From an optimization exercise on the open Yosys and OpenROAD flow, aimed at small area; shortcuts taken in it are not production practice.
Function was checked by simulation only, so behaviour that the tests miss may differ from the original.
Not every run is shown, and edits may drop behaviour that the tests do not exercise.

### design.v
`timescale 1ns / 1ps
module Clock(clk, reset, clk1, clk2, tick1, tick2);
input clk, reset;
output clk1, clk2;
output tick1, tick2;
reg clk1, clk2;
reg [24:0] counter1, counter2;
always@(posedge reset or posedge clk)
begin
    if (reset == 1'b1)
        begin
            clk1 <= 0;
				clk2 <= 0;
            counter1 <= 0;
				counter2 <= 0;
        end
    else
        begin
            counter1 <= counter1 + 1;
				counter2 <= counter2 + 1;
            if ( counter1 == 25)
                begin
                    counter1 <= 0;
                    clk1 <= ~clk1;
                end
				if ( counter2 == 100)
                begin
                    counter2 <= 0;
                    clk2 <= ~clk2;
                end
 end
end
assign tick1 = (counter1 == 25) && (clk1 == 1'b0);
assign tick2 = (counter2 == 100) && (clk2 == 1'b0);
endmodule   
`timescale 1ns / 1ps
module counter(clk, tick2, reset, sec_chuc, sec_dv, min_chuc, min_dv, hour_chuc, hour_dv);
input clk, tick2, reset;
output reg [3:0]sec_chuc, sec_dv, min_chuc, min_dv, hour_chuc, hour_dv;
reg [7:0] sec_o, min_o, hour_o;
always @ (posedge clk or posedge reset) begin
	if (reset) begin 
		sec_chuc=0; sec_dv=0; min_chuc=0; min_dv=0; hour_chuc=0; hour_dv=0;
		sec_o=0; min_o=0; hour_o=0;
	end
	else if (tick2) begin
		if(sec_o == 60) begin
			sec_chuc = 0; sec_dv=0; sec_o=0;
		end
		else begin
			if (sec_o>=50) begin sec_chuc = 5; sec_dv = sec_o - 50; end
			else if (sec_o>=40) begin sec_chuc = 4; sec_dv = sec_o - 40; end
			else if (sec_o>=30) begin sec_chuc = 3; sec_dv = sec_o - 30; end
			else if (sec_o>=20) begin sec_chuc = 2; sec_dv = sec_o - 20; end
			else if (sec_o>=10) begin sec_chuc = 1; sec_dv = sec_o - 10; end
			else begin sec_chuc = 0; sec_dv = sec_o; end
		end
		if(min_o == 60) begin
			min_chuc = 0; min_dv=0; min_o=0;
		end
		else begin
			if (min_o>=50) begin min_chuc = 5; min_dv = min_o - 50; end
			else if (min_o>=40) begin min_chuc = 4; min_dv = min_o - 40; end
			else if (min_o>=30) begin min_chuc = 3; min_dv = min_o - 30; end
			else if (min_o>=20) begin min_chuc = 2; min_dv = min_o - 20; end
			else if (min_o>=10) begin min_chuc = 1; min_dv = min_o - 10; end
			else begin min_chuc = 0; min_dv = min_o; end
		end
if(hour_o == 24) begin
			hour_chuc = 0; hour_dv=0; hour_o=0;
		end
		else begin
			if (hour_o>=20) begin hour_chuc = 2; hour_dv = hour_o - 20; end
			else if (hour_o>=10) begin hour_chuc = 1; hour_dv = hour_o - 10; end
			else begin hour_chuc = 0; hour_dv = hour_o; end
		end
		sec_o = sec_o +1;
		if (sec_o==60) begin min_o = min_o +1; end
		if (min_o==60) begin hour_o = hour_o +1; end
	end
end
endmodule
`timescale 1ns / 1ps
module tm1638(clk, tick1, reset, stb, dio, sclk, data_check, sec_chuc, sec_dv, min_chuc, min_dv, hour_chuc, hour_dv);
input clk, tick1, reset;
output reg stb, dio, sclk;
output reg [7:0] data_check;
input [3:0] sec_chuc, sec_dv, min_chuc, min_dv, hour_chuc, hour_dv;
wire [7:0] sseg1, sseg2, sseg3, sseg4, sseg5, sseg6;
function [7:0] decode_sseg1;
	input [3:0] sec_chuc;
		case(sec_chuc)
			4'd0: decode_sseg1 = 8'h3f;
			4'd1: decode_sseg1 = 8'h06;
			4'd2: decode_sseg1 = 8'h5b;
			4'd3: decode_sseg1 = 8'h4f;
			4'd4: decode_sseg1 = 8'h66;
			4'd5: decode_sseg1 = 8'h6d;
			4'd6: decode_sseg1 = 8'h7d;
			4'd7: decode_sseg1 = 8'h07;
			4'd8: decode_sseg1 = 8'h7f;
			4'd9: decode_sseg1 = 8'h6f;
        endcase
endfunction
function [7:0] decode_sseg2;
	input [3:0] sec_dv;
		case(sec_dv)
			4'd0: decode_sseg2 = 8'h3f;
			4'd1: decode_sseg2 = 8'h06;
			4'd2: decode_sseg2 = 8'h5b;
			4'd3: decode_sseg2 = 8'h4f;
			4'd4: decode_sseg2 = 8'h66;
			4'd5: decode_sseg2 = 8'h6d;
			4'd6: decode_sseg2 = 8'h7d;
			4'd7: decode_sseg2 = 8'h07;
			4'd8: decode_sseg2 = 8'h7f;
			4'd9: decode_sseg2 = 8'h6f;
        endcase
endfunction
function [7:0] decode_sseg3;
	input [3:0] min_chuc;
		case(min_chuc)
			4'd0: decode_sseg3 = 8'h3f;
			4'd1: decode_sseg3 = 8'h06;
			4'd2: decode_sseg3 = 8'h5b;
			4'd3: decode_sseg3 = 8'h4f;
			4'd4: decode_sseg3 = 8'h66;
			4'd5: decode_sseg3 = 8'h6d;
			4'd6: decode_sseg3 = 8'h7d;
			4'd7: decode_sseg3 = 8'h07;
			4'd8: decode_sseg3 = 8'h7f;
			4'd9: decode_sseg3 = 8'h6f;
        endcase
endfunction
function [7:0] decode_sseg4;
	input [3:0] min_dv;
		case(min_dv)
			4'd0: decode_sseg4 = 8'h3f;
			4'd1: decode_sseg4 = 8'h06;
			4'd2: decode_sseg4 = 8'h5b;
			4'd3: decode_sseg4 = 8'h4f;
			4'd4: decode_sseg4 = 8'h66;
			4'd5: decode_sseg4 = 8'h6d;
			4'd6: decode_sseg4 = 8'h7d;
			4'd7: decode_sseg4 = 8'h07;
			4'd8: decode_sseg4 = 8'h7f;
			4'd9: decode_sseg4 = 8'h6f;
        endcase
endfunction
function [7:0] decode_sseg5;
input [3:0] hour_chuc;
 case (hour_chuc)
		4'd0: decode_sseg5 = 8'h3f;
		4'd1: decode_sseg5 = 8'h06;
		4'd2: decode_sseg5 = 8'h5b;
		4'd3: decode_sseg5 = 8'h4f;
		4'd4: decode_sseg5 = 8'h66;
		4'd5: decode_sseg5 = 8'h6d;
		4'd6: decode_sseg5 = 8'h7d;
		4'd7: decode_sseg5 = 8'h07;
		4'd8: decode_sseg5 = 8'h7f;
		4'd9: decode_sseg5 = 8'h6f;
	endcase
endfunction
function [7:0] decode_sseg6;
	input [3:0] hour_dv;
		case(hour_dv)
			4'd0: decode_sseg6 = 8'h3f;
			4'd1: decode_sseg6 = 8'h06;
			4'd2: decode_sseg6 = 8'h5b;
			4'd3: decode_sseg6 = 8'h4f;
			4'd4: decode_sseg6 = 8'h66;
			4'd5: decode_sseg6 = 8'h6d;
			4'd6: decode_sseg6 = 8'h7d;
			4'd7: decode_sseg6 = 8'h07;
			4'd8: decode_sseg6 = 8'h7f;
			4'd9: decode_sseg6 = 8'h6f;
        endcase
endfunction
assign sseg1 = decode_sseg1(sec_chuc);
assign sseg2 = decode_sseg2(sec_dv);
assign sseg3 = decode_sseg3(min_chuc);
assign sseg4 = decode_sseg4(min_dv);
assign sseg5 = decode_sseg5(hour_chuc);
assign sseg6 = decode_sseg6(hour_dv);
wire [47:0]data;
assign data[0*8+7:0*8+0]=sseg1;
assign data[1*8+7:1*8+0]=sseg2;
assign data[2*8+7:2*8+0]=sseg3;
assign data[3*8+7:3*8+0]=sseg4;
assign data[4*8+7:4*8+0]=sseg5;
assign data[5*8+7:5*8+0]=sseg6;
reg [47:0] data_hold;
reg [7:0] command_activate;  
reg [7:0] command_mode;  
reg [7:0] command_addr1;  
reg [7:0] command_addr2;  
reg [7:0] command_addr3;  
reg [7:0] command_addr4;  
reg [7:0] command_addr5;  
reg [7:0] command_addr6;  
integer cnt;
always @ (posedge clk or posedge reset) begin
if (reset) begin
	sclk = 1;
	stb = 1; 
	dio = 0;
	cnt = 0;
	data_check = 0;
end
else if (tick1) begin
	if (cnt == 0) begin 
		command_mode = 8'h44; command_activate = 8'h8f; command_addr1 = 8'hc0; command_addr2 = 8'hc2; command_addr3 = 8'hc4; command_addr4 = 8'hc6; command_addr5 = 8'hc8; command_addr6 = 8'hca;
		data_hold = data;
		stb = 0;
	end
	else if ((cnt >= 1) && (cnt <= 16)) begin  
		data_check = 8'h44;
		dio = command_mode[0];
		sclk = ~sclk;
		if (sclk) begin command_mode=command_mode>>1; end
	end
	else if (cnt == 17) begin  
		data_check = 0;
		stb = 1;
	end
	else if (cnt == 18) begin  
		stb = 0;
	end
	else if ((cnt>=19) && (cnt<=34)) begin  
		data_check = 8'hc0;
		dio = command_addr1[0];
		sclk = ~sclk;
		if (sclk) begin command_addr1 = command_addr1>>1; end
	end
	else if ((cnt>=35) && (cnt<=50)) begin  
		data_check = sseg1;
		dio = data_hold[0];
		sclk = ~ sclk;
		if (sclk) begin data_hold = data_hold >>1; end
	end
	else if (cnt == 51) begin  
		data_check = 0;
		stb = 1;
	end
	else if (cnt == 52) begin  
		stb = 0;
	end
	else if ((cnt>=53) && (cnt<=68)) begin  
		data_check = 8'hc2;
		dio = command_addr2[0];
		sclk = ~sclk;
		if (sclk) begin command_addr2 = command_addr2>>1; end
	end
	else if ((cnt>=69) && (cnt<=84)) begin  
		data_check = sseg2;
		dio = data_hold[0];
		sclk = ~ sclk;
		if (sclk) begin data_hold = data_hold >>1; end
	end
	else if (cnt == 85) begin  
		data_check = 0;
		stb = 1;
	end
	else if (cnt == 86) begin  
		stb = 0;
	end
	else if ((cnt>=87) && (cnt<=102)) begin  
		data_check = 8'hc4;
		dio = command_addr3[0];
		sclk = ~sclk;
		if (sclk) begin command_addr3 = command_addr3>>1; end
	end
	else if ((cnt>=103) && (cnt<=118)) begin  
		data_check = sseg3;
		dio = data_hold[0];
		sclk = ~ sclk;
		if (sclk) begin data_hold = data_hold >>1; end
	end
	else if (cnt == 119) begin  
		data_check = 0;
		stb = 1;
	end
	else if (cnt == 120) begin  
		stb = 0;
	end
	else if ((cnt>=121) && (cnt<=136)) begin  
		data_check = 8'hc6;
		dio = command_addr4[0];
		sclk = ~sclk;
		if (sclk) begin command_addr4 = command_addr4>>1; end
	end
	else if ((cnt>=137) && (cnt<=152)) begin  
		data_check = sseg4;
		dio = data_hold[0];
		sclk = ~ sclk;
		if (sclk) begin data_hold = data_hold >>1; end
	end
	else if (cnt == 153) begin  
		data_check = 0;
		stb = 1;
	end
	else if (cnt == 154) begin  
		stb = 0;
	end
	else if ((cnt>=155) && (cnt<=170)) begin  
		data_check = 8'hc8;
		dio = command_addr5[0];
		sclk = ~sclk;
		if (sclk) begin command_addr5 = command_addr5>>1; end
	end
	else if ((cnt>=171) && (cnt<=186)) begin  
		data_check = sseg5;
		dio = data_hold[0];
		sclk = ~ sclk;
		if (sclk) begin data_hold = data_hold >>1; end
	end
	else if (cnt == 187) begin  
		data_check = 0;
		stb = 1;
	end
	else if (cnt == 188) begin  
		stb = 0;
	end
	else if ((cnt>=189) && (cnt<=204)) begin  
		data_check = 8'hca;
		dio = command_addr6[0];
		sclk = ~sclk;
		if (sclk) begin command_addr6 = command_addr6>>1; end
	end
	else if ((cnt>=205) && (cnt<=220)) begin  
		data_check = sseg6;
		dio = data_hold[0];
		sclk = ~ sclk;
		if (sclk) begin data_hold = data_hold >>1; end
	end
	else if (cnt == 221) begin  
		data_check = 0;
		stb = 1;
	end
	else if (cnt == 222) begin  
		stb = 0;
	end
	else if ((cnt>=223) && (cnt<=238)) begin  
		data_check = 8'h8f;
		dio = command_activate[0];
		sclk = ~sclk;
		if (sclk) begin command_activate = command_activate>>1; end
	end
	else if (cnt == 239) begin  
		data_check = 0;
		stb = 1;
	end
	else if (cnt == 240) begin  
		cnt = -1;
		sclk = 1;
		dio = 0;
	end
	cnt = cnt +1;
end
end
endmodule 
`timescale 1ns / 1ps
module mainblock(clk_50M, reset, dio, sclk, stb, data_check, sec_chuc, sec_dv, min_chuc, min_dv, hour_chuc, hour_dv);
input clk_50M, reset;
wire clk1, clk2;
wire tick1, tick2;
output wire [3:0] sec_chuc, sec_dv, min_chuc, min_dv, hour_chuc, hour_dv;
output wire dio, stb, sclk;
output wire [7:0] data_check;
Clock Clock(clk_50M, reset, clk1, clk2, tick1, tick2);
tm1638 tm1638(clk_50M, tick1, reset, stb, dio, sclk, data_check, sec_chuc, sec_dv, min_chuc, min_dv, hour_chuc, hour_dv);
counter counter (clk_50M, tick2, reset, sec_chuc, sec_dv, min_chuc, min_dv, hour_chuc, hour_dv);
endmodule
### run.sh
#!/bin/bash
# synth_recipe.tcl (not shown) runs the flow's synth.tcl, then flattens the netlist and writes it again
# the make line also repeats each setting of config.mk as NAME=value (left out here)
make -C /OpenROAD-flow-scripts/flow DESIGN_CONFIG=/design/flow/config.mk WORK_HOME=/design/flow/orfs CLKGATE_MAP_FILE= SYNTH_SCRIPT=/design/flow/synth_recipe.tcl finish
### config.mk
export PLATFORM = sky130hd
export DESIGN_NAME = mainblock
export DESIGN_NICKNAME = mainblock
export VERILOG_FILES = /design/flow/design.v
export SDC_FILE = /design/flow/constraint.sdc
export NUM_CORES = 4
export LEC_CHECK = 0
export CAP_MARGIN = 20
export CORE_MARGIN = 2
export CORE_UTILIZATION = 40
export SLEW_MARGIN = 20
### constraint.sdc
create_clock -name core_clock -period 20.0 [get_ports {clk_50M}]
set_input_delay 4.0000 -clock core_clock [delete_from_list [all_inputs] [get_ports {clk_50M}]]
set_output_delay 4.0000 -clock core_clock [all_outputs]
set_load 0.01 [all_outputs]
==> key figures, run 1 <==
Run status
  – Status: complete, no violations

Logic synthesis
  – Post-synthesis cell area: 0.0144 mm²
  – Ys async rst share: 0.558
  – Post-synthesis mux area share: 0.0196
  – Post-Synth XOR/XNOR Area: 0.0493
  – Synth Area in Compound Gates: 0.157
  – Synthesized instance count: 1,502
  – Synth Area in Adders: 0.0329
  – Main combinational cell family by area after synthesis: simple AND/OR/NAND/NOR gates
  – Synth Register Bits: 249
  – Ys flop type: dfrtp_1
  – Number of synthesized flops with an enable pin: 110
  – Post-synth top area share: 0.238
  – Sequential element share of the synthesized area: 0.471
  – Largest area contributor in the netlist: dfrtp_1
  – Yosys cell types: 93
  – Synth top area cells: dfrtp_1 24%, edfxtp_1 23%, nand2_1 3.8%
  – Simple-gate share of the synthesized area: 0.231
  – YS warnings: 3
  – Synthesized area per cell: 9.58 µm²

Timing
  – WHS: 0.477 ns
  – Final hold vios: 0
  – RSZ-0062 raised after global routing: false
  – Fmax: 0.163 GHz
  – TNS Setup: 0 ns
  – Final setup viols: 0
  – Clock skew: 0.0218 ns
  – Slew Limit Fails: 0
  – Setup ws final: 13.87 ns
  – Worst slew margin: 0.364
  – Worst-Margin Slew: 0.954 ns
  – Shortest period the worst path allows: 6.13 ns
  – Period utilization: 0.307

Run
  – Max Cap Viol: 0

Cells and area
  – Layout overhead on the synthesized area: 10.7%
  – Most frequent cells in the layout: 147 x nand2_1, 137 x dfrtp_1, 122 x nor2_1
  – Share of cells above drive strength 1: 0.0657
  – Nets: 1,523
  – Inserted Diodes: 0
  – Commonest non-fill, non-tap cell in the layout: nand2_1

Worst setup path
  – CP endpoint kind: flip-flop
  – Critical-path cell list: clkdlybuf4s50_1, nor2_1, o2111ai_1, nand2b_1, nor3_1, clkbuf_2
  – CP Class: in2reg
  – Max incr delay on CP: 0.48 ns
  – CP startpoint kind: primary input
  – Worst path required time: 20.24 ns
  – Worst path top cell family by delay: simple AND/OR/NAND/NOR gates
  – CP max-delay cell: clkdlybuf4s50_1
  – Worst Path Max Fanout: 5
  – Crit path buf inv count: 2
  – Arrival time worst endpoint: 6.38 ns

Floorplan
  – Starting Density: 0.406
  – Core ar.: 0.0355 mm²
  – I/O Pins: 37
  – Row cnt: 69
  – Die Span X: 194 µm
  – DIE AREA: 0.0375 mm²
  – Die Span Y: 194 µm

Global route
  – First-pass GRT wire length: 58,600 µm
  – GR peak layer: met2
  – Largest net degree at the start of global routing: 89
  – Total grt overflow: 0
  – GR met3 Demand/Resource: 0.0322
  – Vias in the first global route: 10,900
  – Initial antenna violation count: 0
  – Global Route Usage Sum: 0.187
  – Met1 usage: 0.265

Placement
  – DP Wirelength: 23,900 µm
  – Port bufs: 32
  – Final Wtd Congestion: 0.874
  – Worst slack at placement: 13.03 ns

Clock network
  – CTS Buffer Depth: 3
  – CTS tree: done
  – CTS HTree Levels: 1
  – Hold buffer count at CTS: 0
  – Clock latency on the worst-skew pair: 0.55 ns
  – Total CTS buffers: 28
  – Post-CTS Setup Inserts: 0
  – Post_cts resized: 0
  – Clock sinks: 249
  – Worst-path clk slew: 0.06 ns
  – Root Driver: clkbuf_16

Routing
  – Metal-1 WL: 16,300 µm
  – Vias/cell: 5.76
  – Routed met2 length: 16,000 µm
  – First DRT Iteration DRCs: 938
  – WL per Instance: 17.9 µm
  – DRT antenna net count: 0
  – DR top layer: met4
  – WL met3: 1940 µm
  – Remaining DRCs: 0
  – TritonRoute pass-1 iters: 5

Hold path
  – Hold Crit Class: reg2reg
## run 1: cell usage after synthesis (36+ instances only)
cell type and number:
a21oi_1 60, and2_1 56, clkbuf_1 76, dfrtp_1 137, edfxtp_1 110, ha_1 37, inv_1 38, nand2_1 147
nand2b_1 43, nand3_1 61, nand4_1 36, nor2_1 122, nor3_1 44, o21ai_0 103, xnor2_1 56
## run 1: metrics by stage
step                      std cells  instance area, µm²
after floorplan                1505               14400
after global placement         1914               15100
after detailed placement       1914               15100
after CTS                      1966               15900
after global routing           1967               15900
final                          1967               15900
## run 1: sequential cells by signal, summed over array words and instances, names as in the netlist, 7 cells and up
| signal | count |
|---|---|
| tm1638.command_mode | 7 |
| tm1638.data_hold | 47 |
| tm1638.command_addr4 | 8 |
| tm1638.command_activate | 8 |
| tm1638.command_addr3 | 8 |
| tm1638.cnt | 32 |
| tm1638.command_addr1 | 8 |
| counter.hour_o | 8 |
| tm1638.command_addr6 | 8 |
| counter.sec_o | 8 |
| tm1638.data_check | 8 |
| Clock.counter2 | 25 |
| counter.min_o | 8 |
| tm1638.command_addr5 | 8 |
| tm1638.command_addr2 | 8 |
| Clock.counter1 | 25 |
## run 1: worst reg2reg max path: cells and delay by family (launching register included)
| family | cells | cell delay, ns |
|---|---|---|
| AND/OR/NAND/NOR | 8 | 3.60 |
| adder cells (fa/ha/maj) | 1 | 0.25 |
| flip-flops | 1 | 0.45 |
## run 1: path summary, 6_finish.rpt
path                                         start                 endpoint  slack, ns  cells after the start
worst max-delay path                         reset  tm1638.command_addr5[6]      13.87                      6
worst min-delay path            Clock.counter2[24]       Clock.counter2[24]       0.48                      1
worst max register to register      tm1638.cnt[10]           tm1638.cnt[16]      15.61                      9
worst min register to register  Clock.counter2[24]       Clock.counter2[24]       0.48                      1
max in group asynchronous                    reset     tm1638.data_check[3]      14.65                      3
min in group asynchronous                    reset           tm1638.cnt[24]       3.96                      2
## run 1: cell type report
class	count	area (µm²)
fillers	3332	19500
well taps	461	577
repair buffers	47	430
clock inverters	17	143
inverters	39	151
multi-input cells	1119	7120
clock buffers	35	727
flip-flops and latches	249	6780
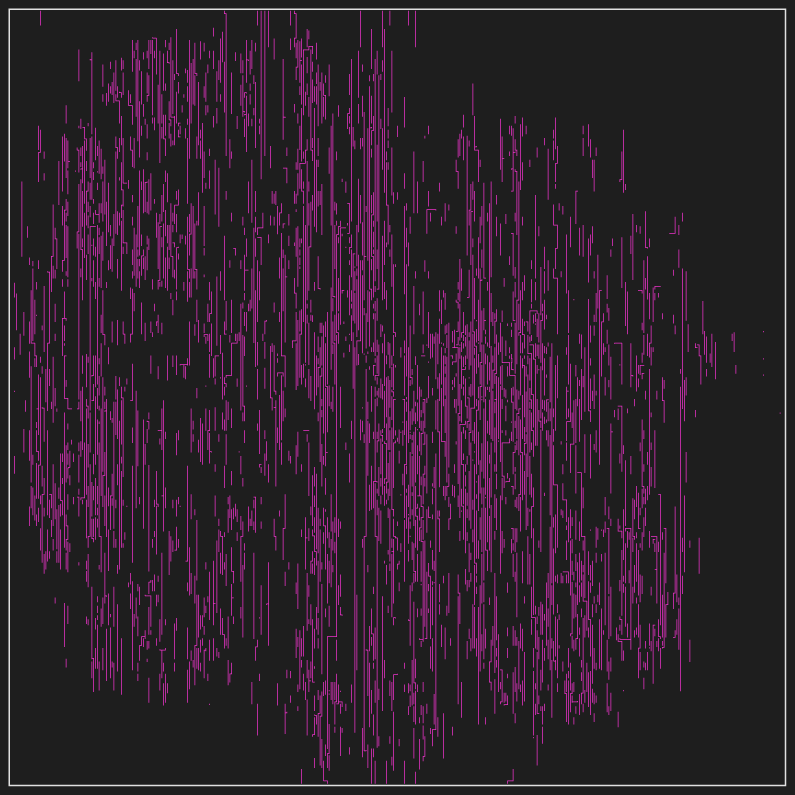
Fig. 1. Metal 2 (run 1).
Scale: 4 px per µm.
The layer carries 16,000 µm of wire. The wires run mostly vertical. The layer holds 45% of the routed length.
final wirelength: 35,200 µm
total number of vias: 11,300
met2 Usage GRT: 0.293

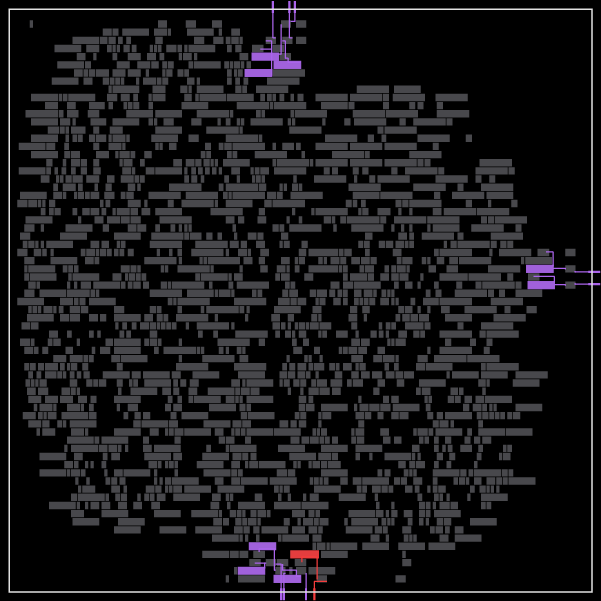
Fig. 2. Port wiring (run 1).
Scale: 3 px per µm.
Red stands for stb, direction output, edge bottom, end cells 1, wire 21.3 µm. Purple stands for data_check, direction output, edge 3 bottom, 3 top, 2 right, end cells 8, wire 152 µm.

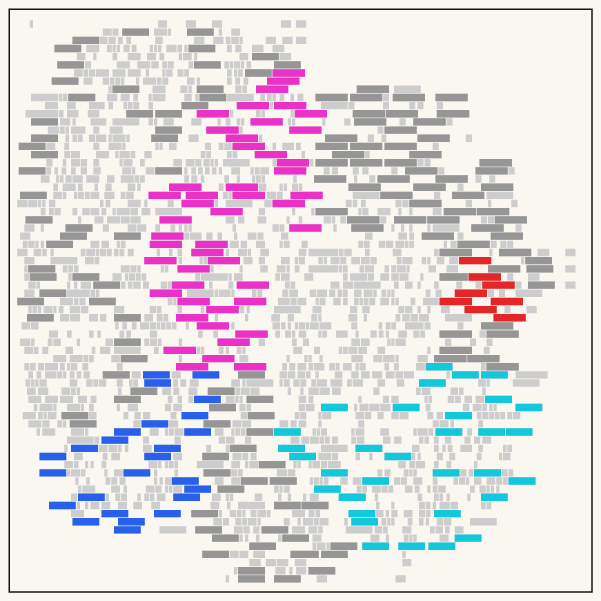
Fig. 3. Sequential cells coloured by netlist name (run 1).
Scale: 3 px per µm. Other sequential cells in the stronger grey, the rest of the logic in the fainter grey.
Magenta stands for tm1638.data_hold, sequential cells 47. Cyan stands for tm1638.cnt, sequential cells 32. Red stands for tm1638.command_addr1, sequential cells 8, where middle right. Blue stands for Clock.counter2, sequential cells 25, where lower left.
Another 137 sequential cells are not coloured.
sequential cell area: 0.00678 mm²
Core Util, Final: 0.449
Seq/total area: 0.426

## Run 2: files that changed since run 1, shown whole
==> design.v <==
module Clock(clk, reset, tick1, tick2);
input clk, reset;
output tick1, tick2;
reg [5:0] p;
reg [7:0] q;
assign tick1 = (p == 6'd51);
assign tick2 = (q == 8'd201);
always @(posedge clk or posedge reset) begin
    if (reset) begin
        p <= 6'd26;
        q <= 8'd101;
    end else begin
        p <= tick1 ? 6'd0 : p + 6'd1;
        q <= tick2 ? 8'd0 : q + 8'd1;
    end
end
endmodule
module counter(clk, tick2, reset, sec_chuc, sec_dv, min_chuc, min_dv, hour_chuc, hour_dv);
input clk, tick2, reset;
output [3:0] sec_chuc, sec_dv, min_chuc, min_dv, hour_chuc, hour_dv;
reg [2:0] sc, mc;
reg [3:0] sd, md, hd;
reg [1:0] hc;
reg first;
assign sec_chuc = {1'b0, sc};
assign sec_dv = sd;
assign min_chuc = {1'b0, mc};
assign min_dv = md;
assign hour_chuc = {2'b00, hc};
assign hour_dv = hd;
wire sd9 = (sd == 4'd9);
wire sc5 = (sc == 3'd5);
wire md9 = (md == 4'd9);
wire mc5 = (mc == 3'd5);
wire hwrap = (hc == 2'd2) && (hd == 4'd3);
wire hd9 = (hd == 4'd9);
always @(posedge clk or posedge reset) begin
    if (reset) begin
        sc <= 0; sd <= 0; mc <= 0; md <= 0; hc <= 0; hd <= 0;
        first <= 1'b1;
    end else if (tick2) begin
        first <= 1'b0;
        if (!first) begin
            sd <= sd9 ? 4'd0 : sd + 4'd1;
            if (sd9) begin
                sc <= sc5 ? 3'd0 : sc + 3'd1;
                if (sc5) begin
                    md <= md9 ? 4'd0 : md + 4'd1;
                    if (md9) begin
                        mc <= mc5 ? 3'd0 : mc + 3'd1;
                        if (mc5) begin
                            if (hwrap) begin
                                hc <= 2'd0; hd <= 4'd0;
                            end else begin
                                hd <= hd9 ? 4'd0 : hd + 4'd1;
                                if (hd9) hc <= hc + 2'd1;
                            end
                        end
                    end
                end
            end
        end
    end
end
endmodule
module tm1638(clk, tick1, tick2, reset, stb, dio, sclk, data_check,
              sec_chuc, sec_dv, min_chuc, min_dv, hour_chuc, hour_dv);
input clk, tick1, tick2, reset;
output stb, dio, sclk;
output [7:0] data_check;
input [3:0] sec_chuc, sec_dv, min_chuc, min_dv, hour_chuc, hour_dv;
reg [2:0] g;
reg [1:0] s;
reg [3:0] u;
reg [3:0] sample;    
reg [2:0] lsc;       
reg [3:0] lsd;
reg roll;            
wire inbyte = ~s[1];
wire [2:0] b = u[3:1];
reg [3:0] x;
always @* begin
    case (g)
        3'd0: x = sec_chuc;
        3'd1: x = sec_dv;
        3'd2: x = min_chuc;
        3'd3: x = min_dv;
        3'd4: x = hour_chuc;
        3'd5: x = hour_dv;
        default: x = 4'd0;
    endcase
end
wire min0 = (min_chuc == 4'd0) && (min_dv == 4'd0);
wire hour0 = (hour_chuc == 4'd0) && (hour_dv == 4'd0);
reg [3:0] lx;
always @* begin
    case (g)
        3'd0: lx = {1'b0, lsc};
        3'd1: lx = lsd;
        3'd2: lx = (roll && min_dv == 4'd0) ? ((x == 4'd0) ? 4'd5 : x - 4'd1) : x;
        3'd3: lx = roll ? ((x == 4'd0) ? 4'd9 : x - 4'd1) : x;
        3'd4: lx = (roll && min0 && hour_dv == 4'd0) ? ((x == 4'd0) ? 4'd2 : x - 4'd1) : x;
        3'd5: lx = (roll && min0) ? ((x == 4'd0) ? (hour0 ? 4'd3 : 4'd9) : x - 4'd1) : x;
        default: lx = 4'd0;
    endcase
end
reg [7:0] cmd;
always @* begin
    case (g)
        3'd7: cmd = 8'h44;
        3'd6: cmd = 8'h8f;
        default: cmd = {4'hc, g, 1'b0};
    endcase
end
wire [7:0] dseg, cseg;
sseg sseg_d(lx, dseg);
sseg sseg_c(sample, cseg);
wire [7:0] byte_out = s[0] ? dseg : cmd;
assign stb = s[1] & ((u == 4'd0) | ((g == 3'd6) & (u == 4'd1)));
assign sclk = ~(inbyte & ~u[0]);
assign dio = inbyte ? byte_out[b] : (s[1] & (g == 3'd6) & (u == 4'd0));
assign data_check = s[1] ? 8'h00 : (s[0] ? cseg : cmd);
wire start_next = s[1] & (g == 3'd6) & (u == 4'd1);
always @(posedge clk or posedge reset) begin
    if (reset) begin
        g <= 3'd6; s <= 2'd2; u <= 4'd1;
    end else if (tick1) begin
        if (inbyte) begin
            u <= u + 4'd1;
            if (u == 4'd15)
                s <= (s[0] | g[2] & g[1]) ? 2'd2 : 2'd1;
        end else begin
            if ((u[0] & (g != 3'd6)) | u[1]) begin
                u <= 4'd0; s <= 2'd0; g <= g + 3'd1;
            end else
                u <= u + 4'd1;
        end
    end
end
always @(posedge clk) begin
    if (tick1) begin
        sample <= x;
        if (start_next) begin
            lsc <= sec_chuc[2:0];
            lsd <= sec_dv;
            roll <= 1'b0;
        end
    end else if (tick2 && sec_chuc == 4'd5 && sec_dv == 4'd9)
        roll <= 1'b1;
end
endmodule
module sseg(d, seg);
input [3:0] d;
output [7:0] seg;
assign seg[0] = d[3] | d[1] | ~(d[2] ^ d[0]);
assign seg[1] = ~d[2] | ~(d[1] ^ d[0]);
assign seg[2] = d[2] | ~d[1] | d[0];
assign seg[3] = d[3] | (~d[2] & ~d[0]) | (~d[2] & d[1]) | (d[1] & ~d[0]) | (d[2] & ~d[1] & d[0]);
assign seg[4] = ~d[0] & (~d[2] | d[1]);
assign seg[5] = d[3] | (~d[1] & ~d[0]) | (d[2] & ~d[1]) | (d[2] & ~d[0]);
assign seg[6] = d[3] | (d[2] ^ d[1]) | (d[1] & ~d[0]);
assign seg[7] = 1'b0;
endmodule
module mainblock(clk_50M, reset, dio, sclk, stb, data_check, sec_chuc, sec_dv, min_chuc, min_dv, hour_chuc, hour_dv);
input clk_50M, reset;
output wire [3:0] sec_chuc, sec_dv, min_chuc, min_dv, hour_chuc, hour_dv;
output wire dio, stb, sclk;
output wire [7:0] data_check;
wire tick1, tick2;
Clock Clock(clk_50M, reset, tick1, tick2);
tm1638 tm1638(clk_50M, tick1, tick2, reset, stb, dio, sclk, data_check, sec_chuc, sec_dv, min_chuc, min_dv, hour_chuc, hour_dv);
counter counter(clk_50M, tick2, reset, sec_chuc, sec_dv, min_chuc, min_dv, hour_chuc, hour_dv);
endmodule
==> config.mk <==
export PLATFORM = sky130hd
export DESIGN_NAME = mainblock
export DESIGN_NICKNAME = mainblock
export VERILOG_FILES = /design/flow/design.v
export SDC_FILE = /design/flow/constraint.sdc
export NUM_CORES = 4
export LEC_CHECK = 0
export ABC_AREA = 1
export CAP_MARGIN = 20
export CORE_MARGIN = 2
export CORE_UTILIZATION = 40
export SLEW_MARGIN = 20
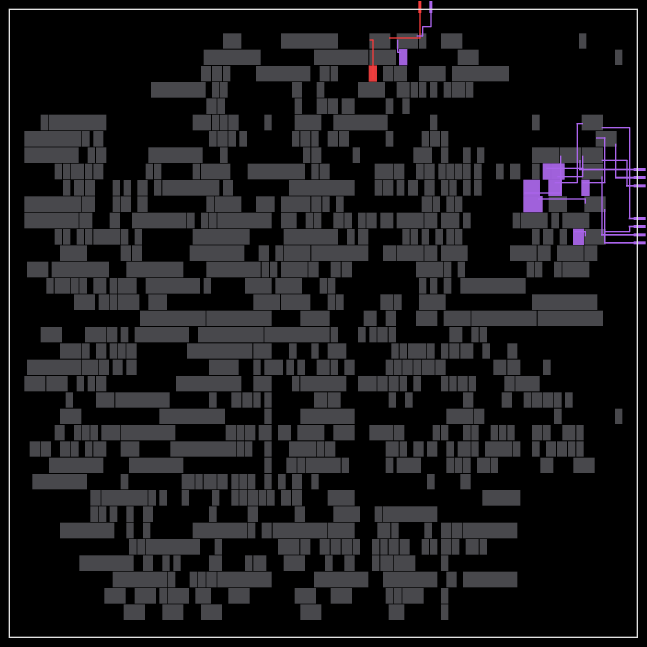
Fig. 4. Port wiring (run 2).
Scale: 6 px per µm.
Purple stands for data_check, direction output, edge 7 right, 1 top, end cells 8, wire 154 µm. Red stands for stb, direction output, edge top, end cells 1, wire 16.4 µm.
I/O Pins: 37
port bufs: 32

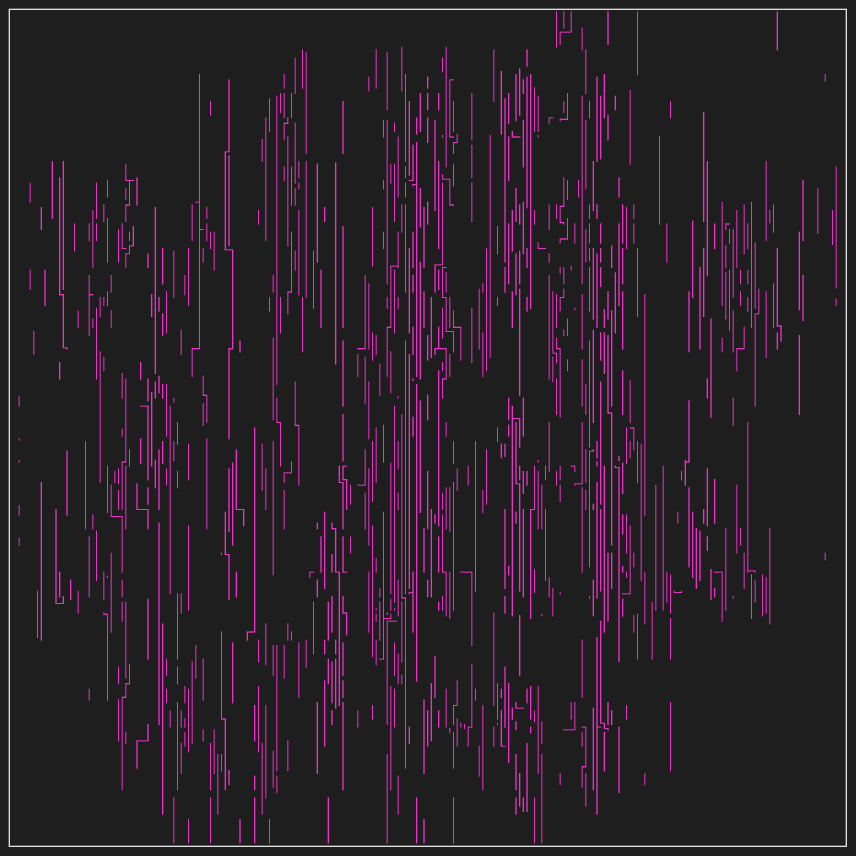
Fig. 5. Metal 2 (run 2).
Scale: 8 px per µm.
final wirelength: 9410 µm
total number of vias: 3,489

==> run 2 against run 1 <==
Utilization rose by 2.1 points. Fmax down 26%.
==> key figures, run 2 <==
Clock network
  – Post-CTS Setup Inserts: 0
  – Worst-path clk slew: 0.10 ns
  – Root Driver: clkbuf_8
  – Hold buffer count at CTS: 0
  – CTS Buffer Depth: 2
  – CTS tree: done
  – Total CTS buffers: 5
  – CTS HTree Levels: 2

Routing
  – TritonRoute pass-1 iters: 4
  – WL per Instance: 13.5 µm
  – DRT antenna net count: 0
  – First DRT Iteration DRCs: 181
  – Vias/cell: 4.99
  – Remaining DRCs: 0

Timing
  – Final setup viols: 0
  – Setup ws final: 11.69 ns
  – Final hold vios: 0
  – RSZ-0062 raised after global routing: false
  – Clock skew: 0.0194 ns
  – Period utilization: 0.415
  – Fmax: 0.120 GHz
  – Worst slew margin: 0.406
  – Slew Limit Fails: 0
  – Shortest period the worst path allows: 8.31 ns
  – Worst-Margin Slew: 0.885 ns
  – TNS Setup: 0 ns

Placement
  – Post-DP Area: 0.00447 mm²
  – Placed cells: 691
  – Final Wtd Congestion: 0.890

Cells and area
  – Inserted Diodes: 0
  – Fillers: 1,001
  – Nets: 597
  – Max FFs per register: 8
  – Core Util, Final: 0.470
  – Area of the multi-input gates: 0.00217 mm²
  – Share of cells above drive strength 1: 0.129
  – Non-filler cells, final: 699
  – Design area: 0.00460 mm²

Floorplan
  – Row cnt: 36
  – DIE AREA: 0.0109 mm²
  – Die Span Y: 104 µm

Logic synthesis
  – Ys async rst share: 0.786
  – Sequential element share of the synthesized area: 0.366
  – Cell with the most instances after synthesis: nand2_1
  – Synthesized area per cell: 7.58 µm²
  – Synthesized instance count: 532
  – Ys flop type: dfrtp_1
  – Synth Register Bits: 56
  – Post-synthesis cell area: 0.00404 mm²
  – Yosys cell types: 44
  – Largest area contributor in the netlist: dfrtp_1

Worst setup path
  – Worst Path Max Fanout: 15
  – CP startpoint kind: flip-flop
  – CP Class: reg2out
  – Worst path required time: 16.00 ns
  – Arrival time worst endpoint: 4.31 ns
  – R2R Setup Slk: 17.60 ns
  – R2R Path End: tm1638.roll
  – Worst flop-to-flop path startpoint: tm1638.g[1]
  – Worst-case reg-to-reg path depth: 6

Run
  – Max Cap Viol: 0

Global route
  – Vias in the first global route: 3,364
  – Global Route Usage Sum: 0.182
  – Initial antenna violation count: 0

Run status
  – Status: complete, no violations

Hold path
  – Hold path depth: 1
  – Hold Crit Class: reg2reg
  – Hold Crit Endpoint: Clock.p[0]
  – Hold_sp: Clock.p[0]
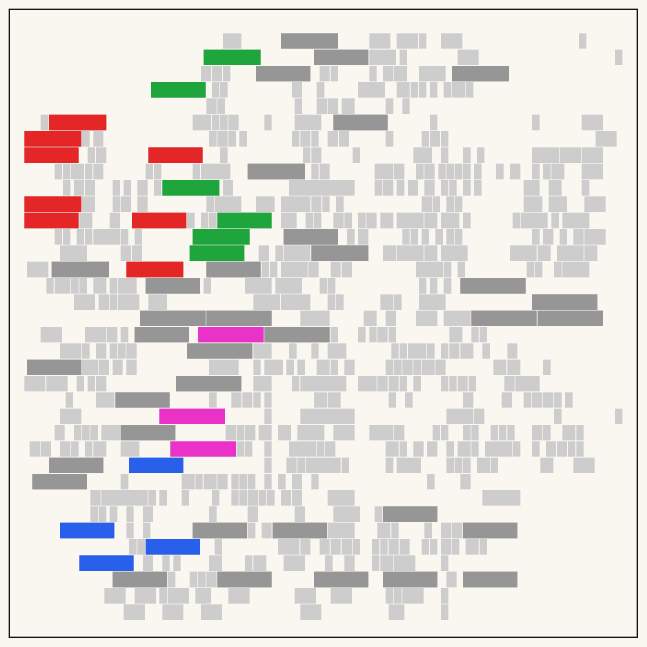
Fig. 6. Sequential cells coloured by netlist name (run 2).
Scale: 6 px per µm. Other sequential cells in the stronger grey, the rest of the logic in the fainter grey.
Green stands for Clock.p, sequential cells 6. Magenta stands for tm1638.lsc, sequential cells 3. Blue stands for counter.md, sequential cells 4, where lower left. Red stands for Clock.q, sequential cells 8, where upper left.
Another 35 sequential cells are not coloured.

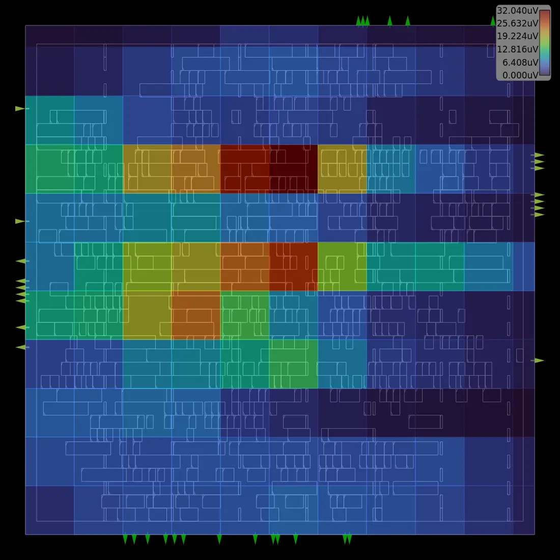
Fig. 7. Supply voltage drop heat map (run 2).

[run 2: cell types whose count changed in the layout (fill, tap and decap cells not counted), moves of 37 or more]
| cell | change |
|---|---|
| dfrtp_1 | -105 |
| edfxtp_1 | -98 |
| o21ai_0 | -83 |
| nor2_1 | -63 |
| and2_1 | -56 |
| xnor2_1 | -56 |
| nand2_1 | -45 |
| nand2b_1 | -43 |
| inv_1 | +37 |
[run 2: final cells by class]
class,instances,share of cell area
clock buffers,7,0.0212
clock inverters,1,0.00653
multi-input cells,382,0.473
well taps,133,0.0362
inverters,87,0.0710
repair buffers,33,0.0713
flip-flops and latches,56,0.321
[run 2: per-layer routing]
layer | track usage | vias up | share of wire
met4 | 0.0338 | 0 | 0.0040
met3 | 0.0276 | 4 | 0.029
met2 | 0.294 | 60 | 0.47
met1 | 0.259 | 1638 | 0.50
met5 | 0 | - | 0
li1 | - | 1787 | -
[run 2: cell families (layout without fill, tap and decap cells)]
logic type                 count (synthesis)  after routing  share of synthesized area
other                                      1              4                   0.000929
and+or+nand+nor                          260            260                      0.309
buffers and inverters                     97            128                     0.0983
adders and majority gates                 30             30                     0.0930
DFF                                       56             56                      0.366
AOI/OAI and AO/OA                         81             81                      0.118
xor gates and xnor gates                   7              7                     0.0152
[run 2: critical path, cell delays in order, from the launching register on]
cell and delay [ns]:
dfstp_2 0.71, inv_2 0.16, ha_1 0.28, nand2_1 0.08
nand2_1 0.05, nor2_1 0.10, nand2_1 0.12, nand2_2 0.17
ha_1 0.28, inv_1 0.09, nand2_2 0.07, nand2_2 0.07
nand2_2 0.09, nand2_1 0.05, nand2_1 0.07, nand2_1 0.06
inv_2 0.05, nand2_2 0.08, ha_1 0.23, nor4_1 0.26
nand2_1 0.09, a21oi_1 0.16, a21oi_2 0.07, nand2_1 0.07
nand2_1 0.05, clkdlybuf4s50_1 0.47
[run 2: worst max-delay path by stage]
stage | start | to | depth (start not counted)
6_report | tm1638.g[2] | dio | 25
4_1_cts | tm1638.g[2] | dio | 21
3_3_place_gp | tm1638.g[2] | dio | 23
2_1_floorplan | tm1638.g[2] | dio | 20
3_5_place_dp | tm1638.g[2] | dio | 21
5_1_grt | tm1638.g[2] | dio | 25
==> inputs of run 3 (changes only) <==
--- a/design.v
+++ b/design.v
@@ -3,14 +3,14 @@
 output tick1, tick2;
 reg [5:0] p;
-reg [7:0] q;
-assign tick1 = (p == 6'd51);
-assign tick2 = (q == 8'd201);
+reg [8:0] q;
+assign tick1 = ~p[0] & p[1] & p[2] & ~p[3] & p[4];
+assign tick2 = ~q[0] & q[1] & q[3] & ~q[4] & q[6] & q[7] & q[8];
 always @(posedge clk or posedge reset) begin
     if (reset) begin
-        p <= 6'd26;
-        q <= 8'd101;
+        p <= 6'b010001;
+        q <= 9'b101101011;
     end else begin
-        p <= tick1 ? 6'd0 : p + 6'd1;
-        q <= tick2 ? 8'd0 : q + 8'd1;
+        p <= {p[4:0], p[5] ^ p[0] ^ tick1};
+        q <= {q[7:0], q[8] ^ q[3] ^ tick2};
     end
 end
@@ -22,5 +22,4 @@
 reg [3:0] sd, md, hd;
 reg [1:0] hc;
-reg first;
 assign sec_chuc = {1'b0, sc};
 assign sec_dv = sd;
@@ -38,8 +37,6 @@
     if (reset) begin
         sc <= 0; sd <= 0; mc <= 0; md <= 0; hc <= 0; hd <= 0;
-        first <= 1'b1;
     end else if (tick2) begin
-        first <= 1'b0;
-        if (!first) begin
+        begin
             sd <= sd9 ? 4'd0 : sd + 4'd1;
             if (sd9) begin
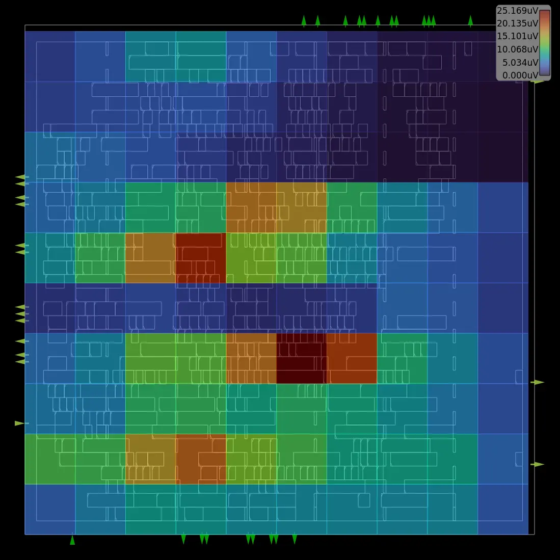
Fig. 8. Supply voltage drop heat map (run 3).

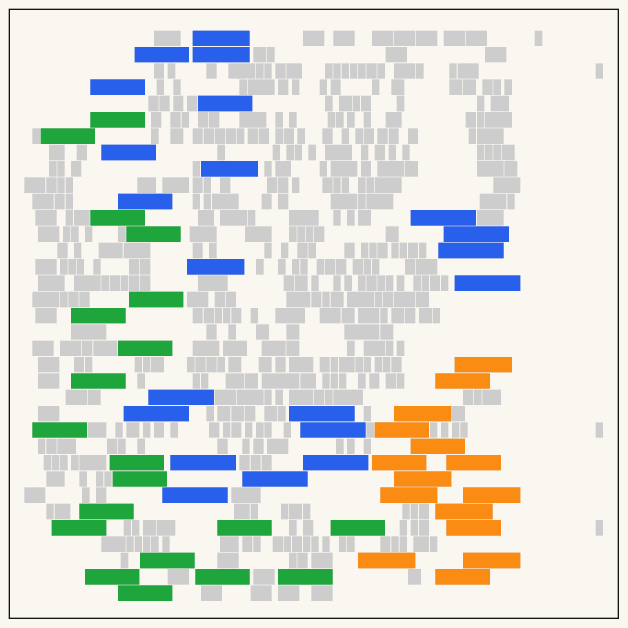
Fig. 9. Flops by top-level scope (run 3).
Scale: 6 px per µm. Other cells in grey.
Green stands for counter, sequential cells 20. Blue stands for tm1638, sequential cells 21. Orange stands for Clock, sequential cells 15, where lower right.

==> run 3 against run 2 <==
Routed wire length is 10% lower. Synthesized cell count down 10%. Still clean on timing, DRC and antenna. Fmax is 2.0% lower. Final cell count fell by 11%. Critical path type unchanged. First-iteration DRC count is 8.3% lower. Global-route usage shrank 0.62 points.
==> key figures, run 3 <==
Routing
  – Vias/cell: 5.11
  – First DRT Iteration DRCs: 166
  – TritonRoute pass-1 iters: 4

Timing
  – Period utilization: 0.424
  – Final setup viols: 0
  – Setup ws final: 11.52 ns
  – Worst-Margin Slew: 0.758 ns
  – RSZ-0062 raised after global routing: false
  – Final hold vios: 0
  – Fmax: 0.118 GHz
  – Shortest period the worst path allows: 8.48 ns
  – WHS: 0.364 ns
  – Slew Limit Fails: 0

Clock network
  – Post-CTS Setup Inserts: 0
  – Clock latency on the worst-skew pair: 0.32 ns
  – Clock sinks: 56
  – Hold buffer count at CTS: 0
  – Post_cts resized: 0
  – Total CTS buffers: 5
  – Worst-path clk slew: 0.11 ns
  – Root Driver: clkbuf_8
  – CTS Buffer Depth: 2
  – CTS HTree Levels: 2

Worst setup path
  – CP endpoint kind: output port
  – R2R Setup Slk: 17.50 ns
  – Worst path required time: 16.00 ns
  – Worst flop-to-flop path startpoint: Clock.p[4]
  – CP max-delay cell: dfstp_2
  – Max incr delay on CP: 0.70 ns
  – End point of the critical path: dio
  – Most numerous cell on the critical path: nand2_1
  – CP Launch Point: tm1638.g[2]
  – CP Class: reg2out
  – Arrival time worst endpoint: 4.48 ns

Cells and area
  – Share of cells above drive strength 1: 0.132
  – Most frequent cells in the layout: 90 x nand2_1, 60 x inv_1, 45 x nor2_1
  – Nets: 536
  – Inserted Diodes: 0
  – Layout overhead on the synthesized area: 12.7%
  – Core Util, Final: 0.464
  – Design area: 0.00427 mm²
  – Max FFs per register: 9

Global route
  – Largest net degree at the start of global routing: 45
  – Global Route Usage Sum: 0.175
  – Total grt overflow: 0
  – Initial antenna violation count: 0

Floorplan
  – Core ar.: 0.00920 mm²
  – Die Span X: 101 µm
  – Die Span Y: 101 µm
  – Starting Density: 0.412
  – DIE AREA: 0.0103 mm²
  – I/O Pins: 37

Placement
  – Final Wtd Congestion: 0.965
  – DP Wirelength: 6490 µm
  – Post-DP Area: 0.00417 mm²
  – Port bufs: 32

Logic synthesis
  – Synthesized area per cell: 7.93 µm²
  – Post-synth top area share: 0.212
  – Synth top area cells: dfrtp_1 21%, edfxtp_1 9.5%, ha_1 8.9%
  – Ys flop type: dfrtp_1
  – Number of synthesized flops with an enable pin: 12
  – Yosys cell types: 50
  – YS warnings: 3
  – Sequential element share of the synthesized area: 0.390

Run
  – Max Cap Viol: 0

Run status
  – Status: complete, no violations
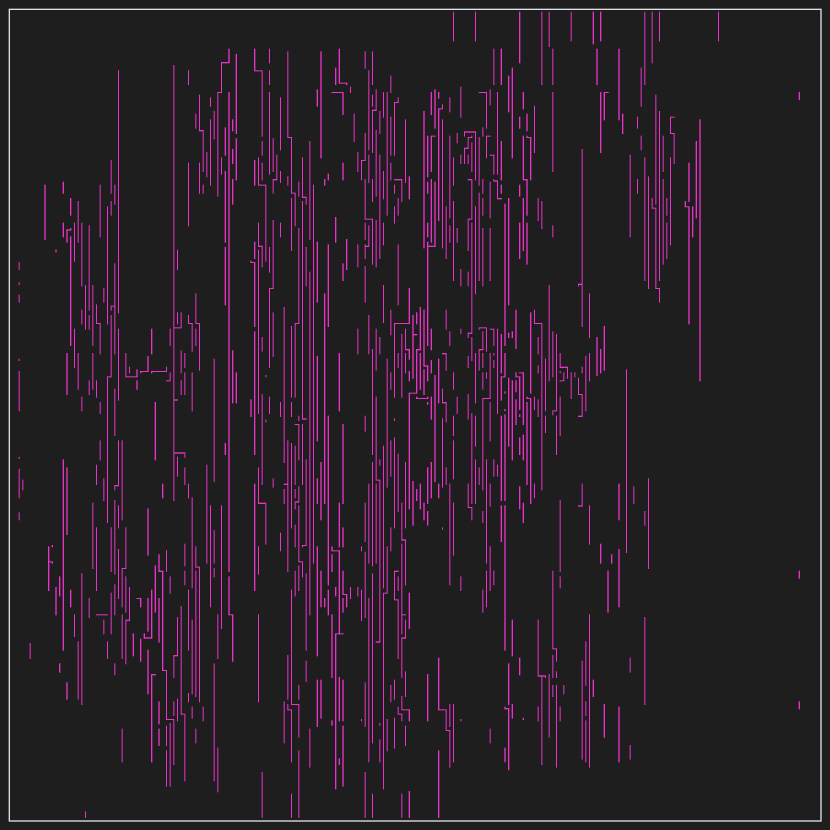
Fig. 10. Metal 2 (run 3).
Scale: 8 px per µm.
The layer holds 47% of the routed length. 431 nets have wire on it.
total number of vias: 3,163
final wirelength: 8430 µm

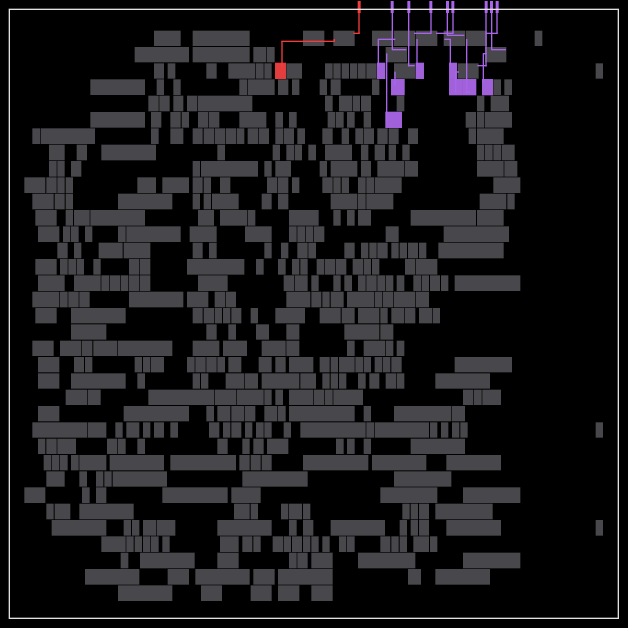
Fig. 11. Port wiring (run 3).
Scale: 6 px per µm.
Purple stands for data_check, direction output, edge top, end cells 8, wire 111 µm. Red stands for stb, direction output, edge top, end cells 1, wire 17.6 µm.

==> run 3: cell types whose count changed in the layout (fill, tap and decap cells not counted), moves of 4 or more <==
| cell | delta |
|---|---|
| a21oi_2 | -4 |
| inv_1 | -14 |
| nand2_1 | -12 |
| o21ai_0 | -6 |
| nand3_1 | +8 |
| a22o_1 | -4 |
| a21oi_1 | -8 |
| nand2_2 | -7 |
| nor2_1 | -14 |
==> run 3: metal layers <==
metal	share of wire	track usage	vias to the layer above	routed length [µm]
li1	-	-	1616	-
met1	0.49	0.243	1471	4110
met2	0.47	0.292	69	3950
met3	0.033	0.0193	7	278
met4	0.011	0.0499	0	92
met5	0	0	-	0
==> run 3: how the worst min path moves through the flow <==
| stage | cells past startpoint | slack [ns] | endpoint | start |
|---|---|---|---|---|
| after floorplan | 0 | 0.33 | Clock.q[3] | Clock.q[2] |
| after global placement | 0 | 0.34 | Clock.q[3] | Clock.q[2] |
| after detailed placement | 0 | 0.34 | Clock.q[3] | Clock.q[2] |
| after CTS | 0 | 0.37 | Clock.q[6] | Clock.q[5] |
| after global routing | 0 | 0.37 | Clock.q[6] | Clock.q[5] |
| final | 0 | 0.36 | Clock.q[6] | Clock.q[5] |
==> run 3: kinds of logic after synthesis <==
kind of cell	count (synthesis)	synth area share
AOI/OAI and AO/OA	63	0.0936
xor gates and xnor gates	7	0.0182
adders and majority gates	27	0.0893
buffers and inverters	84	0.0945
DFF	56	0.390
muxes	2	0.00595
other	1	0.000991
and+or+nand+nor	237	0.307
==> run 3: worst max-delay path, delay by kind of cell, from the launching register on <==
family	cells	cell delay (ns)
buf+inv	2	0.65
flops	1	0.70
fa+ha+maj	2	0.53
simple gates	15	1.69
compound gates	2	0.59
==> run 3: area by class of cell <==
class / instances / area (µm²) / area share
multi-input combinational: 340 / 1960 / 0.460
sequential: 56 / 1480 / 0.346
timing repair buffer: 33 / 328 / 0.0769
inverter: 71 / 267 / 0.0625
tap: 111 / 139 / 0.0326
clock buffer: 5 / 68.8 / 0.0161
clock inverter: 3 / 25.0 / 0.00587
==> inputs of run 4 (changes only) <==
==> flow/run.sh (new file) <==
#!/bin/bash
# Own layout flow: the standard synthesis, then its combinational logic
# re-mapped by ABC for area (registers kept as they are), then the standard
# layout with small port buffers. Each tool's output goes to a log here.
set -u
W=$(pwd)
R=$W/orfs/results/$FLOW_PLATFORM/mainblock/base
LIB=$FLOW_HOME/platforms/sky130hd/lib/sky130_fd_sc_hd__tt_025C_1v80.lib
YOSYS=$(command -v yosys || echo $FLOW_HOME/../tools/install/yosys/bin/yosys)

bash standard.sh synth > $W/log_1_standard_synth.log 2>&1 || exit 1
cp $R/1_2_yosys.v $W/std_1_2_yosys.v

sed -e "s|@LIB@|$LIB|g" -e "s|@IN@|$W/std_1_2_yosys.v|g" -e "s|@OUT@|$W/resynth.v|g" \
    -e "s|@ABC@|$W/flow/area.abc|g" $W/flow/resynth.ys > $W/resynth.ys
if timeout 600 $YOSYS -c /dev/null -s $W/resynth.ys > $W/log_2_resynth.log 2>&1 \
   && python3 $W/flow/sameregs.py $W/std_1_2_yosys.v $W/resynth.v > $W/log_3_sameregs.log 2>&1; then
    cp $W/resynth.v $R/1_2_yosys.v
    rm -f $R/1_synth.odb
    echo "using the re-mapped netlist" >> $W/log_3_sameregs.log
else
    echo "keeping the standard netlist" >> $W/log_3_sameregs.log
fi

export BUFFER_PORTS_ARGS="-buffer_cell sky130_fd_sc_hd__buf_1"
bash standard.sh finish > $W/log_4_standard_finish.log 2>&1 || exit 1
==> flow/area.abc (new file) <==
strash
&get -n
&deepsyn -T 20
&put
&get -n
&dch -f
&nf -R 1000
&put
==> flow/resynth.ys (new file) <==
read_liberty -ignore_miss_func -ignore_miss_dir @LIB@
read_verilog @IN@
hierarchy -top mainblock
setattr -mod -set keep_hierarchy 1 sky130_fd_sc_hd__df* sky130_fd_sc_hd__edf* sky130_fd_sc_hd__sdf* sky130_fd_sc_hd__dl*
flatten
rename -hide w:*.*
select mainblock
opt -purge
abc -liberty @LIB@ -dont_use *lpflow* -dont_use *probe* -script @ABC@
opt_clean -purge
setundef -zero
splitnets
opt_clean -purge
hilomap -hicell sky130_fd_sc_hd__conb_1 HI -locell sky130_fd_sc_hd__conb_1 LO
opt_clean -purge
write_verilog -noattr -nohex -nodec -selected @OUT@
==> flow/sameregs.py (new file) <==
# Check that two netlists hold the same registers: same instance names and cell types.
import re, sys
def regs(path):
    t = open(path).read()
    return sorted(re.findall(r'^\s*(sky130_fd_sc_hd__(?:df|edf|sdf|dl)\w*)\s+(\S+)\s*\(', t, re.M))
a, b = regs(sys.argv[1]), regs(sys.argv[2])
print(len(a), "registers in the standard netlist,", len(b), "in the re-mapped one")
if a != b or not a:
    print("registers differ")
    sys.exit(1)
print("same registers")
==> standard.sh (new file) <==
#!/bin/bash
# synth_recipe.tcl (not shown) runs the flow's synth.tcl, then flattens the netlist and writes it again
# the make line also repeats each setting of config.mk as NAME=value (left out here)
make -C /OpenROAD-flow-scripts/flow DESIGN_CONFIG=/design/flow/config.mk WORK_HOME=/design/flow/orfs CLKGATE_MAP_FILE= SYNTH_SCRIPT=/design/flow/synth_recipe.tcl "${@:-finish}"
removed: run.sh
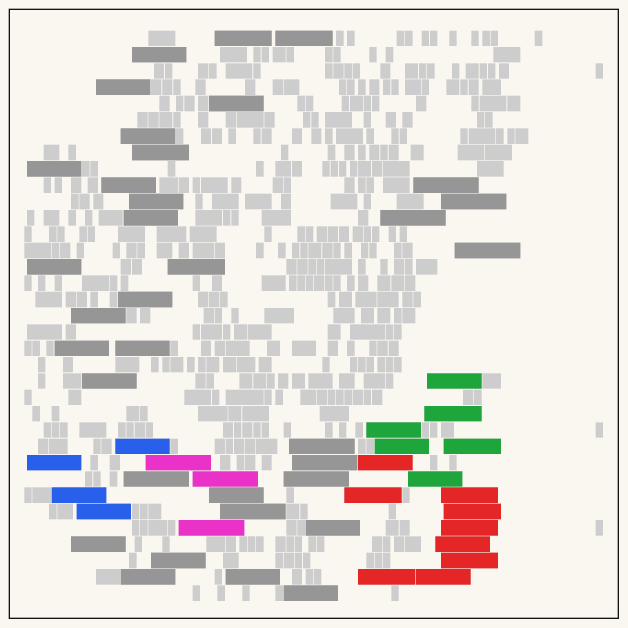
Fig. 12. Sequential cells coloured by netlist name (run 4).
Scale: 6 px per µm. Other sequential cells in the stronger grey, the rest of the logic in the fainter grey.
Red stands for Clock.q, sequential cells 9, where lower right. Green stands for Clock.p, sequential cells 6. Blue stands for counter.md, sequential cells 4, where lower left. Magenta stands for tm1638.lsc, sequential cells 3.
Another 34 sequential cells are not coloured.

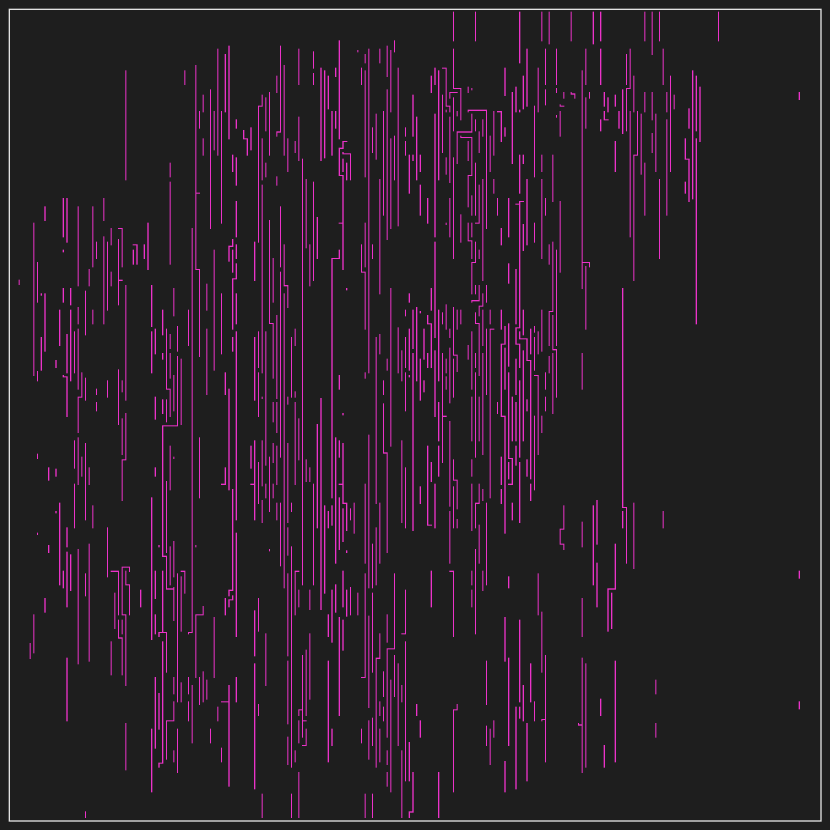
Fig. 13. Metal 2 (run 4).
Scale: 8 px per µm.
The layer carries 3,950 µm of wire. The wires run mostly vertical. The longest straight run is 53.2 µm. 422 nets have wire on it. The layer holds 47% of the routed length.
met2 Usage GRT: 0.273
total number of vias: 3,142

==> run 4 against run 3 <==
First-iteration DRC count increased by 13%. Clock skew increased by 0.0046 ns. Synthesized area unchanged. Global-route usage decreased by 0.18 points. Critical path type unchanged. Fmax increased by 4.9%. Flip-flop and latch count unchanged. Hold slack about the same. Sequential share of layout area increased by 1.7 points. Count of clock-buffer cells in the layout unchanged. Routed wire length decreased by 0.71%. Non-clock buffer count unchanged. Highest routed layer unchanged.
==> key figures, run 4 <==
Global route
  – Vias in the first global route: 2,940
  – Largest net degree at the start of global routing: 45
  – Initial antenna violation count: 0
  – Global Route Usage Sum: 0.174

Routing
  – TritonRoute pass-1 iters: 5
  – Vias/cell: 5.08
  – Remaining DRCs: 0
  – First DRT Iteration DRCs: 187

Clock network
  – Root Driver: clkbuf_8
  – Hold buffer count at CTS: 0
  – Total CTS buffers: 5
  – Worst-path clk slew: 0.11 ns
  – CTS HTree Levels: 2

Logic synthesis
  – Post-synth top area share: 0.212
  – Synthesized instance count: 477
  – Most frequent cells after synthesis: 90 x nand2_1, 61 x inv_1, 45 x nor2_1
  – Number of synthesized flops with an enable pin: 12
  – Ys flop type: dfrtp_1
  – Largest area contributor in the netlist: dfrtp_1
  – Ys async rst share: 0.786
  – Cell with the most instances after synthesis: nand2_1
  – Synthesized area per cell: 7.93 µm²
  – Sequential element share of the synthesized area: 0.390
  – YS warnings: 3
  – Synth top area cells: dfrtp_1 21%, edfxtp_1 9.5%, ha_1 8.9%
  – Synth Register Bits: 56
  – Post-synthesis cell area: 0.00378 mm²

Run status
  – Status: complete, no violations

Worst setup path
  – CP Class: reg2out
  – Worst-case reg-to-reg path depth: 6
  – CP endpoint kind: output port
  – Max incr delay on CP: 0.69 ns
  – CP startpoint kind: flip-flop
  – Worst Path Max Fanout: 15
  – Most numerous cell on the critical path: nand2_1
  – Worst path required time: 16.00 ns

Cells and area
  – Commonest non-fill, non-tap cell in the layout: nand2_1
  – Most frequent cells in the layout: 90 x nand2_1, 60 x inv_1, 45 x nor2_1
  – Nets: 536
  – Layout overhead on the synthesized area: 7.40%
  – Inserted Diodes: 0
  – Max FFs per register: 9

Timing
  – Fmax: 0.124 GHz
  – Setup ws final: 11.92 ns
  – Final hold vios: 0
  – Final setup viols: 0
  – Period utilization: 0.404
  – Worst slew margin: 0.514
  – Slew Limit Fails: 0
  – TNS Setup: 0 ns
  – Clock skew: 0.00891 ns

Placement
  – Port bufs: 32
  – Final Wtd Congestion: 0.915

Run
  – Max Cap Viol: 0

Floorplan
  – Die Span Y: 101 µm
  – Die Span X: 101 µm
  – Core ar.: 0.00920 mm²
  – I/O Pins: 37
  – Row cnt: 35

Hold path
  – Hold path depth: 0
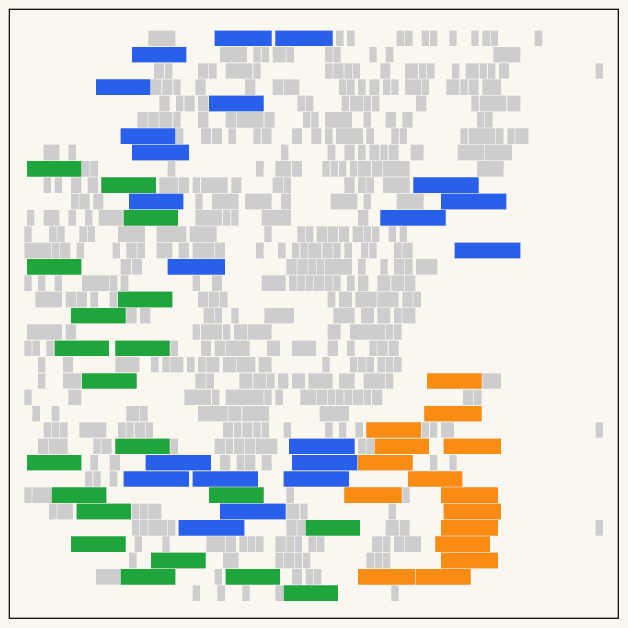
Fig. 14. Flops by top-level scope (run 4).
Scale: 6 px per µm. Other cells in grey.
Core Util, Final: 0.442
non-filler cells, final: 619
DIE AREA: 0.0103 mm²

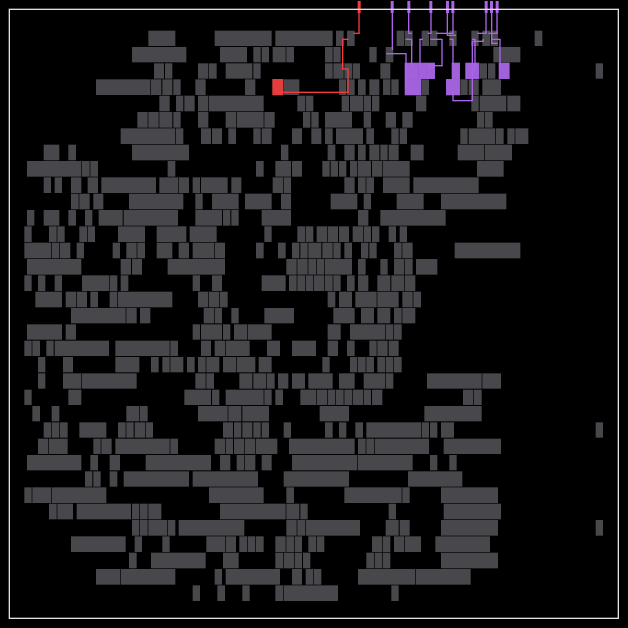
Fig. 15. Port wiring (run 4).
Scale: 6 px per µm.
Red stands for stb, direction output, edge top, end cells 1, wire 26.7 µm. Purple stands for data_check, direction output, edge top, end cells 8, wire 102 µm.

run 4: cell count changes in the layout (fill, tap and decap cells not counted):
| cell | change |
|---|---|
| buf_1 | +32 |
| clkdlybuf4s50_1 | -32 |
run 4: layout make-up:
type | count | area, µm²
Timing Repair Buffer | 33 | 128
Clock inverter | 3 | 25.0
Sequential cell | 56 | 1480
Clock buffer | 5 | 68.8
Fill cell | 938 | 5130
Multi-Input combinational cell | 340 | 1960
Tap cell | 111 | 139
Inverter | 71 | 267
run 4: worst paths after layout:
| kind | start | slack (ns) | endpoint |
|---|---|---|---|
| min reg2reg | Clock.q[5] | 0.36 | Clock.q[6] |
| max in group asynchronous | reset | 15.84 | Clock.p[0] |
| max reg2reg | Clock.p[4] | 17.51 | tm1638.s[0] |
| min | Clock.q[5] | 0.36 | Clock.q[6] |
| min in group asynchronous | reset | 3.78 | counter.md[0] |
| max | tm1638.g[2] | 11.92 | dio |
run 4: routing by layer:
layer / up-vias / part of all wire / GRT usage
li1: 1606 / - / -
met2: 62 / 0.47 / 0.273
met5: - / 0 / 0
met3: 8 / 0.033 / 0.0242
met4: 0 / 0.011 / 0.0478
met1: 1466 / 0.48 / 0.252
run 4: cell families after synthesis:
family,share of synthesized area
and+or+nand+nor,0.307
xor gates and xnor gates,0.0182
muxes,0.00595
other,0.000991
buffers and inverters,0.0945
DFF,0.390
adders and majority gates,0.0893
AOI/OAI and AO/OA,0.0936
run 4: per-stage QoR:
stage                      util  instances  instance area [µm²]  hold slack, ns
after floorplan               -        480                 3800           0.333
after global placement    0.432        611                 3970           0.340
after detailed placement  0.432        611                 3970           0.342
after CTS                 0.442        619                 4070           0.368
after global routing      0.442        619                 4070           0.372
final                     0.442        619                 4070           0.364
run 4: worst max-delay path: cells and delay by family, from the launching register on:
family,cells,cell delay [ns]
AO/OA/AOI/OAI,1,0.12
adder cells (fa/ha/maj),3,0.78
buffers and inverters,2,0.30
flip-flops,1,0.69
AND/OR/NAND/NOR,16,1.87
==> inputs of run 5 (changes only) <==
--- a/flow/run.sh
+++ b/flow/run.sh
@@ -14,5 +14,5 @@
 sed -e "s|@LIB@|$LIB|g" -e "s|@IN@|$W/std_1_2_yosys.v|g" -e "s|@OUT@|$W/resynth.v|g" \
     -e "s|@ABC@|$W/flow/area.abc|g" $W/flow/resynth.ys > $W/resynth.ys
-if timeout 600 $YOSYS -c /dev/null -s $W/resynth.ys > $W/log_2_resynth.log 2>&1 \
+if timeout 600 $YOSYS -s $W/resynth.ys > $W/log_2_resynth.log 2>&1 \
    && python3 $W/flow/sameregs.py $W/std_1_2_yosys.v $W/resynth.v > $W/log_3_sameregs.log 2>&1; then
     cp $W/resynth.v $R/1_2_yosys.v
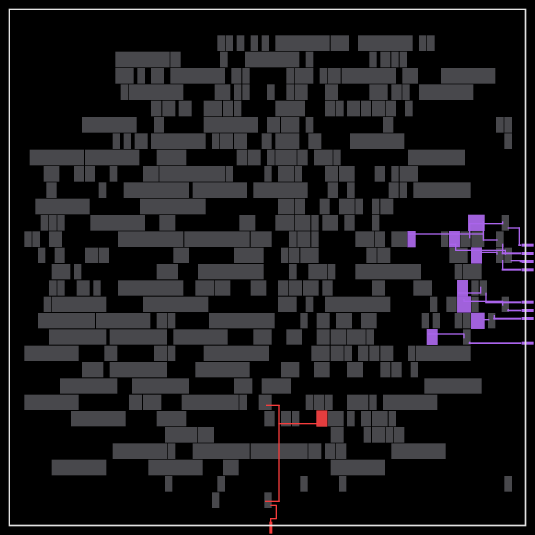
Fig. 16. Port wiring (run 5).
Scale: 6 px per µm.

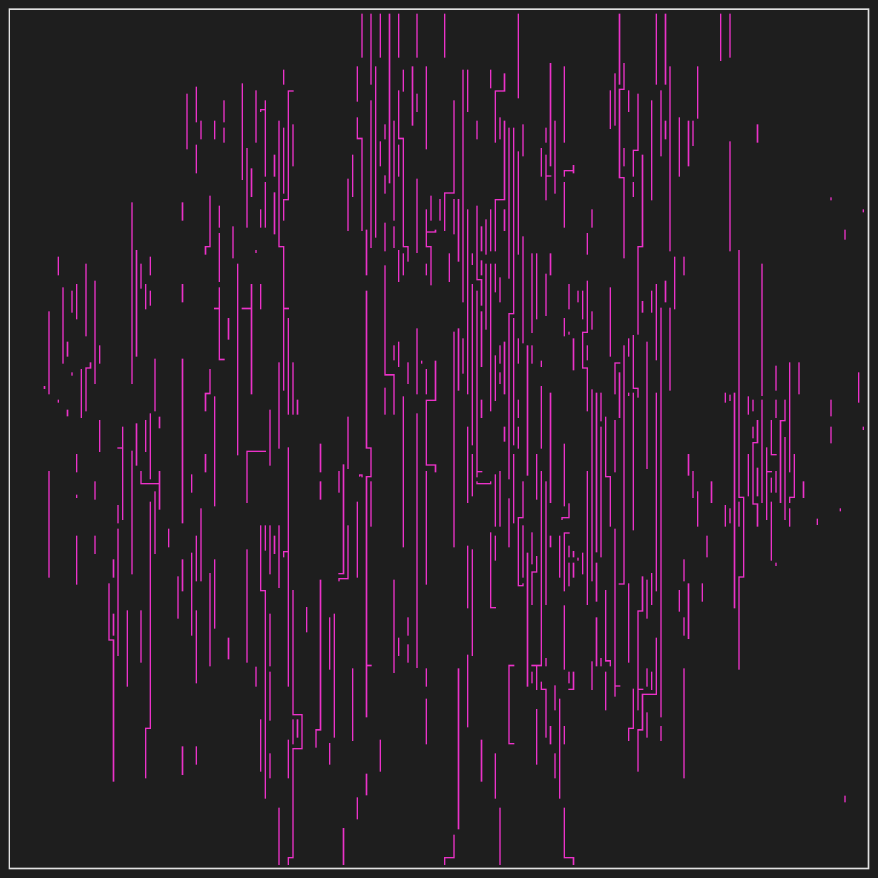
Fig. 17. Metal 2 (run 5).
Scale: 10 px per µm.
met2 Usage GRT: 0.248
total number of vias: 2,086
final wirelength: 5620 µm

==> run 5 against run 4 <==
Still clean on timing, DRC and antenna. Critical path depth fell by 2. Flip-flop and latch count did not move. Worst setup slack got worse by 0.36 ns. First-iteration DRC count fell by 27%. Fmax fell by 4.3%.
==> key figures, run 5 <==
Run status
  – Status: complete, no violations

Worst setup path
  – CP Class: reg2out
  – End point of the critical path: dio
  – CP Launch Point: tm1638.g[2]
  – CP startpoint kind: flip-flop
  – Worst flop-to-flop path startpoint: Clock.q[1]
  – CP endpoint kind: output port
  – Arrival time worst endpoint: 4.44 ns
  – Worst-case reg-to-reg path depth: 16
  – R2R Setup Slk: 16.11 ns
  – Worst path required time: 16.00 ns

Cells and area
  – Sequential cell area: 0.00148 mm²
  – Clkbuf count: 6
  – Layout overhead on the synthesized area: 13.4%
  – Non-filler cells, final: 389
  – Share of cells above drive strength 1: 0.0769
  – Multi-input combinational area share: 0.386
  – Fillers: 648
  – Most frequent cells in the layout: 40 x nor2_1, 32 x dfrtp_1, 32 x buf_1
  – Final clock-cell share: 0.0375
  – Area of the multi-input gates: 0.00117 mm²
  – Seq/total area: 0.487
  – Top cell category: sequential cells
  – Inserted Diodes: 0
  – Commonest non-fill, non-tap cell in the layout: nor2_1
  – Nets: 313
  – Max FFs per register: 9
  – Buffering overhead: 0.0470
  – Plain + repair buffers: 35
  – Count of multi-input gates: 204
  – FF+latch count: 56
  – Non-clock inverter count: 9

Clock network
  – CTS tree: done
  – Clock latency on the worst-skew pair: 0.32 ns
  – Root Driver: clkbuf_8
  – CTS Buffer Depth: 2
  – Post_cts resized: 0
  – Hold buffer count at CTS: 0
  – Total CTS buffers: 5
  – Worst-path clk slew: 0.11 ns
  – CTS HTree Levels: 2

Floorplan
  – Tapcells: 77
  – DIE AREA: 0.00736 mm²
  – I/O Pins: 37
  – Starting Density: 0.417
  – Core ar.: 0.00642 mm²
  – Die Span Y: 85.8 µm
  – Die Span X: 85.8 µm
  – Row cnt: 29

Logic synthesis
  – Synthesized instance count: 269
  – Post-synthesis cell area: 0.00268 mm²
  – Synthesized area per cell: 9.94 µm²
  – YS warnings: 3

Timing
  – Final hold vios: 0
  – Worst-Margin Slew: 0.691 ns
  – Slew Limit Fails: 0
  – Fmax: 0.118 GHz
  – Shortest period the worst path allows: 8.44 ns
  – Final setup viols: 0
  – Worst slew margin: 0.536
  – RSZ-0062 raised after global routing: false
  – TNS Setup: 0 ns
  – Clock skew: 0.00629 ns
  – Period utilization: 0.422

Placement
  – Final Wtd Congestion: 0.849
  – Placed cells: 381
  – DP Wirelength: 4040 µm
  – Port bufs: 32

Routing
  – Metal-1 WL: 2780 µm
  – WL met3: 210 µm
  – DR top layer: met4
  – TritonRoute pass-1 iters: 20
  – Vias/cell: 5.36
  – Routed met2 length: 2600 µm
  – First DRT Iteration DRCs: 137
  – DRT antenna net count: 0
  – Remaining DRCs: 0
  – WL per Instance: 14.4 µm

Global route
  – Global Route Usage Sum: 0.161
  – Largest net degree at the start of global routing: 45
  – Vias in the first global route: 1,874
  – First-pass GRT wire length: 9320 µm
  – Initial antenna violation count: 0
  – GR peak layer: met2
  – Total grt overflow: 0
  – Met1 usage: 0.229
  – GR met3 Demand/Resource: 0.0327

Hold path
  – Hold Crit Class: reg2reg
  – Hold_sp: Clock.q[5]

Run
  – Max Cap Viol: 0
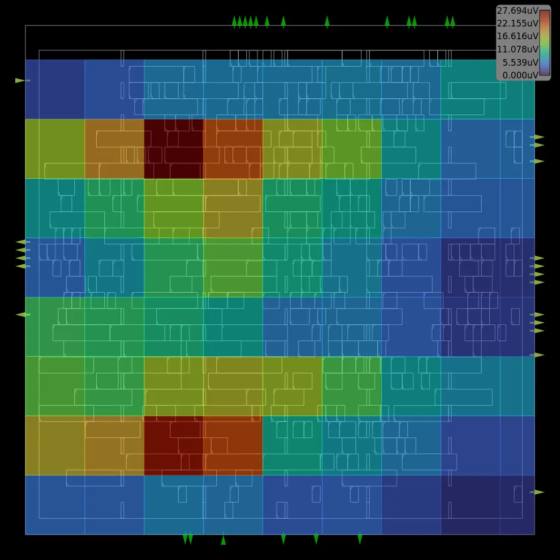
Fig. 18. Supply voltage drop heat map (run 5).

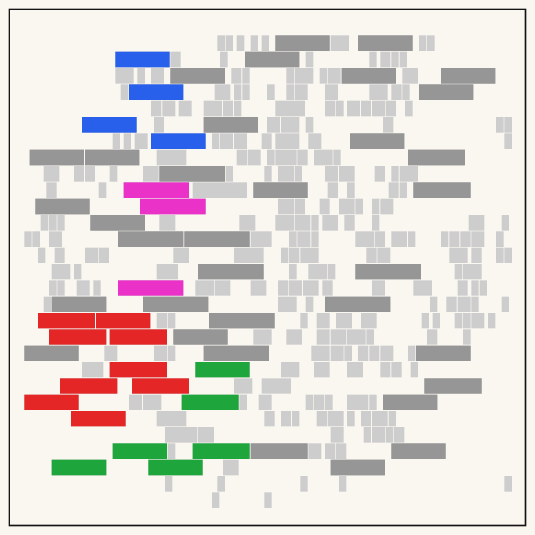
Fig. 19. Sequential cells coloured by netlist name (run 5).
Scale: 6 px per µm. Other sequential cells in the stronger grey, the rest of the logic in the fainter grey.
Green stands for Clock.p, sequential cells 6. Magenta stands for tm1638.lsc, sequential cells 3. Red stands for Clock.q, sequential cells 9. Blue stands for counter.md, sequential cells 4, where upper left.

==> run 5: cell count changes in the layout (fill, tap and decap cells not counted), moves of 8 or more <==
| cell | before | now |
|---|---|---|
| a21oi_1 | 30 | 21 |
| nand2_2 | 8 | 0 |
| and3_1 | 1 | 9 |
| nand2_1 | 90 | 20 |
| nand3_1 | 41 | 6 |
| inv_2 | 10 | 0 |
| ha_1 | 27 | 0 |
| clkinv_1 | 1 | 9 |
| inv_1 | 60 | 0 |
==> run 5: how the worst min path moves through the flow <==
| stage | end | cells past startpoint |
|---|---|---|
| 2_1_floorplan | Clock.q[3] | 0 |
| 3_3_place_gp | Clock.q[3] | 0 |
| 3_5_place_dp | Clock.q[3] | 0 |
| 4_1_cts | Clock.q[6] | 0 |
| 5_1_grt | Clock.q[6] | 0 |
| 6_report | Clock.q[6] | 0 |
==> run 5: worst max-delay path, stage by stage (launching register included) <==
cell and delay [ns]:
dfstp_2 0.60, clkinv_1 0.14, nor3b_1 0.50, a22o_1 0.22
a221o_1 0.16, a221o_1 0.17, nor2_1 0.07, nand2_1 0.13
nor2_1 0.06, a211o_1 0.31, nor2b_1 0.28, xnor2_1 0.20
or2_0 0.18, nand2_1 0.06, a32oi_1 0.17, nor3_1 0.07
nor3_1 0.20, nor2_1 0.06, a311o_1 0.31, o31ai_1 0.07
buf_1 0.18
==> run 5: per-stage QoR <==
| stage | hold WS, ns | utilization | worst slack (ns) | area (µm²) |
|---|---|---|---|---|
| 2_1_floorplan | 0.333 | - | 12.46 | 2680 |
| 3_3_place_gp | 0.335 | 0.455 | 12.10 | 2920 |
| 3_5_place_dp | 0.346 | 0.455 | 11.93 | 2920 |
| 4_1_cts | 0.367 | 0.472 | 11.53 | 3030 |
| 5_1_grt | 0.369 | 0.472 | 11.15 | 3030 |
| 6_report | 0.366 | 0.472 | 11.56 | 3030 |
==> inputs of run 6 (changes only) <==
--- a/flow/run.sh
+++ b/flow/run.sh
@@ -24,3 +24,4 @@
 
 export BUFFER_PORTS_ARGS="-buffer_cell sky130_fd_sc_hd__buf_1"
+[ -f $W/flow/env.sh ] && source $W/flow/env.sh
 bash standard.sh finish > $W/log_4_standard_finish.log 2>&1 || exit 1
==> flow/env.sh (new file) <==
# clock tree: one cluster of all registers, no dummy loads
export CTS_ARGS="-root_buf sky130_fd_sc_hd__clkbuf_16 -buf_list sky130_fd_sc_hd__clkbuf_16 -sink_clustering_enable -sink_clustering_size 60 -sink_clustering_max_diameter 500 -dont_use_dummy_load -repair_clock_nets"
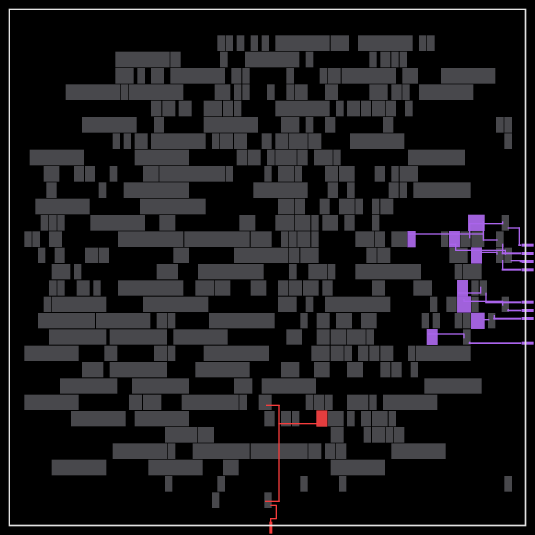
Fig. 20. Port wiring (run 6).
Scale: 6 px per µm.
Purple stands for data_check, direction output, edge right, end cells 8, wire 99.1 µm. Red stands for stb, direction output, edge bottom, end cells 1, wire 31.6 µm.

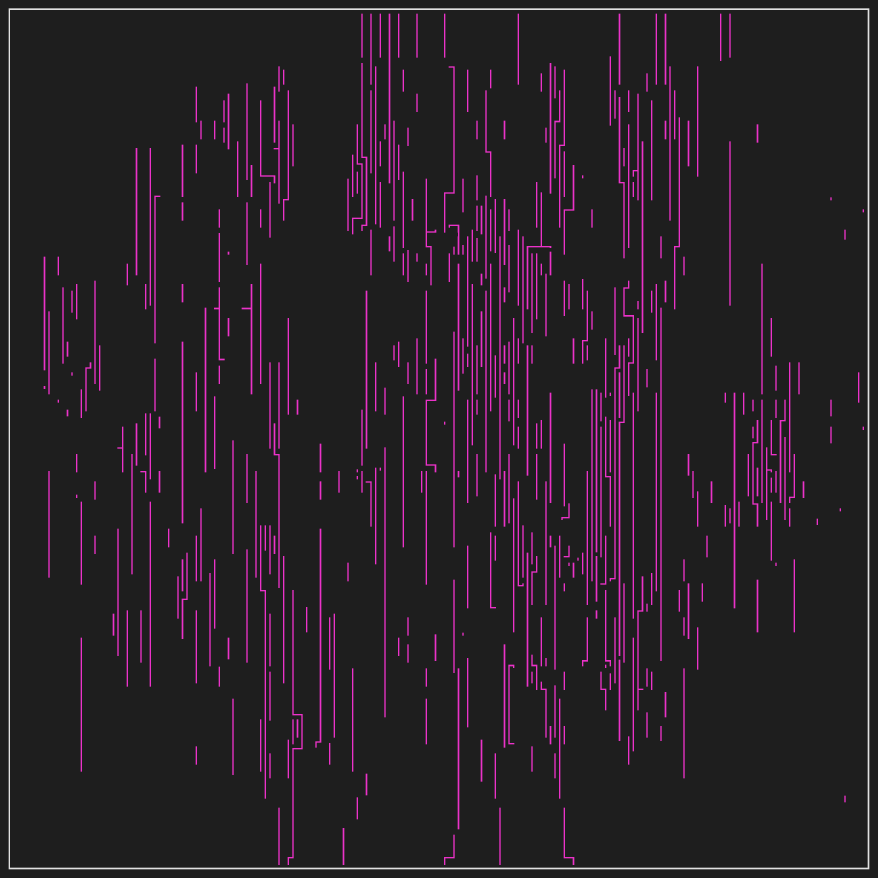
Fig. 21. Metal 2 (run 6).
Scale: 10 px per µm.
252 nets have wire on it. The layer carries 2,540 µm of wire. The layer holds 45% of the routed length.
total number of vias: 2,112
met2 Usage GRT: 0.237
final wirelength: 5590 µm

==> run 6 against run 5 <==
Still clean on timing, DRC and antenna. Routed wire length decreased by 0.50%. Register-to-register slack about the same. Synthesized cell count unchanged. Count of clock-buffer cells in the layout decreased by 1. Clock skew increased by 0.012 ns. Sequential share of layout area decreased by 0.18 points. Non-clock buffer count unchanged. Critical path depth unchanged. Largest cell class unchanged. Utilization increased by 0.18 points. Worst setup slack improved by 0.074 ns.
==> key figures, run 6 <==
Cells and area
  – Max FFs per register: 9
  – Most frequent cells in the layout: 40 x nor2_1, 32 x dfrtp_1, 32 x buf_1
  – Fillers: 638
  – Nets: 313
  – Non-filler cells, final: 386
  – Design area: 0.00305 mm²
  – Commonest non-fill, non-tap cell in the layout: nor2_1
  – Inserted Diodes: 0
  – Share of cells above drive strength 1: 0.0680
  – Core Util, Final: 0.474
  – Layout overhead on the synthesized area: 13.8%

Floorplan
  – I/O Pins: 37
  – DIE AREA: 0.00736 mm²
  – Starting Density: 0.417
  – Core ar.: 0.00642 mm²
  – Die Span X: 85.8 µm
  – Die Span Y: 85.8 µm
  – Row cnt: 29

Worst setup path
  – Worst Path Max Fanout: 6
  – Arrival time worst endpoint: 4.37 ns
  – Worst path required time: 16.00 ns
  – R2R Setup Slk: 16.11 ns
  – CP Launch Point: tm1638.g[2]
  – R2R Path End: counter.hd[2]
  – CP startpoint kind: flip-flop
  – End point of the critical path: dio
  – Worst flop-to-flop path startpoint: Clock.q[1]
  – CP endpoint kind: output port
  – CP Class: reg2out
  – Worst-case reg-to-reg path depth: 16

Clock network
  – CTS tree: done
  – CTS HTree Levels: 2
  – Root Driver: clkbuf_16
  – Total CTS buffers: 5
  – Post-CTS Setup Inserts: 0
  – CTS Buffer Depth: 2
  – Post_cts resized: 0
  – Clock latency on the worst-skew pair: 0.30 ns
  – Worst-path clk slew: 0.08 ns
  – Clock sinks: 56
  – Hold buffer count at CTS: 0

Timing
  – Period utilization: 0.419
  – Fmax: 0.119 GHz
  – Shortest period the worst path allows: 8.37 ns
  – Final hold vios: 0
  – WHS: 0.359 ns
  – Worst slew margin: 0.542
  – RSZ-0062 raised after global routing: false
  – Final setup viols: 0
  – Slew Limit Fails: 0
  – Setup ws final: 11.63 ns
  – Clock skew: 0.0180 ns
  – TNS Setup: 0 ns
  – Worst-Margin Slew: 0.681 ns

Routing
  – Remaining DRCs: 0
  – DRT antenna net count: 0
  – TritonRoute pass-1 iters: 23
  – First DRT Iteration DRCs: 138
  – WL per Instance: 14.5 µm
  – Vias/cell: 5.47

Placement
  – DP Wirelength: 4040 µm
  – Worst slack at placement: 11.93 ns
  – Placed cells: 381
  – Port bufs: 32
  – Final Wtd Congestion: 0.849
  – Post-DP Area: 0.00292 mm²

Logic synthesis
  – YS warnings: 3
  – Post-synthesis cell area: 0.00268 mm²
  – Synthesized area per cell: 9.94 µm²
  – Synthesized instance count: 269

Global route
  – Global Route Usage Sum: 0.162
  – Initial antenna violation count: 0
  – Vias in the first global route: 1,839
  – Largest net degree at the start of global routing: 45
  – Total grt overflow: 0
  – First-pass GRT wire length: 9300 µm

Run status
  – Status: complete, no violations

Hold path
  – Hold Crit Class: reg2reg

Run
  – Max Cap Viol: 0
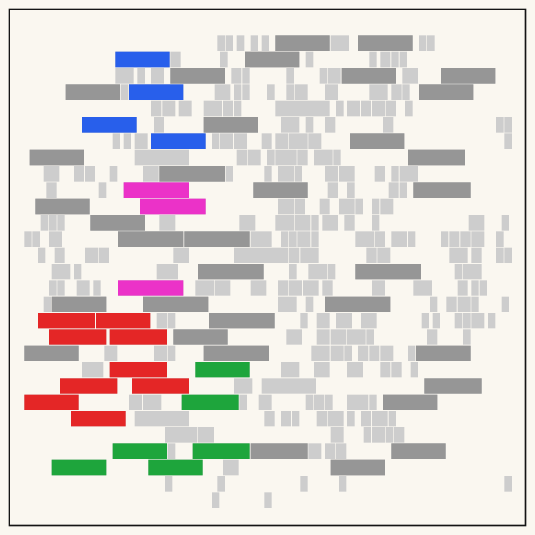
Fig. 22. Sequential cells coloured by netlist name (run 6).
Scale: 6 px per µm. Other sequential cells in the stronger grey, the rest of the logic in the fainter grey.
Green stands for Clock.p, sequential cells 6. Red stands for Clock.q, sequential cells 9. Blue stands for counter.md, sequential cells 4, where upper left. Magenta stands for tm1638.lsc, sequential cells 3.
Another 34 sequential cells are not coloured.

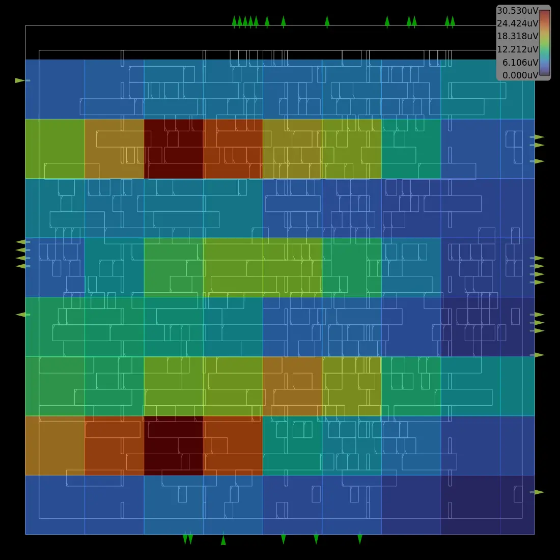
Fig. 23. Supply voltage drop heat map (run 6).

[run 6: layer usage]
metal,global-route usage,vias up,wire length [µm]
met4,0.0534,0,72
met2,0.237,57,2540
li1,-,1061,-
met3,0.0327,6,252
met1,0.240,988,2730
met5,0,-,0
[run 6: area by class of cell]
class	count	area (µm²)	share of cell area
tap	77	96.3	0.0316
timing repair buffer	35	143	0.0468
multi-input combinational	204	1170	0.385
sequential	56	1480	0.485
clock buffer	5	125	0.0411
inverter	9	33.8	0.0111
[run 6: worst max-delay path, stage by stage (launching register included)]
cell,delay [ns]
dfstp_2,0.58
clkinv_1,0.14
nor3b_1,0.48
a22o_1,0.22
a221o_1,0.16
a221o_1,0.17
nor2_1,0.07
nand2_1,0.13
nor2_1,0.06
a211o_1,0.31
nor2b_1,0.27
xnor2_1,0.20
or2_0,0.18
nand2_1,0.06
a32oi_1,0.17
nor3_1,0.07
nor3_1,0.20
nor2_1,0.06
a311o_1,0.31
o31ai_1,0.07
buf_1,0.18
[run 6: worst min path at each step]
stage	start	to	slack, ns	cells after the start
2_1_floorplan	Clock.q[2]	Clock.q[3]	0.33	0
3_3_place_gp	Clock.q[2]	Clock.q[3]	0.34	0
3_5_place_dp	Clock.q[2]	Clock.q[3]	0.35	0
4_1_cts	Clock.q[5]	Clock.q[6]	0.36	0
5_1_grt	Clock.q[5]	Clock.q[6]	0.36	0
6_report	Clock.q[2]	Clock.q[3]	0.36	0
==> inputs of run 7 (changes only) <==
--- a/design.v
+++ b/design.v
@@ -28,33 +28,29 @@
 assign hour_chuc = {2'b00, hc};
 assign hour_dv = hd;
-wire sd9 = (sd == 4'd9);
-wire sc5 = (sc == 3'd5);
-wire md9 = (md == 4'd9);
-wire mc5 = (mc == 3'd5);
-wire hwrap = (hc == 2'd2) && (hd == 4'd3);
-wire hd9 = (hd == 4'd9);
+wire e0 = tick2;
+wire a0 = e0 & sd[0];
+wire e1 = a0 & sd[3];
+wire a1 = e1 & sc[0];
+wire e2 = a1 & sc[2];
+wire a2 = e2 & md[0];
+wire e3 = a2 & md[3];
+wire a3 = e3 & mc[0];
+wire e4 = a3 & mc[2];
+wire a4 = e4 & hd[0];
+wire e5 = a4 & hd[3];
+wire wrap = a4 & hd[1] & hc[1];    
 always @(posedge clk or posedge reset) begin
     if (reset) begin
         sc <= 0; sd <= 0; mc <= 0; md <= 0; hc <= 0; hd <= 0;
-    end else if (tick2) begin
-        begin
-            sd <= sd9 ? 4'd0 : sd + 4'd1;
-            if (sd9) begin
-                sc <= sc5 ? 3'd0 : sc + 3'd1;
-                if (sc5) begin
-                    md <= md9 ? 4'd0 : md + 4'd1;
-                    if (md9) begin
-                        mc <= mc5 ? 3'd0 : mc + 3'd1;
-                        if (mc5) begin
-                            if (hwrap) begin
-                                hc <= 2'd0; hd <= 4'd0;
-                            end else begin
-                                hd <= hd9 ? 4'd0 : hd + 4'd1;
-                                if (hd9) hc <= hc + 2'd1;
-                            end
-                        end
-                    end
-                end
-            end
+    end else begin
+        sd <= {a0 ? sd[1] & sd[2] : sd[3], sd[2] ^ (a0 & sd[1]), sd[1] ^ (a0 & ~sd[3]), sd[0] ^ e0};
+        sc <= {a1 ? sc[1] : sc[2], sc[1] ^ (a1 & ~sc[2]), sc[0] ^ e1};
+        md <= {a2 ? md[1] & md[2] : md[3], md[2] ^ (a2 & md[1]), md[1] ^ (a2 & ~md[3]), md[0] ^ e2};
+        mc <= {a3 ? mc[1] : mc[2], mc[1] ^ (a3 & ~mc[2]), mc[0] ^ e3};
+        if (wrap) begin
+            hd <= 4'd0; hc <= 2'd0;
+        end else begin
+            hd <= {a4 ? hd[1] & hd[2] : hd[3], hd[2] ^ (a4 & hd[1]), hd[1] ^ (a4 & ~hd[3]), hd[0] ^ e4};
+            hc <= {hc[1] | (e5 & hc[0]), hc[0] ^ e5};
         end
     end
@@ -70,5 +66,5 @@
 reg [1:0] s;
 reg [3:0] u;
-reg [3:0] sample;    
+reg inc;             
 reg [2:0] lsc;       
 reg [3:0] lsd;
@@ -88,18 +84,30 @@
     endcase
 end
+reg [3:0] dx;
+always @* begin
+    if (x == 4'd0) begin
+        case (g)
+            3'd0, 3'd2: dx = 4'd5;
+            3'd4: dx = 4'd2;
+            3'd5: dx = (hour_chuc == 4'd0) ? 4'd3 : 4'd9;
+            default: dx = 4'd9;
+        endcase
+    end else
+        dx = x - 4'd1;
+end
+wire sec0 = (sec_chuc == 4'd0) && (sec_dv == 4'd0);
 wire min0 = (min_chuc == 4'd0) && (min_dv == 4'd0);
-wire hour0 = (hour_chuc == 4'd0) && (hour_dv == 4'd0);
-reg [3:0] lx;
+reg carry_in;        
 always @* begin
     case (g)
-        3'd0: lx = {1'b0, lsc};
-        3'd1: lx = lsd;
-        3'd2: lx = (roll && min_dv == 4'd0) ? ((x == 4'd0) ? 4'd5 : x - 4'd1) : x;
-        3'd3: lx = roll ? ((x == 4'd0) ? 4'd9 : x - 4'd1) : x;
-        3'd4: lx = (roll && min0 && hour_dv == 4'd0) ? ((x == 4'd0) ? 4'd2 : x - 4'd1) : x;
-        3'd5: lx = (roll && min0) ? ((x == 4'd0) ? (hour0 ? 4'd3 : 4'd9) : x - 4'd1) : x;
-        default: lx = 4'd0;
+        3'd2: carry_in = (min_dv == 4'd0);
+        3'd4: carry_in = min0 && (hour_dv == 4'd0);
+        3'd5: carry_in = min0;
+        default: carry_in = 1'b1;
     endcase
 end
+wire [3:0] lx = (g == 3'd0) ? {1'b0, lsc} : (g == 3'd1) ? lsd : ((roll && carry_in) ? dx : x);
+wire cb = inc && carry_in && ((g == 3'd0) ? (sec_dv == 4'd0) : (g == 3'd1) ? 1'b1 : sec0);
+wire [3:0] cx = cb ? dx : x;
 reg [7:0] cmd;
 always @* begin
@@ -112,5 +120,5 @@
 wire [7:0] dseg, cseg;
 sseg sseg_d(lx, dseg);
-sseg sseg_c(sample, cseg);
+sseg sseg_c(cx, cseg);
 wire [7:0] byte_out = s[0] ? dseg : cmd;
 assign stb = s[1] & ((u == 4'd0) | ((g == 3'd6) & (u == 4'd1)));
@@ -137,5 +145,5 @@
 always @(posedge clk) begin
     if (tick1) begin
-        sample <= x;
+        inc <= 1'b0;
         if (start_next) begin
             lsc <= sec_chuc[2:0];
@@ -143,6 +151,9 @@
             roll <= 1'b0;
         end
-    end else if (tick2 && sec_chuc == 4'd5 && sec_dv == 4'd9)
-        roll <= 1'b1;
+    end else if (tick2) begin
+        inc <= 1'b1;
+        if (sec_chuc == 4'd5 && sec_dv == 4'd9)
+            roll <= 1'b1;
+    end
 end
 endmodule
==> flow/env.sh (replaced) <==
# clock tree: clkbuf_8 buffers only, no dummy loads
export CTS_ARGS="-root_buf sky130_fd_sc_hd__clkbuf_8 -buf_list sky130_fd_sc_hd__clkbuf_8 -sink_clustering_enable -sink_clustering_size 60 -sink_clustering_max_diameter 500 -dont_use_dummy_load -repair_clock_nets"
--- a/config.mk
+++ b/config.mk
@@ -9,4 +9,4 @@
 export CAP_MARGIN = 20
 export CORE_MARGIN = 2
-export CORE_UTILIZATION = 40
+export CORE_UTILIZATION = 65
 export SLEW_MARGIN = 20
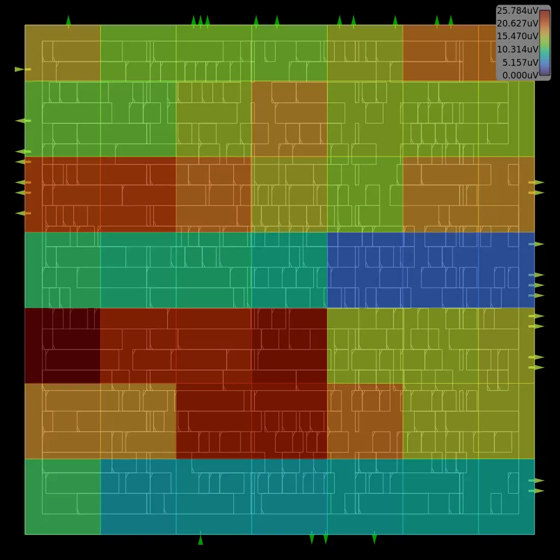
Fig. 24. Supply voltage drop heat map (run 7).

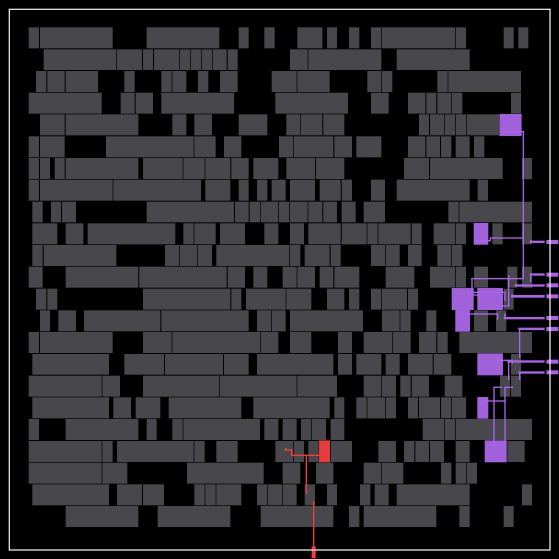
Fig. 25. Port wiring (run 7).
Scale: 8 px per µm.

==> run 7 against run 6 <==
Register-to-register slack gained 0.39 ns. Synthesized area down 2.3%. Clock skew increased by 0.0075 ns. Critical path depth is 2 lower.
==> key figures, run 7 <==
Global route
  – Vias in the first global route: 1,933
  – Largest net degree at the start of global routing: 45
  – First-pass GRT wire length: 9190 µm
  – Global Route Usage Sum: 0.274
  – Total grt overflow: 0
  – Initial antenna violation count: 0

Clock network
  – Root Driver: clkbuf_8
  – Total CTS buffers: 5
  – Worst-path clk slew: 0.10 ns
  – Clock latency on the worst-skew pair: 0.31 ns
  – Hold buffer count at CTS: 0
  – CTS tree: done
  – CTS HTree Levels: 2
  – CTS Buffer Depth: 2
  – Post-CTS Setup Inserts: 0
  – Clock sinks: 53
  – Post_cts resized: 0

Timing
  – TNS Setup: 0 ns
  – Final hold vios: 0
  – Worst-Margin Slew: 0.767 ns
  – Setup ws final: 11.12 ns
  – Period utilization: 0.444
  – Fmax: 0.113 GHz
  – Shortest period the worst path allows: 8.88 ns
  – Clock skew: 0.0255 ns
  – Final setup viols: 0
  – Worst slew margin: 0.482
  – RSZ-0062 raised after global routing: false
  – Slew Limit Fails: 0

Floorplan
  – Core ar.: 0.00394 mm²
  – Die Span X: 67.4 µm
  – I/O Pins: 37
  – Starting Density: 0.663
  – Row cnt: 23
  – Die Span Y: 67.4 µm

Hold path
  – Hold Crit Class: reg2reg
  – Hold_sp: Clock.q[5]
  – Hold path depth: 0
  – Hold Crit Endpoint: Clock.q[6]

Routing
  – Final wirelength: 5600 µm
  – Vias/cell: 6.16
  – WL per Instance: 15.7 µm
  – Remaining DRCs: 0
  – DRT antenna net count: 0
  – TritonRoute pass-1 iters: 4
  – Total number of vias: 2,192
  – First DRT Iteration DRCs: 175

Worst setup path
  – Max incr delay on CP: 0.72 ns
  – Worst Path Max Fanout: 16
  – Most numerous cell on the critical path: a31oi_1
  – CP endpoint kind: output port
  – R2R Path End: counter.hc[1]
  – Critical-path cell list: nor3_1, a32o_1, a221o_1, a221oi_1, and3_1, nand2_1, o21ai_0, o221ai_1, and2_0, nand2b_1, o31a_1, a2111oi_0, a31oi_1, nor2_1, a31oi_1, o22ai_1, o31ai_1, buf_1
  – CP max-delay cell: dfstp_2
  – CP Launch Point: tm1638.g[2]
  – Worst-case reg-to-reg path depth: 9
  – Worst path required time: 16.00 ns
  – Worst flop-to-flop path startpoint: Clock.q[3]
  – Arrival time worst endpoint: 4.88 ns
  – CP startpoint kind: flip-flop
  – R2R Setup Slk: 16.50 ns
  – CP Class: reg2out

Cells and area
  – Fillers: 322
  – Share of cells above drive strength 1: 0.0621
  – Nets: 310
  – Max FFs per register: 9
  – Design area: 0.00288 mm²
  – Commonest non-fill, non-tap cell in the layout: nor2_1
  – Layout overhead on the synthesized area: 10.2%
  – Most frequent cells in the layout: 35 x nor2_1, 32 x dfrtp_1, 32 x buf_1
  – Inserted Diodes: 0

Placement
  – DP Wirelength: 4010 µm
  – Final Wtd Congestion: 0.878
  – Worst slack at placement: 11.54 ns
  – Port bufs: 32
  – Post-DP Area: 0.00281 mm²

Run
  – Max Cap Viol: 0

Logic synthesis
  – Synthesized instance count: 267
  – Synthesized area per cell: 9.79 µm²
  – YS warnings: 3
  – Post-synthesis cell area: 0.00261 mm²

Run status
  – Status: complete, no violations
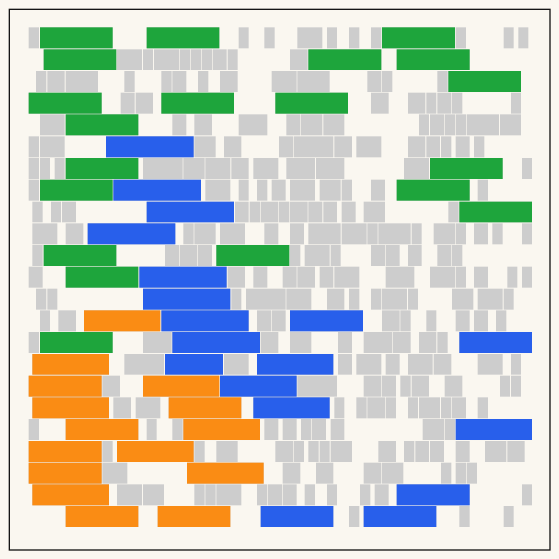
Fig. 26. Flops by top-level scope (run 7).
Scale: 8 px per µm. Other cells in grey.
Orange stands for Clock, sequential cells 15, where lower left. Blue stands for tm1638, sequential cells 18. Green stands for counter, sequential cells 20.
DIE AREA: 0.00454 mm²
non-filler cells, final: 356
Core Util, Final: 0.731

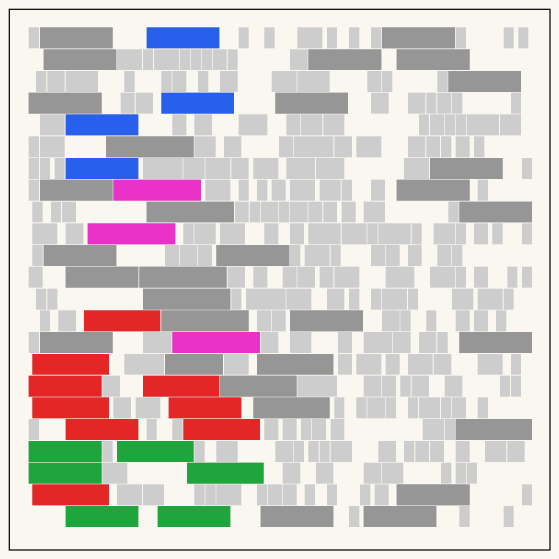
Fig. 27. Sequential cells coloured by netlist name (run 7).
Scale: 8 px per µm. Other sequential cells in the stronger grey, the rest of the logic in the fainter grey.
Blue stands for counter.md, sequential cells 4, where upper left. Magenta stands for tm1638.lsc, sequential cells 3. Green stands for Clock.p, sequential cells 6, where lower left. Red stands for Clock.q, sequential cells 9, where lower left.

[run 7: cell count changes in the layout (fill, tap and decap cells not counted), moves of 5 or more]
cell / delta
mux2_1: +5
nor2_1: -5
nor3_1: -6
clkbuf_16: -5
clkbuf_8: +5
o21a_1: -6
o21ai_0: +6
[run 7: through the flow]
stage	hold WS [ns]	util	std cells
2_1_floorplan	0.333	-	267
3_3_place_gp	0.344	0.713	351
3_5_place_dp	0.351	0.713	351
4_1_cts	0.381	0.731	356
5_1_grt	0.383	0.731	356
6_report	0.378	0.731	356
[run 7: worst max-delay path by stage]
stage / end / slack, ns / cells past startpoint
2_1_floorplan: dio / 12.17 / 17
3_3_place_gp: dio / 11.59 / 18
3_5_place_dp: dio / 11.54 / 18
4_1_cts: dio / 11.19 / 18
5_1_grt: dio / 10.73 / 19
6_report: dio / 11.12 / 18
[run 7: worst max-delay path, delay by kind of cell (launching register included)]
kind	cells	cell delay [ns]
compound gates	11	2.62
flops	1	0.72
buf+inv	1	0.13
simple gates	6	1.10
[run 7: cell type report]
type / instances / area, µm² / share of cell area
Clock buffer: 5 / 68.8 / 0.0239
Inverter: 10 / 37.5 / 0.0130
Multi-Input combinational cell: 204 / 1200 / 0.417
Sequential cell: 53 / 1380 / 0.478
Tap cell: 50 / 62.6 / 0.0217
Timing Repair Buffer: 34 / 135 / 0.0469
[run 7: layer usage]
layer  global-route usage  vias up  wire length (µm)
met5                    0        -                 0
met4               0.0944        0                82
met3               0.0383        9               276
met2                0.437       62              2620
met1                0.388     1062              2620
li1                     -     1059                 -
==> inputs of run 8 (changes only) <==
--- a/config.mk
+++ b/config.mk
@@ -9,4 +9,4 @@
 export CAP_MARGIN = 20
 export CORE_MARGIN = 2
-export CORE_UTILIZATION = 65
+export CORE_UTILIZATION = 40
 export SLEW_MARGIN = 20
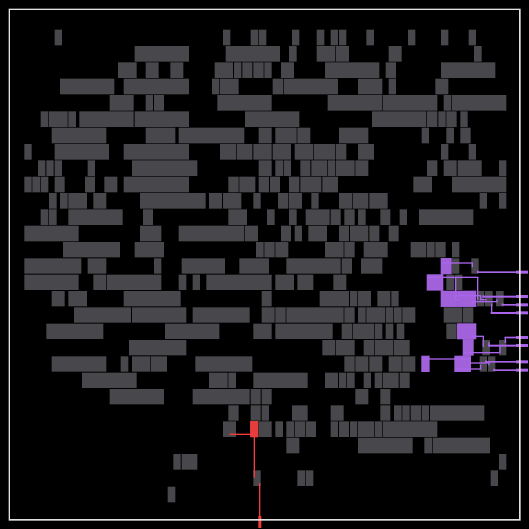
Fig. 28. Port wiring (run 8).
Scale: 6 px per µm.

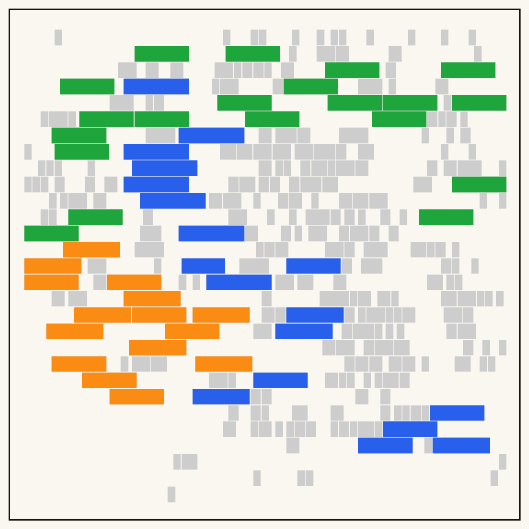
Fig. 29. Flops by top-level scope (run 8).
Scale: 6 px per µm. Other cells in grey.
DIE AREA: 0.00720 mm²
Core Util, Final: 0.459
non-filler cells, final: 383

==> run 8 against run 7 <==
Still clean. Via count fell by 0.50%. Flip-flop and latch count did not move. Critical path type unchanged. Highest routed layer unchanged.
==> key figures, run 8 <==
Worst setup path
  – Worst-case reg-to-reg path depth: 11
  – CP endpoint kind: output port
  – Worst Path Max Fanout: 16
  – CP Launch Point: tm1638.g[2]
  – R2R Setup Slk: 16.50 ns
  – Worst path required time: 16.00 ns
  – CP startpoint kind: flip-flop
  – Worst path top cell family by delay: compound AO/OA/AOI/OAI gates
  – Worst flop-to-flop path startpoint: Clock.q[3]
  – CP Class: reg2out
  – CP max-delay cell: dfstp_2
  – Arrival time worst endpoint: 4.86 ns
  – R2R Path End: counter.hd[2]
  – Max incr delay on CP: 0.71 ns
  – Critical-path cell list: nor3_1, a32o_1, a221o_1, a221oi_1, and3_1, nand2_1, o21ai_0, o221ai_1, and2_0, nand2b_1, o31a_1, a2111oi_0, a31oi_1, nor2_1, a31oi_1, o22ai_1, o31ai_1, buf_1
  – Most numerous cell on the critical path: a31oi_1
  – Crit path buf inv count: 1

Hold path
  – Hold Crit Class: reg2reg
  – Hold path depth: 0
  – Hold Crit Endpoint: Clock.q[6]
  – Hold_sp: Clock.q[5]

Timing
  – Clock skew: 0.0155 ns
  – Shortest period the worst path allows: 8.86 ns
  – Slew Limit Fails: 0
  – TNS Setup: 0 ns
  – RSZ-0062 raised after global routing: false
  – Final hold vios: 0
  – Worst slew margin: 0.443
  – Fmax: 0.113 GHz
  – Worst-Margin Slew: 0.824 ns
  – Period utilization: 0.443
  – Final setup viols: 0

Placement
  – DP Wirelength: 4100 µm
  – Port bufs: 32
  – Post-DP Area: 0.00285 mm²
  – Final Wtd Congestion: 0.879

Floorplan
  – Core ar.: 0.00635 mm²
  – Starting Density: 0.412
  – Die Span Y: 84.8 µm
  – Row cnt: 29
  – Die Span X: 84.8 µm
  – I/O Pins: 37

Clock network
  – CTS tree: done
  – Hold buffer count at CTS: 0
  – Post-CTS Setup Inserts: 0
  – CTS Buffer Depth: 2
  – CTS HTree Levels: 2
  – Total CTS buffers: 5
  – Root Driver: clkbuf_8
  – Clock latency on the worst-skew pair: 0.30 ns
  – Clock sinks: 53
  – Worst-path clk slew: 0.09 ns
  – Post_cts resized: 0

Routing
  – WL met3: 294 µm
  – Vias/cell: 5.69
  – WL per Instance: 15.0 µm
  – Routed met2 length: 2440 µm
  – DRT antenna net count: 0
  – Total number of vias: 2,181
  – Final wirelength: 5730 µm
  – TritonRoute pass-1 iters: 5
  – DR top layer: met4
  – Metal-1 WL: 2900 µm
  – Remaining DRCs: 0
  – First DRT Iteration DRCs: 195

Logic synthesis
  – YS warnings: 3
  – Synthesized area per cell: 9.79 µm²
  – Synthesized instance count: 267
  – Post-synthesis cell area: 0.00261 mm²

Global route
  – Total grt overflow: 0
  – Global Route Usage Sum: 0.164
  – First-pass GRT wire length: 9560 µm
  – Initial antenna violation count: 0
  – Largest net degree at the start of global routing: 45
  – Vias in the first global route: 1,955

Cells and area
  – Max FFs per register: 9
  – Nets: 310
  – Fillers: 613
  – Layout overhead on the synthesized area: 11.5%
  – Inserted Diodes: 0
  – Most frequent cells in the layout: 35 x nor2_1, 32 x dfrtp_1, 32 x buf_1
  – Design area: 0.00291 mm²
  – Commonest non-fill, non-tap cell in the layout: nor2_1
  – Share of cells above drive strength 1: 0.0621

Run status
  – Status: complete, no violations

Run
  – Max Cap Viol: 0
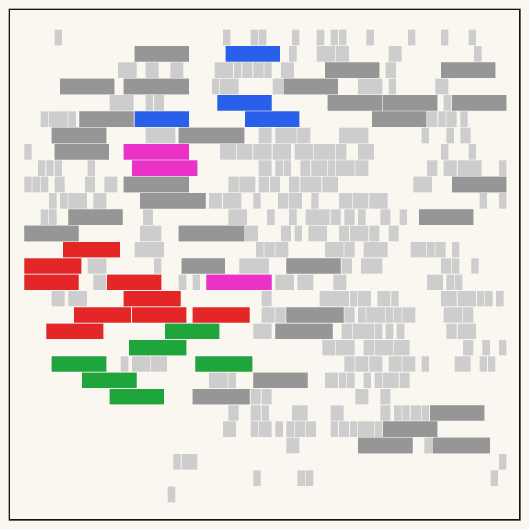
Fig. 30. Sequential cells coloured by netlist name (run 8).
Scale: 6 px per µm. Other sequential cells in the stronger grey, the rest of the logic in the fainter grey.
Green stands for Clock.p, sequential cells 6. Magenta stands for tm1638.lsc, sequential cells 3. Red stands for Clock.q, sequential cells 9, where middle left. Blue stands for counter.md, sequential cells 4, where top centre.
Another 31 sequential cells are not coloured.
Seq/total area: 0.472
sequential cell area: 0.00138 mm²

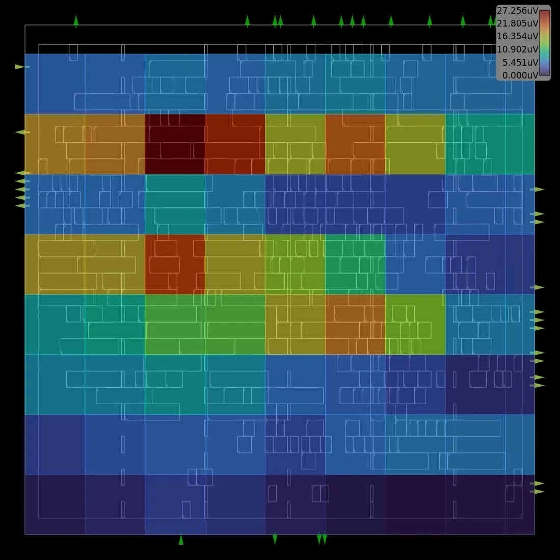
Fig. 31. Supply voltage drop heat map (run 8).

## run 8: cell counts in the layout (fill, tap and decap cells not counted)
Identical to the previous run, type by type.
## run 8: layout make-up
type	instances	area, µm²	share of cell area
Timing Repair Buffer	34	135	0.0464
Multi-Input combinational cell	204	1200	0.412
Sequential cell	53	1380	0.472
Clock buffer	5	68.8	0.0236
Inverter	10	37.5	0.0129
Tap cell	77	96.3	0.0331
## run 8: worst max-delay path by stage
stage / depth (start not counted) / end
2_1_floorplan: 17 / dio
3_3_place_gp: 18 / dio
3_5_place_dp: 18 / dio
4_1_cts: 18 / dio
5_1_grt: 19 / dio
6_report: 18 / dio
## run 8: routing by layer
layer  vias up  track usage
met5         -            0
met4         0       0.0577
li1       1063            -
met2        65        0.230
met1      1044        0.255
met3         9       0.0282
## run 8: worst reg2reg max path, cell delays in order (launching register included)
cell	delay [ns]
dfstp_2	0.57
nand4_1	0.09
nor4b_1	0.73
and2_0	0.34
and3_1	0.32
and3_1	0.32
and3_1	0.28
and3_1	0.32
nand2_1	0.12
nor2_1	0.15
nor2_1	0.05
a31oi_1	0.13
## run 8: stage by stage
stage	worst slack, ns	std cells	utilization	hold WS (ns)
finish	11.14	383	0.459	0.361
global route	10.72	383	0.459	0.365
CTS	11.18	383	0.459	0.362
detailed placement	11.51	378	0.448	0.347
global placement	11.51	378	0.448	0.333
floorplan	12.17	267	-	0.333

## Gallery

Flops by top-level scope.
Plate I
Scale: 6 px per µm. Other sequential cells in the stronger grey, the rest of the logic in the fainter grey.
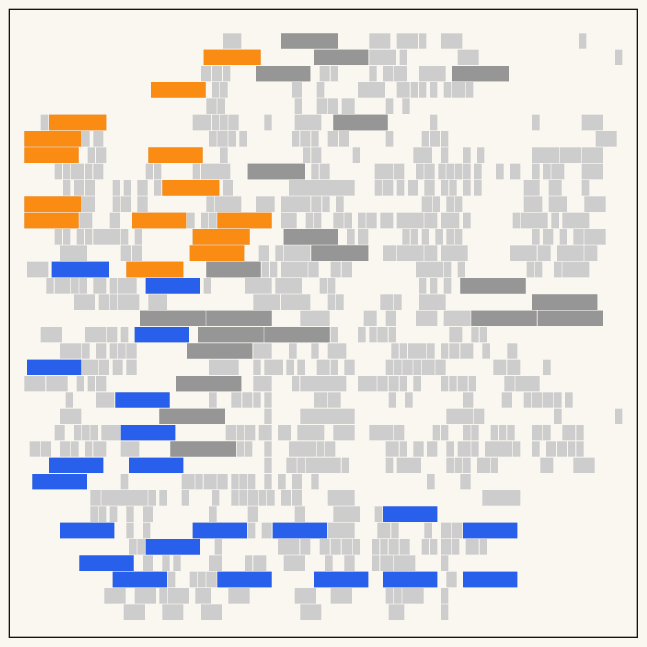
Plate II
Scale: 6 px per µm. Other cells in grey.
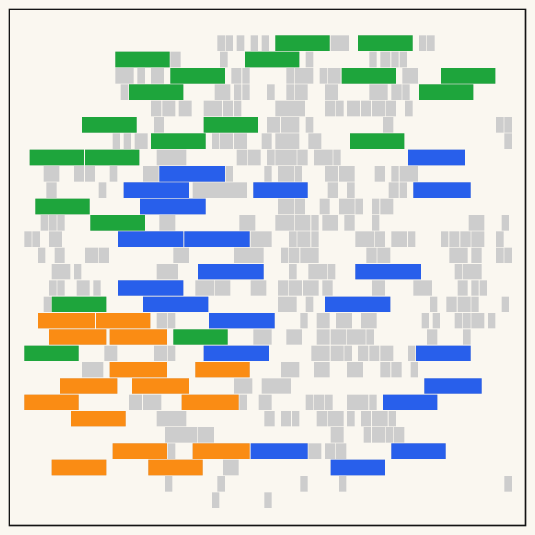
Plate III
Scale: 3 px per µm. Other cells in grey.
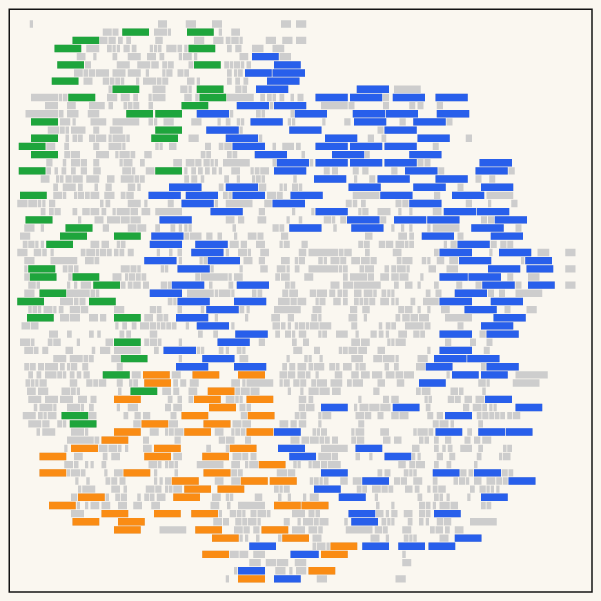
- run 5 = Plate II
- run 1 = Plate III
- run 2 = Plate I
Of these, largest die: Plate III

==> what the ideal ports hide <==
In the flow no input, the clock included, has a driving cell. The finished layouts below were timed again as built, in two steps. Step 1: set_driving_cell puts a clkbuf_16 on clk_50M and a buf_2 on each other input, an assumption about the parent block. Step 2 also shifts input and output timing later by t, the mid clock arrival at the registers, as if the neighbouring blocks saw the same clock. Slacks: ideal / step 1 / step 2; pairs: ideal / step 1.
run	t, ns	setup WS [ns]	worst setup path after step 2	worst register clock-pin slew, ns	cell pins on the clock port's net
run 1	0.593	13.865 / 13.895 / 13.302	input to register	0.06 / 0.06	1
run 2	0.339	11.693 / 11.664 / 12.003	register to output	0.12 / 0.12	1
run 3	0.348	11.521 / 11.489 / 11.838	register to output	0.11 / 0.11	1
run 4	0.343	11.920 / 11.890 / 12.232	register to output	0.11 / 0.11	1
run 5	0.341	11.556 / 11.528 / 11.868	register to output	0.11 / 0.11	1
run 6	0.321	11.630 / 11.597 / 11.918	register to output	0.08 / 0.08	1
run 7	0.328	11.116 / 11.088 / 11.416	register to output	0.10 / 0.10	1
run 8	0.326	11.135 / 11.107 / 11.432	register to output	0.09 / 0.09	1
After both steps every run listed still meets setup and hold. The setup slack of run 1, which loses most, moves by +0.030 ns with the drivers and by -0.563 ns with both steps.
